From an optimization exercise on the open Yosys and OpenROAD flow, aimed at small area; shortcuts taken in it are not production practice. The RTL was checked by simulation tests, not by an equivalence proof against the original design. Power is estimated from default activity; no workload was simulated.

File: flow/run.sh
#!/bin/bash
# synth_recipe.tcl (not shown) runs the flow's synth.tcl, then flattens the netlist and writes it again
# the make line also repeats each setting of config.mk as NAME=value (left out here)
make -C /OpenROAD-flow-scripts/flow DESIGN_CONFIG=/design/flow/config.mk WORK_HOME=/design/flow/orfs CLKGATE_MAP_FILE= SYNTH_SCRIPT=/design/flow/synth_recipe.tcl finish
File: flow/config.mk
export PLATFORM = sky130hd
export DESIGN_NAME = TOP_Module
export DESIGN_NICKNAME = TOP_Module
export VERILOG_FILES = /design/flow/design.v
export SDC_FILE = /design/flow/constraint.sdc
export NUM_CORES = 4
export LEC_CHECK = 0
export CAP_MARGIN = 20
export CORE_MARGIN = 2
export CORE_UTILIZATION = 40
export SLEW_MARGIN = 20
File: flow/constraint.sdc
create_clock -name core_clock -period 20.0 [get_ports {clk_50Mhz}]
set_input_delay 4.0000 -clock core_clock [delete_from_list [all_inputs] [get_ports {clk_50Mhz}]]
set_output_delay 4.0000 -clock core_clock [all_outputs]
set_load 0.01 [all_outputs]
File: flow/design.v
module DISPLAY_SEG (
    input        clk,
    input  [3:0] digit,
    output reg [6:0] segments
);
    always @(*) begin
        case (digit)
            4'd0: segments = 7'b1000000;  
            4'd1: segments = 7'b1111001;  
            4'd2: segments = 7'b0100100;  
            4'd3: segments = 7'b0110000;  
            4'd4: segments = 7'b0011001;  
            4'd5: segments = 7'b0010010;  
            4'd6: segments = 7'b0000010;  
            4'd7: segments = 7'b1111000;  
            4'd8: segments = 7'b0000000;  
            4'd9: segments = 7'b0010000;  
            default: segments = 7'b1000000;  
        endcase
    end
endmodule
module COUNTDOWN_SEG (
    input        clk,         
    input        rst_n,
    input  [3:0] state,       
    output reg   flag,        
    output reg [3:0] current_digit  
);
    localparam ONE_SEC_COUNT = 50_000 - 1;  
    reg [25:0] second_counter;   
    reg [3:0]  countdown_val;  
    always @(posedge clk or negedge rst_n) begin
      if (!rst_n) begin
            second_counter <= 0;
            countdown_val <= 10;
            flag <= 0;
            current_digit <= 0;
      end else begin
			flag <= 0;
		  if (state == 4'b1011) begin
            if (second_counter == ONE_SEC_COUNT) begin
                second_counter <= 0;  
                if (countdown_val > 0) begin
                    countdown_val <= countdown_val - 1;
                end
                if (countdown_val == 0) begin
                    flag <= 1;
                end
            end else begin
                second_counter <= second_counter + 1;
            end
				current_digit <= countdown_val;
        end else begin
			  second_counter <= 0;
            countdown_val <= 10;
            flag <= flag;
				current_digit <= 0;
        end
      end
    end
endmodule
module IR_RECEIVER(
					iCLK,          
					iRST_n,        
					iIRDA,         
					oDATA_READY,   
					oDATA          
					);
parameter IDLE               = 2'b00;     
parameter GUIDANCE           = 2'b01;     
parameter DATAREAD           = 2'b10;     
parameter IDLE_HIGH_DUR      =  262143;   
parameter GUIDE_LOW_DUR      =  230000;   
parameter GUIDE_HIGH_DUR     =  210000;   
parameter DATA_HIGH_DUR      =  41500;	  
parameter BIT_AVAILABLE_DUR  =  20000;    
input         iCLK;         
input         iRST_n;       
input         iIRDA;        
output        oDATA_READY;  
output [31:0] oDATA;        
reg    [31:0] oDATA;                  
reg    [17:0] idle_count;             
reg           idle_count_flag;        
reg    [17:0] state_count;            
reg           state_count_flag;       
reg    [17:0] data_count;             
reg           data_count_flag;        
reg     [5:0] bitcount;               
reg     [1:0] state;                  
reg    [31:0] data;                   
reg    [31:0] data_buf;               
reg           data_ready;             
assign oDATA_READY = data_ready;
always @(posedge iCLK or negedge iRST_n)	
	  if (!iRST_n)
		   idle_count <= 0;
	  else if (idle_count_flag)     
			 idle_count <= idle_count + 1'b1;
		else  
			 idle_count <= 0;	          
always @(posedge iCLK or negedge iRST_n)	
	  if (!iRST_n)
		   idle_count_flag <= 1'b0;
	  else if ((state == IDLE) && !iIRDA)
			 idle_count_flag <= 1'b1;
		else                           
			 idle_count_flag <= 1'b0;		     		 	
always @(posedge iCLK or negedge iRST_n)	
	  if (!iRST_n)
		   state_count <= 0;
	  else if (state_count_flag)     
			 state_count <= state_count + 1'b1;
		else  
			 state_count <= 0;	         
always @(posedge iCLK or negedge iRST_n)	
	  if (!iRST_n)
		   state_count_flag <= 1'b0;
	  else if ((state == GUIDANCE) && iIRDA)
			 state_count_flag <= 1'b1;
		else  
			 state_count_flag <= 1'b0;     		 	
always @(posedge iCLK or negedge iRST_n)	
	  if (!iRST_n)
		   data_count <= 1'b0;
	  else if(data_count_flag)       
			 data_count <= data_count + 1'b1;
		else 
			 data_count <= 1'b0;         
always @(posedge iCLK or negedge iRST_n)
	  if (!iRST_n) 
		   data_count_flag <= 0;	
	  else if ((state == DATAREAD) && iIRDA)
			 data_count_flag <= 1'b1;  
		else
			 data_count_flag <= 1'b0; 
always @(posedge iCLK or negedge iRST_n)
    if (!iRST_n)
       bitcount <= 6'b0;
	  else if (state == DATAREAD)
		begin
			if (data_count == 20000)
					bitcount <= bitcount + 1'b1;  
		end   
	  else
	     bitcount <= 6'b0;
always @(posedge iCLK or negedge iRST_n) 
	  if (!iRST_n)	     
	     state <= IDLE;
	  else 
			 case (state)
 			    IDLE     : if (idle_count > GUIDE_LOW_DUR)   
			  	              state <= GUIDANCE; 
			    GUIDANCE : if (state_count > GUIDE_HIGH_DUR) 
			  	              state <= DATAREAD;
			    DATAREAD : if ((data_count >= IDLE_HIGH_DUR) || (bitcount >= 33))
			  					      state <= IDLE;
	        default  : state <= IDLE;  
			 endcase
always @(posedge iCLK or negedge iRST_n)
	  if (!iRST_n)
	     data <= 0;
		else if (state == DATAREAD)
		begin
			 if (data_count >= DATA_HIGH_DUR)  
			    data[bitcount-1'b1] <= 1'b1;   
		end
		else
			 data <= 0;
always @(posedge iCLK or negedge iRST_n) 
	  if (!iRST_n)
	  begin
	     data_ready <= 1'b0;
	     data_buf <= 32'b0;
	  end
    else if (bitcount == 32)   
		begin
			 if (data[31:24] == ~data[23:16])
			 begin		
					data_buf <= data;      
				  data_ready <= 1'b1;    
			 end	
			 else
				  data_ready <= 1'b0 ;   
		end
		else
		   data_ready <= 1'b0 ;
always @(posedge iCLK or negedge iRST_n)
	  if (!iRST_n)
		   oDATA <= 32'b0000;
	  else if (data_ready)
	     oDATA <= data_buf;   
endmodule
module STATE_Manager(
	input clk,
	input clk_slow,
	input reset,
	input ir_input,
	input PW,
	output reg [17:0] LEDR,
	output reg [7:0] LEDG,
	input [8:0] SW,
	output reg [3:0] state,
	output [3:0] current_digit
);
localparam S0 = 4'b0000;  
localparam S1 = 4'b0001;  
localparam S2 = 4'b0010;  
localparam S3 = 4'b0011;  
localparam S4 = 4'b0100;  
localparam S5 = 4'b0101;  
localparam S6 = 4'b0110;  
localparam S7 = 4'b0111;  
localparam S8 = 4'b1000;  
localparam S9 = 4'b1001;  
localparam S10 = 4'b1010;  
localparam S11 = 4'b1011;  
localparam S13 = 4'b1101;  
localparam S14 = 4'b1110;  
localparam S15 = 4'b1111;  
reg picked_first_power;
reg picked_second_power;
wire countdown_finished;
reg [7:0] chosen_code_coder;
wire [31:0] ir_output;
reg [29:0] counter;
always@(posedge clk or negedge reset) begin
  if (!reset) begin
	state <= S0;
	counter <= 0;
	LEDR <= 0;
	LEDG <= 0;
	picked_first_power <= 0;
	picked_second_power <= 0;
	chosen_code_coder <= 0;
  end else
	case (state)
		S0 : begin
			LEDR[17:0] <= {18{1'b0}};
			LEDG[7:0] <= {8{1'b0}};
			picked_first_power <= 0;
			picked_second_power <= 0;
			chosen_code_coder <= 0;
			if(SW[0])
				state <= S1;
			end	
		S1 : begin 
			if(SW[1])
				state <= S2;
			else if(SW[2])
				state <= S3;
			end
		S2 : begin
			if (counter == 250000) begin  
				counter <= 0;
				if(!SW[4] && SW[3]) begin
					picked_first_power <= 1;
					state <= S4;
				end
				else if(SW[4] && !SW[3]) begin 
					picked_first_power <= 1;
					state <= S5;
				end
				else if(SW[4] && SW[3]) begin 
					picked_first_power <= 1;
					state <= S6;
				end
			end
			else begin
				counter <= counter + 1;
			end
		end
		S3 : begin 
			if (counter == 250000) begin  
				counter <= 0;
				if(!SW[4] && SW[3]) begin
					picked_second_power <= 1;
					state <= S7;
				end
				else if(SW[4] && !SW[3]) begin
					picked_second_power <= 1;
					state <= S8;
				end
				else if(SW[4] && SW[3]) begin
					picked_second_power <= 1;
					state <= S9;
				end
			end
			else begin
				counter <= counter + 1;
			end
		end
		S4 : begin  
			if (counter == 250000)begin
			counter <= 0;
			if(picked_first_power && picked_second_power)
				state <= S10;
			else
				state <= S3;
			end
			else begin
				counter <= counter + 1;
			end
		end
		S5 : begin  
			if (counter == 250000)begin
			counter <= 0;
			if(picked_first_power && picked_second_power)
				state <= S10;
			else
				state <= S3;
			end
			else begin
				counter <= counter + 1;
			end
		end
		S6 : begin  
			if (counter == 250000)begin
			counter <= 0;
			if(picked_first_power && picked_second_power)
				state <= S10;
			else
				state <= S3;
			end
			else begin
				counter <= counter + 1;
			end
		end
		S7 : begin  
			if (counter == 250000)begin
			counter <= 0;
			if(picked_first_power && picked_second_power)
				state <= S10;
			else
				state <= S2;
			end
			else begin
				counter <= counter + 1;
			end
		end
		S8 : begin  
			if (counter == 250000)begin
			counter <= 0;
			if(picked_first_power && picked_second_power)
				state <= S10;
			else
				state <= S2;
			end
			else begin
				counter <= counter + 1;
			end
		end
		S9 : begin  
			if (counter == 250000)begin
			counter <= 0;
			if(picked_first_power && picked_second_power)
				state <= S10;
			else
				state <= S2;
			end
			else begin
				counter <= counter + 1;
			end
		end
		S10 : begin  
			if (SW[5]) begin
				if (ir_output[23:16] == 0)
					state <= S14;
				else begin
					chosen_code_coder <= ir_output[23:16];
					state <= S11;
				end
			end
		end
		S11 : begin 
			if(SW[6]) begin 
				if(chosen_code_coder != ir_output[23:16]) begin 
					state <= S13;
				end else if(chosen_code_coder == ir_output[23:16]) begin 
					state <= S14;
				end
			end
			if(countdown_finished == 1) begin 
				state <= S13;
			end 
		end
		S13 : begin 
			LEDR[17:0] <= {18{1'b1}};
			if (counter == 250000)begin
				counter <= 0;
				state <= S15;
			end else 
				counter <= counter + 1; 
		end 
		S14: begin
			LEDG[7:0] <= {8{1'b1}};
			if (counter == 250000)begin
				counter <= 0;
				state <= S15;
			end else 
				counter <= counter + 1;
		end
		S15 : begin 
				if(PW == 1'b0) 
					state <= S0;
		end 
	endcase
end
IR_RECEIVER read_ir(
	.iCLK(clk),          
	.iRST_n(reset),        
	.iIRDA(ir_input),         
	.oDATA(ir_output) 		   
);
COUNTDOWN_SEG counting_down(
	.clk(clk),         
   .rst_n(reset),
   .state(state),       
   .flag(countdown_finished),        
   .current_digit(current_digit) 
);
endmodule
module LCD_Controller (	 
						iDATA,iRS,
						iStart,oDone,
						iCLK,iRST_N,iARST_N,
						LCD_DATA,
						LCD_RW,
						LCD_EN,
						LCD_RS	);
parameter	CLK_Divide	=	16;
input	[7:0]	iDATA;  
input	iRS;  
input iStart;  
input	iCLK;  
input iRST_N;  
input iARST_N;  
output	reg		oDone;  
output	[7:0]	LCD_DATA;  
output	reg		LCD_EN;  
output			LCD_RW;  
output			LCD_RS;  
reg		[4:0]	Cont;  
reg		[1:0]	ST;  
reg		preStart,mStart;  
assign	LCD_DATA	=	iDATA;   
assign	LCD_RW		=	1'b0;  
assign	LCD_RS		=	iRS;  
always@(posedge iCLK or negedge iARST_N)
begin
	if(!iARST_N)
	begin
		oDone	<=	1'b0;
		LCD_EN	<=	1'b0;
		preStart<=	1'b0;
		mStart	<=	1'b0;
		Cont	<=	0;
		ST		<=	0;
	end
	else if(!iRST_N)
	begin
		oDone	<=	1'b0;
		LCD_EN	<=	1'b0;
		preStart<=	1'b0;
		mStart	<=	1'b0;
		Cont	<=	0;
		ST		<=	0;
	end
	else
	begin
		preStart<=	iStart;
		if({preStart,iStart}==2'b01)
		begin
			mStart	<=	1'b1;
			oDone	<=	1'b0;
		end
		if(mStart)
		begin
			case(ST)
			0:	ST	<=	1;	 
			1:	begin
					LCD_EN	<=	1'b1;
					ST		<=	2;
				end
			2:	begin					
					if(Cont<CLK_Divide)
					Cont	<=	Cont+1;
					else
					ST		<=	3;
				end
			3:	begin
					LCD_EN	<=	1'b0;
					mStart	<=	1'b0;
					oDone	<=	1'b1;
					Cont	<=	0;
					ST		<=	0;
				end
			endcase
		end
	end
end
endmodule  
module	LCD_module (
	clk,rst_n,areset_n,
	state,
	LCD_DATA,LCD_RW,LCD_EN,LCD_RS
);
input			clk,rst_n,areset_n;
input [3:0]	state;
output	[7:0]	LCD_DATA;
output			LCD_RW,LCD_EN,LCD_RS;
reg state_valid_ready;
reg state_valid_group;
reg state_valid_coder;
reg state_valid_breaker;
reg state_valid_invisible_right_seg;
reg state_valid_flexible_right_seg;
reg state_valid_camouflage_right_seg;
reg state_valid_invisible_left_seg;
reg state_valid_flexible_left_seg;
reg state_valid_camouflage_left_seg;
reg state_valid_lock_coder_choose_password;
reg state_valid_breaker_try_guess_code;
reg state_valid_lock_breaker_wins;
reg state_valid_lock_coder_wins; 
reg state_valid_play_again;
reg	[5:0]	LUT_INDEX;
reg	[8:0]	LUT_DATA;
reg	[5:0]	mLCD_ST;
reg	[17:0]	mDLY;
reg			mLCD_Start;
reg	[7:0]	mLCD_DATA;
reg			mLCD_RS;
wire		mLCD_Done;
parameter	LCD_INTIAL	=	0;
parameter	LCD_LINE1	=	5;
parameter	LCD_CH_LINE	=	LCD_LINE1+16;
parameter	LCD_LINE2	=	LCD_LINE1+16+1;
parameter	LUT_SIZE	=	LCD_LINE1+32+1;
always@(posedge clk or negedge areset_n) begin
  if (!areset_n) begin
			state_valid_ready <= 0;
			state_valid_group <= 0;
			state_valid_coder <= 0;
			state_valid_breaker <= 0;
			state_valid_invisible_right_seg <= 0;
			state_valid_flexible_right_seg <= 0;
			state_valid_camouflage_right_seg <= 0;
			state_valid_invisible_left_seg <= 0;
			state_valid_flexible_left_seg <= 0;
			state_valid_camouflage_left_seg <= 0;
			state_valid_lock_coder_choose_password <= 0;
			state_valid_lock_breaker_wins <= 0;
			state_valid_lock_coder_wins <= 0;
			state_valid_breaker_try_guess_code <= 0;
			state_valid_play_again <= 0;
  end else
	case (state)
		4'b0000 : begin
			state_valid_ready <= 1;
			state_valid_group <= 0;
			state_valid_coder <= 0;
			state_valid_breaker <= 0;
			state_valid_invisible_right_seg <= 0;
			state_valid_flexible_right_seg <= 0;
			state_valid_camouflage_right_seg <= 0;
			state_valid_invisible_left_seg <= 0;
			state_valid_flexible_left_seg <= 0;
			state_valid_camouflage_left_seg <= 0;
			state_valid_lock_coder_choose_password <= 0;
			state_valid_lock_breaker_wins <= 0;
			state_valid_lock_coder_wins <= 0;
			state_valid_breaker_try_guess_code <= 0;
			state_valid_play_again <= 0;
		end
		4'b0001 : begin
		   state_valid_ready <= 0;
			state_valid_group <= 1;
			state_valid_coder <= 0;
			state_valid_breaker <= 0;
			state_valid_invisible_right_seg <= 0;
			state_valid_flexible_right_seg <= 0;
			state_valid_camouflage_right_seg <= 0;
			state_valid_invisible_left_seg <= 0;
			state_valid_flexible_left_seg <= 0;
			state_valid_camouflage_left_seg <= 0;
			state_valid_lock_coder_choose_password <= 0;
			state_valid_lock_breaker_wins <= 0;
			state_valid_lock_coder_wins <= 0;
			state_valid_breaker_try_guess_code <= 0;
			state_valid_play_again <= 0;
		end
		4'b0010 : begin 
			state_valid_ready <= 0;
			state_valid_group <= 0;
			state_valid_coder <= 1;
			state_valid_breaker <= 0;
			state_valid_invisible_right_seg <= 0;
			state_valid_flexible_right_seg <= 0;
			state_valid_camouflage_right_seg <= 0;
			state_valid_invisible_left_seg <= 0;
			state_valid_flexible_left_seg <= 0;
			state_valid_camouflage_left_seg <= 0;
			state_valid_lock_coder_choose_password <= 0;
			state_valid_lock_breaker_wins <= 0;
			state_valid_lock_coder_wins <= 0;
			state_valid_breaker_try_guess_code <= 0;
			state_valid_play_again <= 0;
		end 
		4'b0011 : begin 
			state_valid_ready <= 0;
			state_valid_group <= 0;
			state_valid_coder <= 0;
			state_valid_breaker <= 1;
			state_valid_invisible_right_seg <= 0;
			state_valid_flexible_right_seg <= 0;
			state_valid_camouflage_right_seg <= 0;
			state_valid_invisible_left_seg <= 0;
			state_valid_flexible_left_seg <= 0;
			state_valid_camouflage_left_seg <= 0;
			state_valid_lock_coder_choose_password <= 0;
			state_valid_lock_breaker_wins <= 0;
			state_valid_lock_coder_wins <= 0;
			state_valid_breaker_try_guess_code <= 0;
			state_valid_play_again <= 0;
		end 
		4'b0100 : begin 
			state_valid_ready <= 0;
			state_valid_group <= 0;
			state_valid_coder <= 0;
			state_valid_breaker <= 0;
			state_valid_invisible_right_seg <= 1;
			state_valid_flexible_right_seg <= 0;
			state_valid_camouflage_right_seg <= 0;
			state_valid_invisible_left_seg <= 0;
			state_valid_flexible_left_seg <= 0;
			state_valid_camouflage_left_seg <= 0;
			state_valid_lock_coder_choose_password <= 0;
			state_valid_lock_breaker_wins <= 0;
			state_valid_lock_coder_wins <= 0;
			state_valid_breaker_try_guess_code <= 0;
			state_valid_play_again <= 0;
		end 
		4'b0101 : begin 
			state_valid_ready <= 0;
			state_valid_group <= 0;
			state_valid_coder <= 0;
			state_valid_breaker <= 0;
			state_valid_invisible_right_seg <= 0;
			state_valid_flexible_right_seg <= 1;
			state_valid_camouflage_right_seg <= 0;
			state_valid_invisible_left_seg <= 0;
			state_valid_flexible_left_seg <= 0;
			state_valid_camouflage_left_seg <= 0;
			state_valid_lock_coder_choose_password <= 0;
			state_valid_lock_breaker_wins <= 0;
			state_valid_lock_coder_wins <= 0;
			state_valid_breaker_try_guess_code <= 0;
			state_valid_play_again <= 0;
		end
		4'b0110 : begin 
			state_valid_ready <= 0;
			state_valid_group <= 0;
			state_valid_coder <= 0;
			state_valid_breaker <= 0;
			state_valid_invisible_right_seg <= 0;
			state_valid_flexible_right_seg <= 0;
			state_valid_camouflage_right_seg <= 1;
			state_valid_invisible_left_seg <= 0;
			state_valid_flexible_left_seg <= 0;
			state_valid_camouflage_left_seg <= 0;
			state_valid_lock_coder_choose_password <= 0;
			state_valid_lock_breaker_wins <= 0;
			state_valid_lock_coder_wins <= 0;
			state_valid_breaker_try_guess_code <= 0;
			state_valid_play_again <= 0;
		end
		4'b0111 : begin
			state_valid_ready <= 0;
			state_valid_group <= 0;
			state_valid_coder <= 0;
			state_valid_breaker <= 0;
			state_valid_invisible_right_seg <= 0;
			state_valid_flexible_right_seg <= 0;
			state_valid_camouflage_right_seg <= 0;
			state_valid_invisible_left_seg <= 1;
			state_valid_flexible_left_seg <= 0;
			state_valid_camouflage_left_seg <= 0;
			state_valid_lock_coder_choose_password <= 0;
			state_valid_lock_breaker_wins <= 0;
			state_valid_lock_coder_wins <= 0;
			state_valid_breaker_try_guess_code <= 0;
			state_valid_play_again <= 0;
			end
		4'b1000 : begin
			state_valid_ready <= 0;
			state_valid_group <= 0;
			state_valid_coder <= 0;
			state_valid_breaker <= 0;
			state_valid_invisible_right_seg <= 0;
			state_valid_flexible_right_seg <= 0;
			state_valid_camouflage_right_seg <= 0;
			state_valid_invisible_left_seg <= 0;
			state_valid_flexible_left_seg <= 1;
			state_valid_camouflage_left_seg <= 0;
			state_valid_lock_coder_choose_password <= 0;
			state_valid_lock_breaker_wins <= 0;
			state_valid_lock_coder_wins <= 0;
			state_valid_breaker_try_guess_code <= 0;
			state_valid_play_again <= 0;
			end
		4'b1001 : begin
			state_valid_ready <= 0;
			state_valid_group <= 0;
			state_valid_coder <= 0;
			state_valid_breaker <= 0;
			state_valid_invisible_right_seg <= 0;
			state_valid_flexible_right_seg <= 0;
			state_valid_camouflage_right_seg <= 0;
			state_valid_invisible_left_seg <= 0;
			state_valid_flexible_left_seg <= 0;
			state_valid_camouflage_left_seg <= 1;
			state_valid_lock_coder_choose_password <= 0;
			state_valid_lock_breaker_wins <= 0;
			state_valid_lock_coder_wins <= 0;
			state_valid_breaker_try_guess_code <= 0;
			state_valid_play_again <= 0;
			end
		4'b1010 : begin
			state_valid_ready <= 0;
			state_valid_group <= 0;
			state_valid_coder <= 0;
			state_valid_breaker <= 0;
			state_valid_invisible_right_seg <= 0;
			state_valid_flexible_right_seg <= 0;
			state_valid_camouflage_right_seg <= 0;
			state_valid_invisible_left_seg <= 0;
			state_valid_flexible_left_seg <= 0;
			state_valid_camouflage_left_seg <= 0;
			state_valid_lock_coder_choose_password <= 1;
			state_valid_lock_breaker_wins <= 0;
			state_valid_lock_coder_wins <= 0;
			state_valid_breaker_try_guess_code <= 0;
			state_valid_play_again <= 0;
			end
		4'b1011 : begin
			state_valid_ready <= 0;
			state_valid_group <= 0;
			state_valid_coder <= 0;
			state_valid_breaker <= 0;
			state_valid_invisible_right_seg <= 0;
			state_valid_flexible_right_seg <= 0;
			state_valid_camouflage_right_seg <= 0;
			state_valid_invisible_left_seg <= 0;
			state_valid_flexible_left_seg <= 0;
			state_valid_camouflage_left_seg <= 0;
			state_valid_lock_coder_choose_password <= 0;
			state_valid_lock_breaker_wins <= 0;
			state_valid_lock_coder_wins <= 0;
			state_valid_breaker_try_guess_code <= 1;
			state_valid_play_again <= 0;
			end
		4'b1101 : begin
			state_valid_ready <= 0;
			state_valid_group <= 0;
			state_valid_coder <= 0;
			state_valid_breaker <= 0;
			state_valid_invisible_right_seg <= 0;
			state_valid_flexible_right_seg <= 0;
			state_valid_camouflage_right_seg <= 0;
			state_valid_invisible_left_seg <= 0;
			state_valid_flexible_left_seg <= 0;
			state_valid_camouflage_left_seg <= 0;
			state_valid_lock_coder_choose_password <= 0;
			state_valid_lock_breaker_wins <= 0;
			state_valid_lock_coder_wins <= 1;
			state_valid_breaker_try_guess_code <= 0;
			state_valid_play_again <= 0;
			end
		4'b1110 : begin
			state_valid_ready <= 0;
			state_valid_group <= 0;
			state_valid_coder <= 0;
			state_valid_breaker <= 0;
			state_valid_invisible_right_seg <= 0;
			state_valid_flexible_right_seg <= 0;
			state_valid_camouflage_right_seg <= 0;
			state_valid_invisible_left_seg <= 0;
			state_valid_flexible_left_seg <= 0;
			state_valid_camouflage_left_seg <= 0;
			state_valid_lock_coder_choose_password <= 0;
			state_valid_lock_breaker_wins <= 1;
			state_valid_lock_coder_wins <= 0;
			state_valid_breaker_try_guess_code <= 0;
			state_valid_play_again <= 0;
			end
		4'b1111 : begin
			state_valid_ready <= 0;
			state_valid_group <= 0;
			state_valid_coder <= 0;
			state_valid_breaker <= 0;
			state_valid_invisible_right_seg <= 0;
			state_valid_flexible_right_seg <= 0;
			state_valid_camouflage_right_seg <= 0;
			state_valid_invisible_left_seg <= 0;
			state_valid_flexible_left_seg <= 0;
			state_valid_camouflage_left_seg <= 0;
			state_valid_lock_coder_choose_password <= 0;
			state_valid_lock_breaker_wins <= 1;
			state_valid_lock_coder_wins <= 0;
			state_valid_breaker_try_guess_code <= 0;
			state_valid_play_again <= 1;
			end
	endcase
end
always@(posedge clk or negedge areset_n)
begin
	if(!areset_n)
	begin
		LUT_INDEX	<=	0;
		mLCD_ST		<=	0;
		mDLY		<=	0;
		mLCD_Start	<=	0;
		mLCD_DATA	<=	0;
		mLCD_RS		<=	0;
	end
	else if(!rst_n)
	begin
		LUT_INDEX	<=	0;
		mLCD_ST		<=	0;
		mDLY		<=	0;
		mLCD_Start	<=	0;
		mLCD_DATA	<=	0;
		mLCD_RS		<=	0;
	end
	else
	begin
		if(LUT_INDEX<LUT_SIZE)
		begin
			case(mLCD_ST)
			0:	begin
					mLCD_DATA	<=	LUT_DATA[7:0];
					mLCD_RS		<=	LUT_DATA[8];
					mLCD_Start	<=	1;
					mLCD_ST		<=	1;
				end
			1:	begin
					if(mLCD_Done)
					begin
						mLCD_Start	<=	0;
						mLCD_ST		<=	2;					
					end
				end
			2:	begin
					if(mDLY<18'h00106)  
					mDLY	<=	mDLY+1;
					else
					begin
						mDLY	<=	0;
						mLCD_ST	<=	3;
					end
				end
			3:	begin
					LUT_INDEX	<=	LUT_INDEX+1;
					mLCD_ST	<=	0;
				end
			endcase
		end
	end
end
always @*
begin
	LUT_DATA	<=	9'h000;
	if(state_valid_ready) begin
	case(LUT_INDEX)
	LCD_INTIAL+0:	LUT_DATA	<=	9'h038;
	LCD_INTIAL+1:	LUT_DATA	<=	9'h00C;
	LCD_INTIAL+2:	LUT_DATA	<=	9'h001;
	LCD_INTIAL+3:	LUT_DATA	<=	9'h006;
	LCD_INTIAL+4:	LUT_DATA	<=	9'h080;
	LCD_LINE1+0:	 LUT_DATA <=  9'h120;
	LCD_LINE1+1:	 LUT_DATA <=  9'h152; 
	LCD_LINE1+2:	 LUT_DATA <=  9'h165; 
	LCD_LINE1+3:	 LUT_DATA <=  9'h161; 
	LCD_LINE1+4:	 LUT_DATA <=  9'h164; 
	LCD_LINE1+5:	 LUT_DATA <=  9'h179; 
	LCD_LINE1+6:    LUT_DATA <=  9'h120;
   LCD_LINE1+7:    LUT_DATA <=  9'h154; 
   LCD_LINE1+8:    LUT_DATA <=  9'h16F; 
   LCD_LINE1+9:    LUT_DATA <=  9'h120;
   LCD_LINE1+10:   LUT_DATA <=  9'h150; 
   LCD_LINE1+11:   LUT_DATA <=  9'h16C; 
	LCD_LINE1+12:   LUT_DATA <=  9'h161; 
   LCD_LINE1+13:   LUT_DATA <=  9'h179; 
   LCD_LINE1+14:   LUT_DATA <=  9'h13F; 
   LCD_LINE1+15:   LUT_DATA <=  9'h120;
	LCD_CH_LINE:	LUT_DATA	<=	9'h0C0;
	LCD_LINE2+0:	LUT_DATA	<=	9'h120;
	LCD_LINE2+1:	LUT_DATA	<=	9'h120;
	LCD_LINE2+2:	LUT_DATA	<=	9'h120;
	LCD_LINE2+3:	LUT_DATA	<=	9'h120;
	LCD_LINE2+4:	LUT_DATA	<=	9'h120;
	LCD_LINE2+5:	LUT_DATA	<=	9'h120;
	LCD_LINE2+6:	LUT_DATA	<=	9'h120;
	LCD_LINE2+7:	LUT_DATA	<=	9'h120;
	LCD_LINE2+8:	LUT_DATA	<=	9'h120;
	LCD_LINE2+9:	LUT_DATA	<=	9'h120;
	LCD_LINE2+10:	LUT_DATA	<=	9'h120;
	LCD_LINE2+11:	LUT_DATA	<=	9'h120;
	LCD_LINE2+12:	LUT_DATA	<=	9'h120;
	LCD_LINE2+13:	LUT_DATA	<=	9'h120;
	LCD_LINE2+14:	LUT_DATA	<=	9'h120;
	LCD_LINE2+15:	LUT_DATA	<=	9'h120;
	default:		LUT_DATA	<=	9'h000;
	endcase
	end
	if (state_valid_group) begin
	case (LUT_INDEX)
	LCD_INTIAL+0:	LUT_DATA	<=	9'h038;
	LCD_INTIAL+1:	LUT_DATA	<=	9'h00C;
	LCD_INTIAL+2:	LUT_DATA	<=	9'h001;
	LCD_INTIAL+3:	LUT_DATA	<=	9'h006;
	LCD_INTIAL+4:	LUT_DATA	<=	9'h080;
	LCD_LINE1+0:	 LUT_DATA <=  9'h14C; 
	LCD_LINE1+1:	 LUT_DATA <=  9'h16F; 
	LCD_LINE1+2:	 LUT_DATA <=  9'h163; 
	LCD_LINE1+3:	 LUT_DATA <=  9'h16B; 
	LCD_LINE1+4:	 LUT_DATA <=  9'h120;
	LCD_LINE1+5:	 LUT_DATA <=  9'h120;
	LCD_LINE1+6:    LUT_DATA <=  9'h120;
   LCD_LINE1+7:    LUT_DATA <=  9'h14F; 
   LCD_LINE1+8:    LUT_DATA <=  9'h152; 
   LCD_LINE1+9:    LUT_DATA <=  9'h120;
   LCD_LINE1+10:   LUT_DATA <=  9'h120;
   LCD_LINE1+11:   LUT_DATA <=  9'h120;
	LCD_LINE1+12:   LUT_DATA <=  9'h14C; 
   LCD_LINE1+13:   LUT_DATA <=  9'h16F; 
   LCD_LINE1+14:   LUT_DATA <=  9'h163; 
   LCD_LINE1+15:   LUT_DATA <=  9'h16B; 
	LCD_CH_LINE:	LUT_DATA	<=	9'h0C0;
	LCD_LINE2+0:	LUT_DATA	<=	9'h143; 
	LCD_LINE2+1:	LUT_DATA	<=	9'h16F; 
	LCD_LINE2+2:	LUT_DATA	<=	9'h164; 
	LCD_LINE2+3:	LUT_DATA	<=	9'h165; 
	LCD_LINE2+4:	LUT_DATA	<=	9'h172; 
	LCD_LINE2+5:	LUT_DATA	<=	9'h120;
	LCD_LINE2+6:	LUT_DATA	<=	9'h120;
	LCD_LINE2+7:	LUT_DATA	<=	9'h120;
	LCD_LINE2+8:	LUT_DATA	<=	9'h120;
	LCD_LINE2+9:	LUT_DATA	<=	9'h142; 
	LCD_LINE2+10:	LUT_DATA	<=	9'h172; 
	LCD_LINE2+11:	LUT_DATA	<=	9'h165; 
	LCD_LINE2+12:	LUT_DATA	<=	9'h161; 
	LCD_LINE2+13:	LUT_DATA	<=	9'h16B; 
	LCD_LINE2+14:	LUT_DATA	<=	9'h165; 
	LCD_LINE2+15:	LUT_DATA	<=	9'h172; 
	default:		LUT_DATA	<=	9'h000;
	endcase
	end
	if (state_valid_coder) begin
	case(LUT_INDEX)
	LCD_INTIAL+0:	LUT_DATA	<=	9'h038;
	LCD_INTIAL+1:	LUT_DATA	<=	9'h00C;
	LCD_INTIAL+2:	LUT_DATA	<=	9'h001;
	LCD_INTIAL+3:	LUT_DATA	<=	9'h006;
	LCD_INTIAL+4:	LUT_DATA	<=	9'h080;
	LCD_LINE1+0:	 LUT_DATA <=  9'h120;
	LCD_LINE1+1:	 LUT_DATA <=  9'h120;
	LCD_LINE1+2:	 LUT_DATA <=  9'h14C; 
	LCD_LINE1+3:	 LUT_DATA <=  9'h16F; 
	LCD_LINE1+4:	 LUT_DATA <=  9'h163; 
	LCD_LINE1+5:	 LUT_DATA <=  9'h16B; 
	LCD_LINE1+6:    LUT_DATA <=  9'h120;
   LCD_LINE1+7:    LUT_DATA <=  9'h120;
   LCD_LINE1+8:    LUT_DATA <=  9'h120;
   LCD_LINE1+9:    LUT_DATA <=  9'h143; 
   LCD_LINE1+10:   LUT_DATA <=  9'h16F; 
   LCD_LINE1+11:   LUT_DATA <=  9'h164; 
	LCD_LINE1+12:   LUT_DATA <=  9'h165; 
   LCD_LINE1+13:   LUT_DATA <=  9'h172; 
   LCD_LINE1+14:   LUT_DATA <=  9'h120;
   LCD_LINE1+15:   LUT_DATA <=  9'h120;
	LCD_CH_LINE:	LUT_DATA	<=	9'h0C0;
	LCD_LINE2+0:	LUT_DATA	<=	9'h120;
	LCD_LINE2+1:	LUT_DATA	<=	9'h120;
	LCD_LINE2+2:	LUT_DATA	<=	9'h143; 
	LCD_LINE2+3:	LUT_DATA	<=	9'h148; 
	LCD_LINE2+4:	LUT_DATA	<=	9'h14F; 
	LCD_LINE2+5:	LUT_DATA	<=	9'h14F; 
	LCD_LINE2+6:	LUT_DATA	<=	9'h153; 
	LCD_LINE2+7:	LUT_DATA	<=	9'h145; 
	LCD_LINE2+8:	LUT_DATA	<=	9'h120;
	LCD_LINE2+9:	LUT_DATA	<=	9'h150; 
	LCD_LINE2+10:	LUT_DATA	<=	9'h14F; 
	LCD_LINE2+11:	LUT_DATA	<=	9'h157; 
	LCD_LINE2+12:	LUT_DATA	<=	9'h145; 
	LCD_LINE2+13:	LUT_DATA	<=	9'h152; 
	LCD_LINE2+14:	LUT_DATA	<=	9'h120;
	LCD_LINE2+15:	LUT_DATA	<=	9'h120;
	default:		LUT_DATA	<=	9'h000;
	endcase
	end
	if (state_valid_breaker) begin
	case(LUT_INDEX)
	LCD_INTIAL+0:	LUT_DATA	<=	9'h038;
	LCD_INTIAL+1:	LUT_DATA	<=	9'h00C;
	LCD_INTIAL+2:	LUT_DATA	<=	9'h001;
	LCD_INTIAL+3:	LUT_DATA	<=	9'h006;
	LCD_INTIAL+4:	LUT_DATA	<=	9'h080;
	LCD_LINE1+0:	 LUT_DATA <=  9'h120;
	LCD_LINE1+1:	 LUT_DATA <=  9'h120;
	LCD_LINE1+2:	 LUT_DATA <=  9'h14C; 
	LCD_LINE1+3:	 LUT_DATA <=  9'h16F; 
	LCD_LINE1+4:	 LUT_DATA <=  9'h163; 
	LCD_LINE1+5:	 LUT_DATA <=  9'h16B; 
	LCD_LINE1+6:    LUT_DATA <=  9'h120;
   LCD_LINE1+7:    LUT_DATA <=  9'h120;
   LCD_LINE1+8:    LUT_DATA <=  9'h142; 
   LCD_LINE1+9:    LUT_DATA <=  9'h172; 
   LCD_LINE1+10:   LUT_DATA <=  9'h165; 
   LCD_LINE1+11:   LUT_DATA <=  9'h161; 
	LCD_LINE1+12:   LUT_DATA <=  9'h16B; 
   LCD_LINE1+13:   LUT_DATA <=  9'h165; 
   LCD_LINE1+14:   LUT_DATA <=  9'h172; 
   LCD_LINE1+15:   LUT_DATA <=  9'h120;
	LCD_CH_LINE:	LUT_DATA	<=	9'h0C0;
	LCD_LINE2+0:	LUT_DATA	<=	9'h120;
	LCD_LINE2+1:	LUT_DATA	<=	9'h120;
	LCD_LINE2+2:	LUT_DATA	<=	9'h143; 
	LCD_LINE2+3:	LUT_DATA	<=	9'h148; 
	LCD_LINE2+4:	LUT_DATA	<=	9'h14F; 
	LCD_LINE2+5:	LUT_DATA	<=	9'h14F; 
	LCD_LINE2+6:	LUT_DATA	<=	9'h153; 
	LCD_LINE2+7:	LUT_DATA	<=	9'h145; 
	LCD_LINE2+8:	LUT_DATA	<=	9'h120;
	LCD_LINE2+9:	LUT_DATA	<=	9'h150; 
	LCD_LINE2+10:	LUT_DATA	<=	9'h14F; 
	LCD_LINE2+11:	LUT_DATA	<=	9'h157; 
	LCD_LINE2+12:	LUT_DATA	<=	9'h145; 
	LCD_LINE2+13:	LUT_DATA	<=	9'h152; 
	LCD_LINE2+14:	LUT_DATA	<=	9'h120;
	LCD_LINE2+15:	LUT_DATA	<=	9'h120;
	default:		LUT_DATA	<=	9'h000;
	endcase
	end
	if (state_valid_invisible_right_seg) begin
	case(LUT_INDEX)
	LCD_INTIAL+0:	LUT_DATA	<=	9'h038;
	LCD_INTIAL+1:	LUT_DATA	<=	9'h00C;
	LCD_INTIAL+2:	LUT_DATA	<=	9'h001;
	LCD_INTIAL+3:	LUT_DATA	<=	9'h006;
	LCD_INTIAL+4:	LUT_DATA	<=	9'h080;
	LCD_LINE1+0:	 LUT_DATA <=  9'h14C; 
	LCD_LINE1+1:	 LUT_DATA <=  9'h14F; 
	LCD_LINE1+2:	 LUT_DATA <=  9'h143; 
	LCD_LINE1+3:	 LUT_DATA <=  9'h14B; 
	LCD_LINE1+4:	 LUT_DATA <=  9'h120;
	LCD_LINE1+5:	 LUT_DATA <=  9'h143; 
	LCD_LINE1+6:    LUT_DATA <=  9'h14F; 
   LCD_LINE1+7:    LUT_DATA <=  9'h144; 
   LCD_LINE1+8:    LUT_DATA <=  9'h145; 
   LCD_LINE1+9:    LUT_DATA <=  9'h152; 
   LCD_LINE1+10:   LUT_DATA <=  9'h120;
   LCD_LINE1+11:   LUT_DATA <=  9'h150; 
	LCD_LINE1+12:   LUT_DATA <=  9'h14F; 
   LCD_LINE1+13:   LUT_DATA <=  9'h157; 
   LCD_LINE1+14:   LUT_DATA <=  9'h145; 
   LCD_LINE1+15:   LUT_DATA <=  9'h152; 
	LCD_CH_LINE:	LUT_DATA	<=	9'h0C0;
	LCD_LINE2+0:	LUT_DATA	<=	9'h120;
	LCD_LINE2+1:	LUT_DATA	<=	9'h120;
	LCD_LINE2+2:	LUT_DATA	<=	9'h149; 
	LCD_LINE2+3:	LUT_DATA	<=	9'h14E; 
	LCD_LINE2+4:	LUT_DATA	<=	9'h156; 
	LCD_LINE2+5:	LUT_DATA	<=	9'h149; 
	LCD_LINE2+6:	LUT_DATA	<=	9'h153; 
	LCD_LINE2+7:	LUT_DATA	<=	9'h149; 
	LCD_LINE2+8:	LUT_DATA	<=	9'h142; 
	LCD_LINE2+9:	LUT_DATA	<=	9'h149; 
	LCD_LINE2+10:	LUT_DATA	<=	9'h14C; 
	LCD_LINE2+11:	LUT_DATA	<=	9'h149; 
	LCD_LINE2+12:	LUT_DATA	<=	9'h154; 
	LCD_LINE2+13:	LUT_DATA	<=	9'h159; 
	LCD_LINE2+14:	LUT_DATA	<=	9'h120;
	LCD_LINE2+15:	LUT_DATA	<=	9'h120;
	default:		LUT_DATA	<=	9'h000;
	endcase
	end
	if (state_valid_flexible_right_seg) begin
	case(LUT_INDEX)
	LCD_INTIAL+0:	LUT_DATA	<=	9'h038;
	LCD_INTIAL+1:	LUT_DATA	<=	9'h00C;
	LCD_INTIAL+2:	LUT_DATA	<=	9'h001;
	LCD_INTIAL+3:	LUT_DATA	<=	9'h006;
	LCD_INTIAL+4:	LUT_DATA	<=	9'h080;
	LCD_LINE1+0:	 LUT_DATA <=  9'h14C; 
	LCD_LINE1+1:	 LUT_DATA <=  9'h14F; 
	LCD_LINE1+2:	 LUT_DATA <=  9'h143; 
	LCD_LINE1+3:	 LUT_DATA <=  9'h14B; 
	LCD_LINE1+4:	 LUT_DATA <=  9'h120;
	LCD_LINE1+5:	 LUT_DATA <=  9'h143; 
	LCD_LINE1+6:    LUT_DATA <=  9'h14F; 
   LCD_LINE1+7:    LUT_DATA <=  9'h144; 
   LCD_LINE1+8:    LUT_DATA <=  9'h145; 
   LCD_LINE1+9:    LUT_DATA <=  9'h152; 
   LCD_LINE1+10:   LUT_DATA <=  9'h120;
   LCD_LINE1+11:   LUT_DATA <=  9'h150; 
	LCD_LINE1+12:   LUT_DATA <=  9'h14F; 
   LCD_LINE1+13:   LUT_DATA <=  9'h157; 
   LCD_LINE1+14:   LUT_DATA <=  9'h145; 
   LCD_LINE1+15:   LUT_DATA <=  9'h152; 
	LCD_CH_LINE:	LUT_DATA	<=	9'h0C0;
	LCD_LINE2+0:	LUT_DATA	<=	9'h120;
	LCD_LINE2+1:	LUT_DATA	<=	9'h120;
	LCD_LINE2+2:	LUT_DATA	<=	9'h146; 
	LCD_LINE2+3:	LUT_DATA	<=	9'h14C; 
	LCD_LINE2+4:	LUT_DATA	<=	9'h145; 
	LCD_LINE2+5:	LUT_DATA	<=	9'h158; 
	LCD_LINE2+6:	LUT_DATA	<=	9'h149; 
	LCD_LINE2+7:	LUT_DATA	<=	9'h142; 
	LCD_LINE2+8:	LUT_DATA	<=	9'h149; 
	LCD_LINE2+9:	LUT_DATA	<=	9'h14C; 
	LCD_LINE2+10:	LUT_DATA	<=	9'h149; 
	LCD_LINE2+11:	LUT_DATA	<=	9'h154; 
	LCD_LINE2+12:	LUT_DATA	<=	9'h159; 
	LCD_LINE2+13:	LUT_DATA	<=	9'h120;
	LCD_LINE2+14:	LUT_DATA	<=	9'h120;
	LCD_LINE2+15:	LUT_DATA	<=	9'h120;
	default:		LUT_DATA	<=	9'h000;
	endcase
	end
	if (state_valid_camouflage_right_seg) begin
	case(LUT_INDEX)
	LCD_INTIAL+0:	LUT_DATA	<=	9'h038;
	LCD_INTIAL+1:	LUT_DATA	<=	9'h00C;
	LCD_INTIAL+2:	LUT_DATA	<=	9'h001;
	LCD_INTIAL+3:	LUT_DATA	<=	9'h006;
	LCD_INTIAL+4:	LUT_DATA	<=	9'h080;
	LCD_LINE1+0:	 LUT_DATA <=  9'h14C; 
	LCD_LINE1+1:	 LUT_DATA <=  9'h14F; 
	LCD_LINE1+2:	 LUT_DATA <=  9'h143; 
	LCD_LINE1+3:	 LUT_DATA <=  9'h14B; 
	LCD_LINE1+4:	 LUT_DATA <=  9'h120;
	LCD_LINE1+5:	 LUT_DATA <=  9'h143; 
	LCD_LINE1+6:    LUT_DATA <=  9'h14F; 
   LCD_LINE1+7:    LUT_DATA <=  9'h144; 
   LCD_LINE1+8:    LUT_DATA <=  9'h145; 
   LCD_LINE1+9:    LUT_DATA <=  9'h152; 
   LCD_LINE1+10:   LUT_DATA <=  9'h120;
   LCD_LINE1+11:   LUT_DATA <=  9'h150; 
	LCD_LINE1+12:   LUT_DATA <=  9'h14F; 
   LCD_LINE1+13:   LUT_DATA <=  9'h157; 
   LCD_LINE1+14:   LUT_DATA <=  9'h145; 
   LCD_LINE1+15:   LUT_DATA <=  9'h152; 
	LCD_CH_LINE:	LUT_DATA	<=	9'h0C0;
	LCD_LINE2+0:	LUT_DATA	<=	9'h120;
	LCD_LINE2+1:	LUT_DATA	<=	9'h120;
	LCD_LINE2+2:	LUT_DATA	<=	9'h120;
	LCD_LINE2+3:	LUT_DATA	<=	9'h143; 
	LCD_LINE2+4:	LUT_DATA	<=	9'h141; 
	LCD_LINE2+5:	LUT_DATA	<=	9'h14D; 
	LCD_LINE2+6:	LUT_DATA	<=	9'h14F; 
	LCD_LINE2+7:	LUT_DATA	<=	9'h155; 
	LCD_LINE2+8:	LUT_DATA	<=	9'h146; 
	LCD_LINE2+9:	LUT_DATA	<=	9'h14C; 
	LCD_LINE2+10:	LUT_DATA	<=	9'h141; 
	LCD_LINE2+11:	LUT_DATA	<=	9'h147; 
	LCD_LINE2+12:	LUT_DATA	<=	9'h145; 
	LCD_LINE2+13:	LUT_DATA	<=	9'h120;
	LCD_LINE2+14:	LUT_DATA	<=	9'h120;
	LCD_LINE2+15:	LUT_DATA	<=	9'h120;
	default:		LUT_DATA	<=	9'h000;
	endcase
	end
	if (state_valid_invisible_left_seg) begin
	case(LUT_INDEX)
	LCD_INTIAL+0:	LUT_DATA	<=	9'h038;
	LCD_INTIAL+1:	LUT_DATA	<=	9'h00C;
	LCD_INTIAL+2:	LUT_DATA	<=	9'h001;
	LCD_INTIAL+3:	LUT_DATA	<=	9'h006;
	LCD_INTIAL+4:	LUT_DATA	<=	9'h080;
	LCD_LINE1+0:	 LUT_DATA <=  9'h14C; 
	LCD_LINE1+1:	 LUT_DATA <=  9'h14F; 
	LCD_LINE1+2:	 LUT_DATA <=  9'h143; 
	LCD_LINE1+3:	 LUT_DATA <=  9'h14B; 
	LCD_LINE1+4:	 LUT_DATA <=  9'h120;
	LCD_LINE1+5:	 LUT_DATA <=  9'h142; 
	LCD_LINE1+6:    LUT_DATA <=  9'h152; 
   LCD_LINE1+7:    LUT_DATA <=  9'h145; 
   LCD_LINE1+8:    LUT_DATA <=  9'h141; 
   LCD_LINE1+9:    LUT_DATA <=  9'h14B; 
   LCD_LINE1+10:   LUT_DATA <=  9'h145; 
   LCD_LINE1+11:   LUT_DATA <=  9'h152; 
	LCD_LINE1+12:   LUT_DATA <=  9'h120;
   LCD_LINE1+13:   LUT_DATA <=  9'h150; 
   LCD_LINE1+14:   LUT_DATA <=  9'h14F; 
   LCD_LINE1+15:   LUT_DATA <=  9'h157; 
	LCD_CH_LINE:	LUT_DATA	<=	9'h0C0;
	LCD_LINE2+0:	LUT_DATA	<=	9'h120;
	LCD_LINE2+1:	LUT_DATA	<=	9'h120;
	LCD_LINE2+2:	LUT_DATA	<=	9'h149; 
	LCD_LINE2+3:	LUT_DATA	<=	9'h14E; 
	LCD_LINE2+4:	LUT_DATA	<=	9'h156; 
	LCD_LINE2+5:	LUT_DATA	<=	9'h149; 
	LCD_LINE2+6:	LUT_DATA	<=	9'h153; 
	LCD_LINE2+7:	LUT_DATA	<=	9'h149; 
	LCD_LINE2+8:	LUT_DATA	<=	9'h142; 
	LCD_LINE2+9:	LUT_DATA	<=	9'h149; 
	LCD_LINE2+10:	LUT_DATA	<=	9'h14C; 
	LCD_LINE2+11:	LUT_DATA	<=	9'h149; 
	LCD_LINE2+12:	LUT_DATA	<=	9'h154; 
	LCD_LINE2+13:	LUT_DATA	<=	9'h159; 
	LCD_LINE2+14:	LUT_DATA	<=	9'h120;
	LCD_LINE2+15:	LUT_DATA	<=	9'h120;
	default:		LUT_DATA	<=	9'h000;
	endcase
	end
	if (state_valid_flexible_left_seg) begin
	case(LUT_INDEX)
	LCD_INTIAL+0:	LUT_DATA	<=	9'h038;
	LCD_INTIAL+1:	LUT_DATA	<=	9'h00C;
	LCD_INTIAL+2:	LUT_DATA	<=	9'h001;
	LCD_INTIAL+3:	LUT_DATA	<=	9'h006;
	LCD_INTIAL+4:	LUT_DATA	<=	9'h080;
	LCD_LINE1+0:	 LUT_DATA <=  9'h14C; 
	LCD_LINE1+1:	 LUT_DATA <=  9'h14F; 
	LCD_LINE1+2:	 LUT_DATA <=  9'h143; 
	LCD_LINE1+3:	 LUT_DATA <=  9'h14B; 
	LCD_LINE1+4:	 LUT_DATA <=  9'h120;
	LCD_LINE1+5:	 LUT_DATA <=  9'h142; 
	LCD_LINE1+6:    LUT_DATA <=  9'h152; 
   LCD_LINE1+7:    LUT_DATA <=  9'h145; 
   LCD_LINE1+8:    LUT_DATA <=  9'h141; 
   LCD_LINE1+9:    LUT_DATA <=  9'h14B; 
   LCD_LINE1+10:   LUT_DATA <=  9'h145; 
   LCD_LINE1+11:   LUT_DATA <=  9'h152; 
	LCD_LINE1+12:   LUT_DATA <=  9'h120;
   LCD_LINE1+13:   LUT_DATA <=  9'h150; 
   LCD_LINE1+14:   LUT_DATA <=  9'h14F; 
   LCD_LINE1+15:   LUT_DATA <=  9'h157; 
	LCD_CH_LINE:	LUT_DATA	<=	9'h0C0;
	LCD_LINE2+0:	LUT_DATA	<=	9'h120;
	LCD_LINE2+1:	LUT_DATA	<=	9'h120;
	LCD_LINE2+2:	LUT_DATA	<=	9'h146; 
	LCD_LINE2+3:	LUT_DATA	<=	9'h14C; 
	LCD_LINE2+4:	LUT_DATA	<=	9'h145; 
	LCD_LINE2+5:	LUT_DATA	<=	9'h158; 
	LCD_LINE2+6:	LUT_DATA	<=	9'h149; 
	LCD_LINE2+7:	LUT_DATA	<=	9'h142; 
	LCD_LINE2+8:	LUT_DATA	<=	9'h149; 
	LCD_LINE2+9:	LUT_DATA	<=	9'h14C; 
	LCD_LINE2+10:	LUT_DATA	<=	9'h149; 
	LCD_LINE2+11:	LUT_DATA	<=	9'h154; 
	LCD_LINE2+12:	LUT_DATA	<=	9'h159; 
	LCD_LINE2+13:	LUT_DATA	<=	9'h120;
	LCD_LINE2+14:	LUT_DATA	<=	9'h120;
	LCD_LINE2+15:	LUT_DATA	<=	9'h120;
	default:		LUT_DATA	<=	9'h000;
	endcase
	end
	if (state_valid_camouflage_left_seg) begin
	case(LUT_INDEX)
	LCD_INTIAL+0:	LUT_DATA	<=	9'h038;
	LCD_INTIAL+1:	LUT_DATA	<=	9'h00C;
	LCD_INTIAL+2:	LUT_DATA	<=	9'h001;
	LCD_INTIAL+3:	LUT_DATA	<=	9'h006;
	LCD_INTIAL+4:	LUT_DATA	<=	9'h080;
	LCD_LINE1+0:	 LUT_DATA <=  9'h14C; 
	LCD_LINE1+1:	 LUT_DATA <=  9'h14F; 
	LCD_LINE1+2:	 LUT_DATA <=  9'h143; 
	LCD_LINE1+3:	 LUT_DATA <=  9'h14B; 
	LCD_LINE1+4:	 LUT_DATA <=  9'h120;
	LCD_LINE1+5:	 LUT_DATA <=  9'h142; 
	LCD_LINE1+6:    LUT_DATA <=  9'h152; 
   LCD_LINE1+7:    LUT_DATA <=  9'h145; 
   LCD_LINE1+8:    LUT_DATA <=  9'h141; 
   LCD_LINE1+9:    LUT_DATA <=  9'h14B; 
   LCD_LINE1+10:   LUT_DATA <=  9'h145; 
   LCD_LINE1+11:   LUT_DATA <=  9'h152; 
	LCD_LINE1+12:   LUT_DATA <=  9'h120;
   LCD_LINE1+13:   LUT_DATA <=  9'h150; 
   LCD_LINE1+14:   LUT_DATA <=  9'h14F; 
   LCD_LINE1+15:   LUT_DATA <=  9'h157; 
	LCD_CH_LINE:	LUT_DATA	<=	9'h0C0;
	LCD_LINE2+0:	LUT_DATA	<=	9'h120;
	LCD_LINE2+1:	LUT_DATA	<=	9'h120;
	LCD_LINE2+2:	LUT_DATA	<=	9'h120;
	LCD_LINE2+3:	LUT_DATA	<=	9'h143; 
	LCD_LINE2+4:	LUT_DATA	<=	9'h141; 
	LCD_LINE2+5:	LUT_DATA	<=	9'h14D; 
	LCD_LINE2+6:	LUT_DATA	<=	9'h14F; 
	LCD_LINE2+7:	LUT_DATA	<=	9'h155; 
	LCD_LINE2+8:	LUT_DATA	<=	9'h146; 
	LCD_LINE2+9:	LUT_DATA	<=	9'h14C; 
	LCD_LINE2+10:	LUT_DATA	<=	9'h141; 
	LCD_LINE2+11:	LUT_DATA	<=	9'h147; 
	LCD_LINE2+12:	LUT_DATA	<=	9'h145; 
	LCD_LINE2+13:	LUT_DATA	<=	9'h120;
	LCD_LINE2+14:	LUT_DATA	<=	9'h120;
	LCD_LINE2+15:	LUT_DATA	<=	9'h120;
	default:		LUT_DATA	<=	9'h000;
	endcase
	end
	if (state_valid_lock_coder_choose_password) begin
	case(LUT_INDEX)
	LCD_INTIAL+0:	LUT_DATA	<=	9'h038;
	LCD_INTIAL+1:	LUT_DATA	<=	9'h00C;
	LCD_INTIAL+2:	LUT_DATA	<=	9'h001;
	LCD_INTIAL+3:	LUT_DATA	<=	9'h006;
	LCD_INTIAL+4:	LUT_DATA	<=	9'h080;
	LCD_LINE1+0:	 LUT_DATA <=  9'h120;
	LCD_LINE1+1:	 LUT_DATA <=  9'h120;
	LCD_LINE1+2:	 LUT_DATA <=  9'h14C; 
	LCD_LINE1+3:	 LUT_DATA <=  9'h16F; 
	LCD_LINE1+4:	 LUT_DATA <=  9'h163; 
	LCD_LINE1+5:	 LUT_DATA <=  9'h16B; 
	LCD_LINE1+6:    LUT_DATA <=  9'h120;
   LCD_LINE1+7:    LUT_DATA <=  9'h120;
   LCD_LINE1+8:    LUT_DATA <=  9'h120;
   LCD_LINE1+9:    LUT_DATA <=  9'h143; 
   LCD_LINE1+10:   LUT_DATA <=  9'h16F; 
   LCD_LINE1+11:   LUT_DATA <=  9'h164; 
	LCD_LINE1+12:   LUT_DATA <=  9'h165; 
   LCD_LINE1+13:   LUT_DATA <=  9'h172; 
   LCD_LINE1+14:   LUT_DATA <=  9'h120;
   LCD_LINE1+15:   LUT_DATA <=  9'h120;
	LCD_CH_LINE:	LUT_DATA	<=	9'h0C0;
	LCD_LINE2+0:	LUT_DATA	<=	9'h120;
	LCD_LINE2+1:	LUT_DATA	<=	9'h143; 
	LCD_LINE2+2:	LUT_DATA	<=	9'h168; 
	LCD_LINE2+3:	LUT_DATA	<=	9'h16F; 
	LCD_LINE2+4:	LUT_DATA	<=	9'h16F; 
	LCD_LINE2+5:	LUT_DATA	<=	9'h173; 
	LCD_LINE2+6:	LUT_DATA	<=	9'h165; 
	LCD_LINE2+7:	LUT_DATA	<=	9'h120;
	LCD_LINE2+8:	LUT_DATA	<=	9'h14C; 
	LCD_LINE2+9:	LUT_DATA	<=	9'h16F; 
	LCD_LINE2+10:	LUT_DATA	<=	9'h163; 
	LCD_LINE2+11:	LUT_DATA	<=	9'h16B; 
	LCD_LINE2+12:	LUT_DATA	<=	9'h120;
	LCD_LINE2+13:	LUT_DATA	<=	9'h149; 
	LCD_LINE2+14:	LUT_DATA	<=	9'h152; 
	LCD_LINE2+15:	LUT_DATA	<=	9'h120;
	default:		LUT_DATA	<=	9'h000;
	endcase
	end
	if (state_valid_lock_breaker_wins) begin
	case(LUT_INDEX)
	LCD_INTIAL+0:	LUT_DATA	<=	9'h038;
	LCD_INTIAL+1:	LUT_DATA	<=	9'h00C;
	LCD_INTIAL+2:	LUT_DATA	<=	9'h001;
	LCD_INTIAL+3:	LUT_DATA	<=	9'h006;
	LCD_INTIAL+4:	LUT_DATA	<=	9'h080;
	LCD_LINE1+0:	 LUT_DATA <=  9'h13C; 
	LCD_LINE1+1:	 LUT_DATA <=  9'h13C; 
	LCD_LINE1+2:	 LUT_DATA <=  9'h121; 
	LCD_LINE1+3:	 LUT_DATA <=  9'h121; 
	LCD_LINE1+4:	 LUT_DATA <=  9'h120;
	LCD_LINE1+5:	 LUT_DATA <=  9'h157; 
	LCD_LINE1+6:    LUT_DATA <=  9'h149; 
   LCD_LINE1+7:    LUT_DATA <=  9'h14E; 
   LCD_LINE1+8:    LUT_DATA <=  9'h14E; 
   LCD_LINE1+9:    LUT_DATA <=  9'h145; 
   LCD_LINE1+10:   LUT_DATA <=  9'h152; 
   LCD_LINE1+11:   LUT_DATA <=  9'h120;
	LCD_LINE1+12:   LUT_DATA <=  9'h121; 
   LCD_LINE1+13:   LUT_DATA <=  9'h121; 
   LCD_LINE1+14:   LUT_DATA <=  9'h13E; 
   LCD_LINE1+15:   LUT_DATA <=  9'h13E; 
	LCD_CH_LINE:	LUT_DATA	<=	9'h0C0;
	LCD_LINE2+0:	LUT_DATA	<=	9'h120;
	LCD_LINE2+1:	LUT_DATA	<=	9'h120;
	LCD_LINE2+2:	LUT_DATA	<=	9'h14C; 
	LCD_LINE2+3:	LUT_DATA	<=	9'h14F; 
	LCD_LINE2+4:	LUT_DATA	<=	9'h143; 
	LCD_LINE2+5:	LUT_DATA	<=	9'h14B; 
	LCD_LINE2+6:	LUT_DATA	<=	9'h120;
	LCD_LINE2+7:	LUT_DATA	<=	9'h142; 
	LCD_LINE2+8:	LUT_DATA	<=	9'h152; 
	LCD_LINE2+9:	LUT_DATA	<=	9'h145; 
	LCD_LINE2+10:	LUT_DATA	<=	9'h141; 
	LCD_LINE2+11:	LUT_DATA	<=	9'h14B; 
	LCD_LINE2+12:	LUT_DATA	<=	9'h145; 
	LCD_LINE2+13:	LUT_DATA	<=	9'h152; 
	LCD_LINE2+14:	LUT_DATA	<=	9'h120;
	LCD_LINE2+15:	LUT_DATA	<=	9'h120;
	default:		LUT_DATA	<=	9'h000;
	endcase
	end
	if (state_valid_lock_coder_wins) begin
	case(LUT_INDEX)
	LCD_INTIAL+0:	LUT_DATA	<=	9'h038;
	LCD_INTIAL+1:	LUT_DATA	<=	9'h00C;
	LCD_INTIAL+2:	LUT_DATA	<=	9'h001;
	LCD_INTIAL+3:	LUT_DATA	<=	9'h006;
	LCD_INTIAL+4:	LUT_DATA	<=	9'h080;
	LCD_LINE1+0:	 LUT_DATA <=  9'h120;
	LCD_LINE1+1:	 LUT_DATA <=  9'h121; 
	LCD_LINE1+2:	 LUT_DATA <=  9'h121; 
	LCD_LINE1+3:	 LUT_DATA <=  9'h14E; 
	LCD_LINE1+4:	 LUT_DATA <=  9'h14F; 
	LCD_LINE1+5:	 LUT_DATA <=  9'h120;
	LCD_LINE1+6:    LUT_DATA <=  9'h157; 
   LCD_LINE1+7:    LUT_DATA <=  9'h141; 
   LCD_LINE1+8:    LUT_DATA <=  9'h159; 
   LCD_LINE1+9:    LUT_DATA <=  9'h120;
   LCD_LINE1+10:   LUT_DATA <=  9'h14F; 
   LCD_LINE1+11:   LUT_DATA <=  9'h155; 
	LCD_LINE1+12:   LUT_DATA <=  9'h154; 
   LCD_LINE1+13:   LUT_DATA <=  9'h121; 
   LCD_LINE1+14:   LUT_DATA <=  9'h121; 
   LCD_LINE1+15:   LUT_DATA <=  9'h120;
	LCD_CH_LINE:	LUT_DATA	<=	9'h0C0;
	LCD_LINE2+0:	LUT_DATA	<=	9'h14C; 
	LCD_LINE2+1:	LUT_DATA	<=	9'h14F; 
	LCD_LINE2+2:	LUT_DATA	<=	9'h143; 
	LCD_LINE2+3:	LUT_DATA	<=	9'h14B; 
	LCD_LINE2+4:	LUT_DATA	<=	9'h120;
	LCD_LINE2+5:	LUT_DATA	<=	9'h143; 
	LCD_LINE2+6:	LUT_DATA	<=	9'h14F; 
	LCD_LINE2+7:	LUT_DATA	<=	9'h144; 
	LCD_LINE2+8:	LUT_DATA	<=	9'h145; 
	LCD_LINE2+9:	LUT_DATA	<=	9'h152; 
	LCD_LINE2+10:	LUT_DATA	<=	9'h120;
	LCD_LINE2+11:	LUT_DATA	<=	9'h157; 
	LCD_LINE2+12:	LUT_DATA	<=	9'h149; 
	LCD_LINE2+13:	LUT_DATA	<=	9'h14E; 
	LCD_LINE2+14:	LUT_DATA	<=	9'h153; 
	LCD_LINE2+15:	LUT_DATA	<=	9'h120;
	default:		LUT_DATA	<=	9'h000;
	endcase
	end
	if (state_valid_breaker_try_guess_code) begin
	case(LUT_INDEX)
	LCD_INTIAL+0:	LUT_DATA	<=	9'h038;
	LCD_INTIAL+1:	LUT_DATA	<=	9'h00C;
	LCD_INTIAL+2:	LUT_DATA	<=	9'h001;
	LCD_INTIAL+3:	LUT_DATA	<=	9'h006;
	LCD_INTIAL+4:	LUT_DATA	<=	9'h080;
	LCD_LINE1+0:	 LUT_DATA <=  9'h120;
	LCD_LINE1+1:	 LUT_DATA <=  9'h120;
	LCD_LINE1+2:	 LUT_DATA <=  9'h14C; 
	LCD_LINE1+3:	 LUT_DATA <=  9'h14F; 
	LCD_LINE1+4:	 LUT_DATA <=  9'h143; 
	LCD_LINE1+5:	 LUT_DATA <=  9'h14B; 
	LCD_LINE1+6:    LUT_DATA <=  9'h120;
   LCD_LINE1+7:    LUT_DATA <=  9'h142; 
   LCD_LINE1+8:    LUT_DATA <=  9'h152; 
   LCD_LINE1+9:    LUT_DATA <=  9'h145; 
   LCD_LINE1+10:   LUT_DATA <=  9'h141; 
   LCD_LINE1+11:   LUT_DATA <=  9'h14B; 
	LCD_LINE1+12:   LUT_DATA <=  9'h145; 
   LCD_LINE1+13:   LUT_DATA <=  9'h152; 
   LCD_LINE1+14:   LUT_DATA <=  9'h120;
   LCD_LINE1+15:   LUT_DATA <=  9'h120;
	LCD_CH_LINE:	LUT_DATA	<=	9'h0C0;
	LCD_LINE2+0:	LUT_DATA	<=	9'h120;
	LCD_LINE2+1:	LUT_DATA	<=	9'h120;
	LCD_LINE2+2:	LUT_DATA	<=	9'h147; 
	LCD_LINE2+3:	LUT_DATA	<=	9'h155; 
	LCD_LINE2+4:	LUT_DATA	<=	9'h145; 
	LCD_LINE2+5:	LUT_DATA	<=	9'h153; 
	LCD_LINE2+6:	LUT_DATA	<=	9'h153; 
	LCD_LINE2+7:	LUT_DATA	<=	9'h120;
	LCD_LINE2+8:	LUT_DATA	<=	9'h14C; 
	LCD_LINE2+9:	LUT_DATA	<=	9'h14F; 
	LCD_LINE2+10:	LUT_DATA	<=	9'h143; 
	LCD_LINE2+11:	LUT_DATA	<=	9'h14B; 
	LCD_LINE2+12:	LUT_DATA	<=	9'h120;
	LCD_LINE2+13:	LUT_DATA	<=	9'h120;
	LCD_LINE2+14:	LUT_DATA	<=	9'h120;
	LCD_LINE2+15:	LUT_DATA	<=	9'h120;
	default:		LUT_DATA	<=	9'h000;
	endcase
	end
	if (state_valid_play_again) begin
	case(LUT_INDEX)
	LCD_INTIAL+0:	LUT_DATA	<=	9'h038;
	LCD_INTIAL+1:	LUT_DATA	<=	9'h00C;
	LCD_INTIAL+2:	LUT_DATA	<=	9'h001;
	LCD_INTIAL+3:	LUT_DATA	<=	9'h006;
	LCD_INTIAL+4:	LUT_DATA	<=	9'h080;
	LCD_LINE1+0:	 LUT_DATA <=  9'h120;
	LCD_LINE1+1:	 LUT_DATA <=  9'h120;
	LCD_LINE1+2:	 LUT_DATA <=  9'h150; 
	LCD_LINE1+3:	 LUT_DATA <=  9'h14C; 
	LCD_LINE1+4:	 LUT_DATA <=  9'h141; 
	LCD_LINE1+5:	 LUT_DATA <=  9'h159; 
	LCD_LINE1+6:    LUT_DATA <=  9'h120;
   LCD_LINE1+7:    LUT_DATA <=  9'h141; 
   LCD_LINE1+8:    LUT_DATA <=  9'h147; 
   LCD_LINE1+9:    LUT_DATA <=  9'h141; 
   LCD_LINE1+10:   LUT_DATA <=  9'h149; 
   LCD_LINE1+11:   LUT_DATA <=  9'h14E; 
	LCD_LINE1+12:   LUT_DATA <=  9'h120;
   LCD_LINE1+13:   LUT_DATA <=  9'h13F; 
   LCD_LINE1+14:   LUT_DATA <=  9'h120;
   LCD_LINE1+15:   LUT_DATA <=  9'h120;
	LCD_CH_LINE:	LUT_DATA	<=	9'h0C0;
	LCD_LINE2+0:	LUT_DATA	<=	9'h120;
	LCD_LINE2+1:	LUT_DATA	<=	9'h120;
	LCD_LINE2+2:	LUT_DATA	<=	9'h120;
	LCD_LINE2+3:	LUT_DATA	<=	9'h120;
	LCD_LINE2+4:	LUT_DATA	<=	9'h120;
	LCD_LINE2+5:	LUT_DATA	<=	9'h120;
	LCD_LINE2+6:	LUT_DATA	<=	9'h120;
	LCD_LINE2+7:	LUT_DATA	<=	9'h120;
	LCD_LINE2+8:	LUT_DATA	<=	9'h120;
	LCD_LINE2+9:	LUT_DATA	<=	9'h120;
	LCD_LINE2+10:	LUT_DATA	<=	9'h120;
	LCD_LINE2+11:	LUT_DATA	<=	9'h120;
	LCD_LINE2+12:	LUT_DATA	<=	9'h120;
	LCD_LINE2+13:	LUT_DATA	<=	9'h120;
	LCD_LINE2+14:	LUT_DATA	<=	9'h120;
	LCD_LINE2+15:	LUT_DATA	<=	9'h120;
	default:		LUT_DATA	<=	9'h000;
	endcase
	end
end
LCD_Controller 		u0	(	 
							.iDATA(mLCD_DATA),
							.iRS(mLCD_RS),
							.iStart(mLCD_Start),
							.oDone(mLCD_Done),
							.iCLK(clk),
							.iRST_N(rst_n),
							.iARST_N(areset_n),
							.LCD_DATA(LCD_DATA),
							.LCD_RW(LCD_RW),
							.LCD_EN(LCD_EN),
							.LCD_RS(LCD_RS)	);
endmodule
module clock_devider(
    input wire clk_in,
    input wire rst_n,
    output reg clk_out,
	 output reg clk_out_slow
);
reg [29:0] counter;
reg [29:0] counter1;
always @(posedge clk_in or negedge rst_n) begin
  if (!rst_n) begin
    counter <= 0;
    counter1 <= 0;
    clk_out <= 0;
    clk_out_slow <= 0;
  end else begin
    if (counter == 12500) begin  
        counter <= 0;
        clk_out <= ~clk_out;
    end else begin
        counter <= counter + 1;
    end
	 if (counter1 == 500000) begin  
        counter1 <= 0;
        clk_out_slow <= ~clk_out_slow;
    end else begin
        counter1 <= counter1 + 1;
    end
  end
end
endmodule
module power_selection
	(
		clk,
		rst_n,
		state,							
		oHEX_D2,
		oHEX_D1
	);
input clk;
input rst_n;
input  [3:0]   state;				
output reg [6:0]	  oHEX_D1;   
output reg [6:0]	  oHEX_D2;   
reg [6:0] D1;
reg [6:0] D2;
always @(posedge clk or negedge rst_n) begin
  if (!rst_n) begin
    oHEX_D1 <= 7'b1000000;
    oHEX_D2 <= 7'b1000000;
  end else
    case (state)
        4'b0000: begin
            oHEX_D1 <= 7'b1000000;  
            oHEX_D2 <= 7'b1000000;  
        end
        4'b0100: begin  
            oHEX_D1 <= 7'b1111001;  
            oHEX_D2 <= oHEX_D2;     
        end
        4'b0101: begin  
            oHEX_D1 <= 7'b0100100;  
            oHEX_D2 <= oHEX_D2;     
        end
        4'b0110: begin  
            oHEX_D1 <= 7'b0110000;  
            oHEX_D2 <= oHEX_D2;     
        end
        4'b0111: begin  
            oHEX_D1 <= oHEX_D1;     
            oHEX_D2 <= 7'b1111001;  
        end
        4'b1000: begin  
            oHEX_D1 <= oHEX_D1;     
            oHEX_D2 <= 7'b0100100;  
        end
        4'b1001: begin  
            oHEX_D1 <= oHEX_D1;     
            oHEX_D2 <= 7'b0110000;  
        end
        default: begin
            oHEX_D1 <= oHEX_D1;
            oHEX_D2 <= oHEX_D2;
        end
    endcase
end
endmodule
module TRANSFORM_COLOR(
	input [3:0] state,
	output reg [7:0] r,
	output reg [7:0] g,
	output reg [7:0] b
);
always @(*) begin
	case(state)
		4'b1101: begin
			r <= 8'b11111111;  
			g <= 8'b0;
			b <= 8'b0;
		end
      4'b1110: begin
			r <= 8'b0;
			g <= 8'b11111111;  
			b <= 8'b0;
		end
      default: begin
			r <= 8'b0;
			g <= 8'b0;
			b <= 8'b0;
		end
	endcase
end
endmodule
module video_sync_generator(reset,
                            clk,
                            areset_n,
                            neg_en,
                            blank_n,
                            HS,
                            VS);
input reset;
input clk;        
input areset_n;   
input neg_en;     
output reg blank_n;
output reg HS;
output reg VS;
parameter hori_line  = 800;                           
parameter hori_back  = 144;
parameter hori_front = 16;
parameter vert_line  = 525;
parameter vert_back  = 34;
parameter vert_front = 11;
parameter H_sync_cycle = 96;
parameter V_sync_cycle = 2;
reg [10:0] h_cnt;
reg [9:0]  v_cnt;
wire cHD,cVD,cDEN,hori_valid,vert_valid;
always@(posedge clk,negedge areset_n)
begin
  if (!areset_n)
  begin
     h_cnt<=11'd0;
     v_cnt<=10'd0;
  end
  else if (reset)
  begin
     h_cnt<=11'd0;
     v_cnt<=10'd0;
  end
    else if (neg_en)
    begin
      if (h_cnt==hori_line-1)
      begin 
         h_cnt<=11'd0;
         if (v_cnt==vert_line-1)
            v_cnt<=10'd0;
         else
            v_cnt<=v_cnt+1;
      end
      else
         h_cnt<=h_cnt+1;
    end
end
assign cHD = (h_cnt<H_sync_cycle)?1'b0:1'b1;
assign cVD = (v_cnt<V_sync_cycle)?1'b0:1'b1;
assign hori_valid = (h_cnt<(hori_line-hori_front)&& h_cnt>=hori_back)?1'b1:1'b0;
assign vert_valid = (v_cnt<(vert_line-vert_front)&& v_cnt>=vert_back)?1'b1:1'b0;
assign cDEN = hori_valid && vert_valid;
always@(posedge clk,negedge areset_n)
begin
  if (!areset_n) begin
  HS<=1'b0;
  VS<=1'b0;
  blank_n<=1'b0;
  end
  else if (neg_en) begin
  HS<=cHD;
  VS<=cVD;
  blank_n<=cDEN;
  end
end
endmodule
module vga_controller(iRST_n,
                      iCLK,
                      iARST_n,
                      iPOS_EN,
                      iNEG_EN,
							 color_r1,
							 color_g1,
							 color_b1,
                      oBLANK_n,
                      oHS,
                      oVS,
                      b_data,
                      g_data,
                      r_data);
input iRST_n;
input iCLK;       
input iARST_n;    
input iPOS_EN;    
input iNEG_EN;    
input [7:0] color_r1;
input [7:0] color_g1;
input [7:0] color_b1;
output reg oBLANK_n;
output reg oHS;
output reg oVS;
output reg [7:0] b_data;
output reg [7:0] g_data;  
output reg [7:0] r_data;                        
reg [18:0] ADDR;
reg [23:0] bgr_data;
wire cBLANK_n,cHS,cVS,rst;
assign rst = ~iRST_n;
video_sync_generator LTM_ins (.clk(iCLK),
                              .areset_n(iARST_n),
                              .neg_en(iNEG_EN),
                              .reset(rst),
                              .blank_n(cBLANK_n),
                              .HS(cHS),
                              .VS(cVS));
always@(posedge iCLK,negedge iARST_n)
begin
  if (!iARST_n)
     ADDR<=19'd0;
  else if (!iRST_n)
     ADDR<=19'd0;
  else if (iPOS_EN) begin
    if (cHS==1'b0 && cVS==1'b0) begin
       ADDR<=19'd0;
    end
    else if (cBLANK_n==1'b1)
       ADDR<=ADDR+1;
  end
end
wire first_part;
wire second_part;
wire third_part;
assign first_part = ADDR < (19'd102400);
assign second_part = (ADDR < (19'd204800)) && (ADDR > (19'd102400));
assign third_part = ADDR > (19'd204800);
always @* begin
	if (first_part) begin
	b_data <= color_b1;
	g_data <= color_g1;
	r_data <= color_r1;
	end else if (second_part) begin
	b_data <= color_b1;
	g_data <= color_g1;
	r_data <= color_r1;
	end else if (third_part) begin
	b_data <= color_b1;
	g_data <= color_g1;
	r_data <= color_r1;
	end else begin
	b_data <= 8'b0;
	g_data <= 8'b0;
	r_data <= 8'b0;
	end
end
always@(posedge iCLK,negedge iARST_n)
begin
  if (!iARST_n) begin
    oHS<=1'b0;
    oVS<=1'b0;
    oBLANK_n<=1'b0;
  end
  else if (iNEG_EN) begin
    oHS<=cHS;
    oVS<=cVS;
    oBLANK_n<=cBLANK_n;
  end
end
endmodule
module	Reset_Delay(iCLK,iRST_n,oRESET);
input		iCLK;
input		iRST_n;
output reg	oRESET;
reg	[19:0]	Cont;
always@(posedge iCLK or negedge iRST_n)
begin
	if(!iRST_n)
	begin
		Cont	<=	0;
		oRESET	<=	1'b0;
	end
	else if(Cont!=20'h00418)  
	begin
		Cont	<=	Cont+1;
		oRESET	<=	1'b0;
	end
	else
	oRESET	<=	1'b1;
end
endmodule
module DE2_115_Default(
	CLOCK_50,
	rst_n,
	state,
	VGA_B,
	VGA_BLANK_N,
	VGA_CLK,
	VGA_G,
	VGA_HS,
	VGA_R,
	VGA_VS
);
input		          		CLOCK_50;
input		          		rst_n;
input 			[3:0]			state;
output		   [7:0]		VGA_B;
output		        		VGA_BLANK_N;
output		        		VGA_CLK;
output		   [7:0]		VGA_G;
output	          		VGA_HS;
output	      [7:0]		VGA_R;
output	          		VGA_VS;
reg		   VGA_CTRL_CLK;
wire		   DLY_RST;
wire [7:0] r1;
wire [7:0] g1;
wire [7:0] b1;
Reset_Delay			r0	(	.iCLK(CLOCK_50),.iRST_n(rst_n),.oRESET(DLY_RST)	);
always@(posedge CLOCK_50 or negedge rst_n)
begin
	if(!rst_n)
		VGA_CTRL_CLK	<=	1'b0;
	else if(!DLY_RST)
		VGA_CTRL_CLK	<=	1'b0;
	else
		VGA_CTRL_CLK	<=	~VGA_CTRL_CLK;
end
assign VGA_CLK = VGA_CTRL_CLK;
TRANSFORM_COLOR u1(
	.state(state),
	.r(r1),
	.g(g1),
	.b(b1)
);
vga_controller u4(.iRST_n(DLY_RST),
                      .iCLK(CLOCK_50),
                      .iARST_n(rst_n),
                      .iPOS_EN(DLY_RST & ~VGA_CTRL_CLK),
                      .iNEG_EN(VGA_CTRL_CLK),
							 .color_r1(r1),
							 .color_g1(g1),
							 .color_b1(b1),
                      .oBLANK_n(VGA_BLANK_N),
                      .oHS(VGA_HS),
                      .oVS(VGA_VS),
                      .b_data(VGA_B),
                      .g_data(VGA_G),
                      .r_data(VGA_R));
endmodule
module TOP_Module(
	input clk_50Mhz,
	input reset,
	input ir_input,
	input [8:0] SW,
	input PW,
	output [17:0] LEDR,
	output [7:0] LEDG,
	output [7:0] lcd_data,  
	output lcd_rw,  
	output lcd_en,  
	output lcd_rs,  
	output [6:0]	HEX0,
	output [6:0]	HEX1,
	output [6:0] 	HEX2,
	output VGA_CLK,
	output VGA_BLANK_N,
	output VGA_HS,
	output VGA_VS,
	output [7:0] VGA_R,
	output [7:0] VGA_G,
	output [7:0] VGA_B
);
wire clk_4hz;
wire clk_slow;
wire [3:0] state;
wire [3:0] current_digit;
clock_devider clk_div (
    .clk_in(clk_50Mhz),
    .rst_n(reset),
    .clk_out(clk_4hz),
	 .clk_out_slow(clk_slow)
);
STATE_Manager state_mgr(
	.clk(clk_50Mhz),
	.clk_slow(clk_slow),
	.reset(reset),
	.LEDR(LEDR),
	.LEDG(LEDG),
	.ir_input(ir_input),
	.SW(SW),
	.state(state),
	.PW(PW),
	.current_digit(current_digit)
);
LCD_module ready_to_play(
	.state(state),
	.clk(clk_50Mhz),
	.rst_n(clk_4hz),
	.areset_n(reset),
	.LCD_DATA(lcd_data),
   .LCD_RW(lcd_rw),
   .LCD_EN(lcd_en),
   .LCD_RS(lcd_rs)
);
power_selection select_your_power (
	.clk(clk_50Mhz),
	.rst_n(reset),
	.state(state),
   .oHEX_D1(HEX0),
	.oHEX_D2(HEX1)
);
DISPLAY_SEG display_countdown(
	.clk(clk_50Mhz),
	.digit(current_digit),
	.segments(HEX2)
);
DE2_115_Default vga (
	.CLOCK_50(clk_50Mhz),
	.rst_n(reset),
	.state(state),
	.VGA_R(VGA_R),
	.VGA_G(VGA_G),
	.VGA_B(VGA_B),
	.VGA_BLANK_N(VGA_BLANK_N),
	.VGA_CLK(VGA_CLK),
	.VGA_HS(VGA_HS),
	.VGA_VS(VGA_VS)
);
endmodule
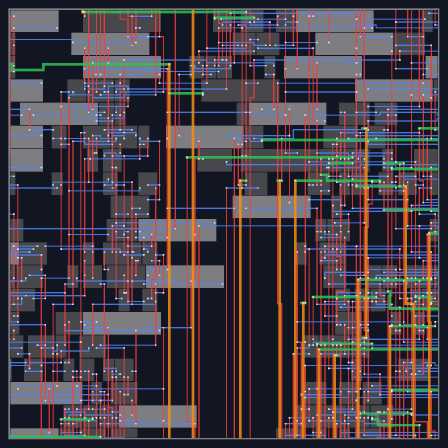
**Above:** close-up of the layout.
Region (95, 143) to (145, 193) um. Cells in gray, sequential cells in the stronger gray; small squares are vias.
met3 -> green
met4 -> orange
met1 -> blue
met2 -> red
sequential cells in the window = 16
netlist names of flops here include = state_mgr.counter (6), ready_to_play.mLCD_DATA (2)
most frequent = dfrtp_1 (16), nor2_1 (12), nand2_1 (9)
cells with their middle in the window = 121

==> results.sh <==
export IMPL_wire_per_inst_um=21.28
export IMPL_critPathTopFamily="simple AND/OR/NAND/NOR gates"
export IMPL_worstPathArrival_ps=3210
export IMPL_finalCriticalPeriod_ps=7210
export IMPL_post_cts_resized=0
export IMPL_ir_drop_uv=66.58
export IMPL_cts_tree="yes"
export IMPL_seq_share=0.3537
export IMPL_rr_endpoint="ready_to_play.mLCD_DATA[5]"
export IMPL_dpl_hpwl_um=48210
export IMPL_synth_cells=2597
export IMPL_ctsRootBufferMaster="clkbuf_16"
export IMPL_setup_violations=0
export IMPL_path_max_fanout=20
export IMPL_dp_slack_ps=13340
export IMPL_max_stage_delay_ps=810
export IMPL_finalInstanceArea_um2=24810
export IMPL_final_common_cell="dfrtp_1"
export IMPL_ant_nets=0
export IMPL_worstSetupStartpointType="register"
export IMPL_n_tap_cell=748
export IMPL_top_regs="clk_div.counter x30, state_mgr.counter x30, state_mgr.counting_down.second_counter x26"
export IMPL_critPathCapture="VGA_R[7]"
export IMPL_clock_latency_ps=560
export IMPL_multi_input_area_um2=12290
export IMPL_regToRegStartpoint="ready_to_play.LUT_INDEX[0]"
export IMPL_hp_class="reg -> reg"
export IMPL_fillers=5426
export IMPL_fmax_mhz=138.7
export IMPL_htreeDepth=2
export IMPL_worstPathBufferInverterCount=1
export IMPL_num_vias=19900
export IMPL_crit_chain="nand2_1, nor4_1, clkdlybuf4s50_1"
export IMPL_cts_buffer_depth=3
export IMPL_yosysMostFrequentCell="dfrtp_1"
export IMPL_critPathSlowestCell="dfrtp_1"
export IMPL_async_flop_share=1.000
export IMPL_grt_pass1_vias=19270
export IMPL_syn_area_per_cell_um2=8.590
export IMPL_final_cell_mix="dfrtp_1, nand2_1, nor2_1"
export IMPL_powerDensity_nw_per_um2=80.90
export IMPL_postCtsHoldBufs=0
export IMPL_drv_slew=0
export IMPL_postLayoutCoreUtil=0.4502
export IMPL_gp_congestion=1.025
export IMPL_path_clk_slew_ps=60
export IMPL_grt_pass1_wl_um=112700
export IMPL_place_inst=3274
export IMPL_vias_per_cell=5.947
export IMPL_grt_overflow_total=0
export IMPL_cp_data_required_time_ps=16000
export IMPL_synth_area_um2=22310
export IMPL_fin_crit_sh=0.3605
export IMPL_multi_input_area_share=0.4956
export IMPL_ys_seq_elements=350
export IMPL_synth_edf_count=0
export IMPL_multi_input_cells=1990
export IMPL_rows=86
export IMPL_n_all_inverters=69
export IMPL_clock_skew_ps=24.64
export IMPL_yosysTopAreaCellShare=0.3881
export IMPL_clock_tree_area_fraction=0.05806
export IMPL_relSlewSlack=0.2525
export IMPL_total_power_uw=2007
export IMPL_drt_pass1_iter_count=7
export IMPL_synth_cell_type_count=102
export IMPL_track_usage=0.2483
export IMPL_wl_um=71200
export IMPL_crit_start="state_mgr.state[3]"
export IMPL_reg2reg_slack_ps=15650
export IMPL_hp_start="state_mgr.read_ir.data_buf[23]"
export IMPL_buf_share=0.04449
export IMPL_grt_max_degree=81
export IMPL_rsz0062_at_grt="no"
export IMPL_cts_sinks=350
export IMPL_yosysSeqAreaShare=0.3928
export IMPL_synth_flop_cell="dfrtp_1"
export IMPL_antenna_found_initial=1
export IMPL_fin_ws_ps=12790
export IMPL_seq_area_um2=8773
export IMPL_hold_viol_final=0
export IMPL_synth_area_top_cells="dfrtp_1, nand2_1, nor2_1"
export IMPL_maxCapViolations=0
export IMPL_drc=0
export IMPL_hold_ws_ps=462.4
export IMPL_core_um2=55090
export IMPL_buffers=117
export IMPL_antenna_cells=0
export IMPL_n_clock_buffer=53
export IMPL_status="no timing/DRC/antenna violations"
export IMPL_drive_above_1_share=0.06274
export IMPL_min_to="state_mgr.read_ir.data_buf[23]"
export IMPL_postPlaceCellArea_um2=23350
export IMPL_path_class="reg -> out"
export IMPL_n_sequential_cell=350
export IMPL_path_depth=3
export IMPL_p_leak_uw=0.01029
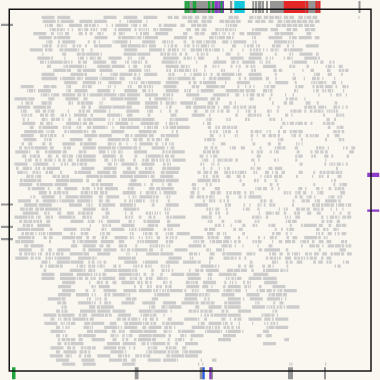
**Above:** pin placement.
(1.5 px per um) Pins as bars across the die edge, other pins in gray.
lcd_rw -> blue  # pins 1, direction output, edge bottom
HEX2 -> cyan  # pins 7, direction output, edge top
lcd_data -> purple  # pins 8, direction output, edge 4 top, 3 right, 1 bottom
LEDR -> red  # pins 18, direction output, edge top
SW -> green  # pins 9, direction input, edge 7 top, 2 bottom
DIE HEIGHT: 240.2 um
# port buffers: 85
die width: 240.2 um

per-layer routing:
metal  up-vias  global-route usage  wire, um
met5         -                   0        15
met4         2              0.1167      3539
li1       9199                   -         -
met2       770              0.3843     31760
met3       204             0.04443      5059
met1      9723              0.3370     30820
report_power, final:
group	internal (uW)	leakage, uW	switching [uW]
clock	496	0.000700	307
combinational	154	0.00479	252
sequential	738	0.00480	58.8
kinds of logic after synthesis:
logic type | Yosys count | synth area share
AND/OR/NAND/NOR | 1059 | 0.2383
multiplexers | 31 | 0.01548
buffers and inverters | 267 | 0.05794
other | 1 | 0.0001681
flip-flops | 350 | 0.3928
adder cells (fa/ha/maj) | 64 | 0.03578
XOR/XNOR | 178 | 0.06989
AO/OA/AOI/OAI | 647 | 0.1896
worst reg2reg max path: stages, from the launching register on:
cell      delay (ps)
dfrtp_1          320
buf_4            410
clkinv_1         750
ha_1             580
buf_4            240
and2_1           280
o31ai_2          680
o21ai_0          230
a21oi_1          250
o211ai_1         110
a31oi_1          330
a21oi_1           70

-- port drivers added, routing unchanged --
The flow's constraints put no driver on any port. The routed layout listed below was extracted and timed again, unchanged, in two steps. Step 1 assumes that a clkbuf_16 drives the clock port and a buf_2 every other input. Step 2 also shifts input and output timing later by t, the mid clock arrival at the registers, as if the neighbouring blocks saw the same clock. a / b / c = ideal ports / drivers / drivers and shift; a / b = the first two.
t (ns): 0.603
setup slack, ns: 12.790 / 12.735 / 13.338
pins driven straight from the clock port: 1
After both steps this run still meets setup and hold. For this run, drivers alone change the setup slack by -0.055 ns; drivers and shift together by +0.548 ns.
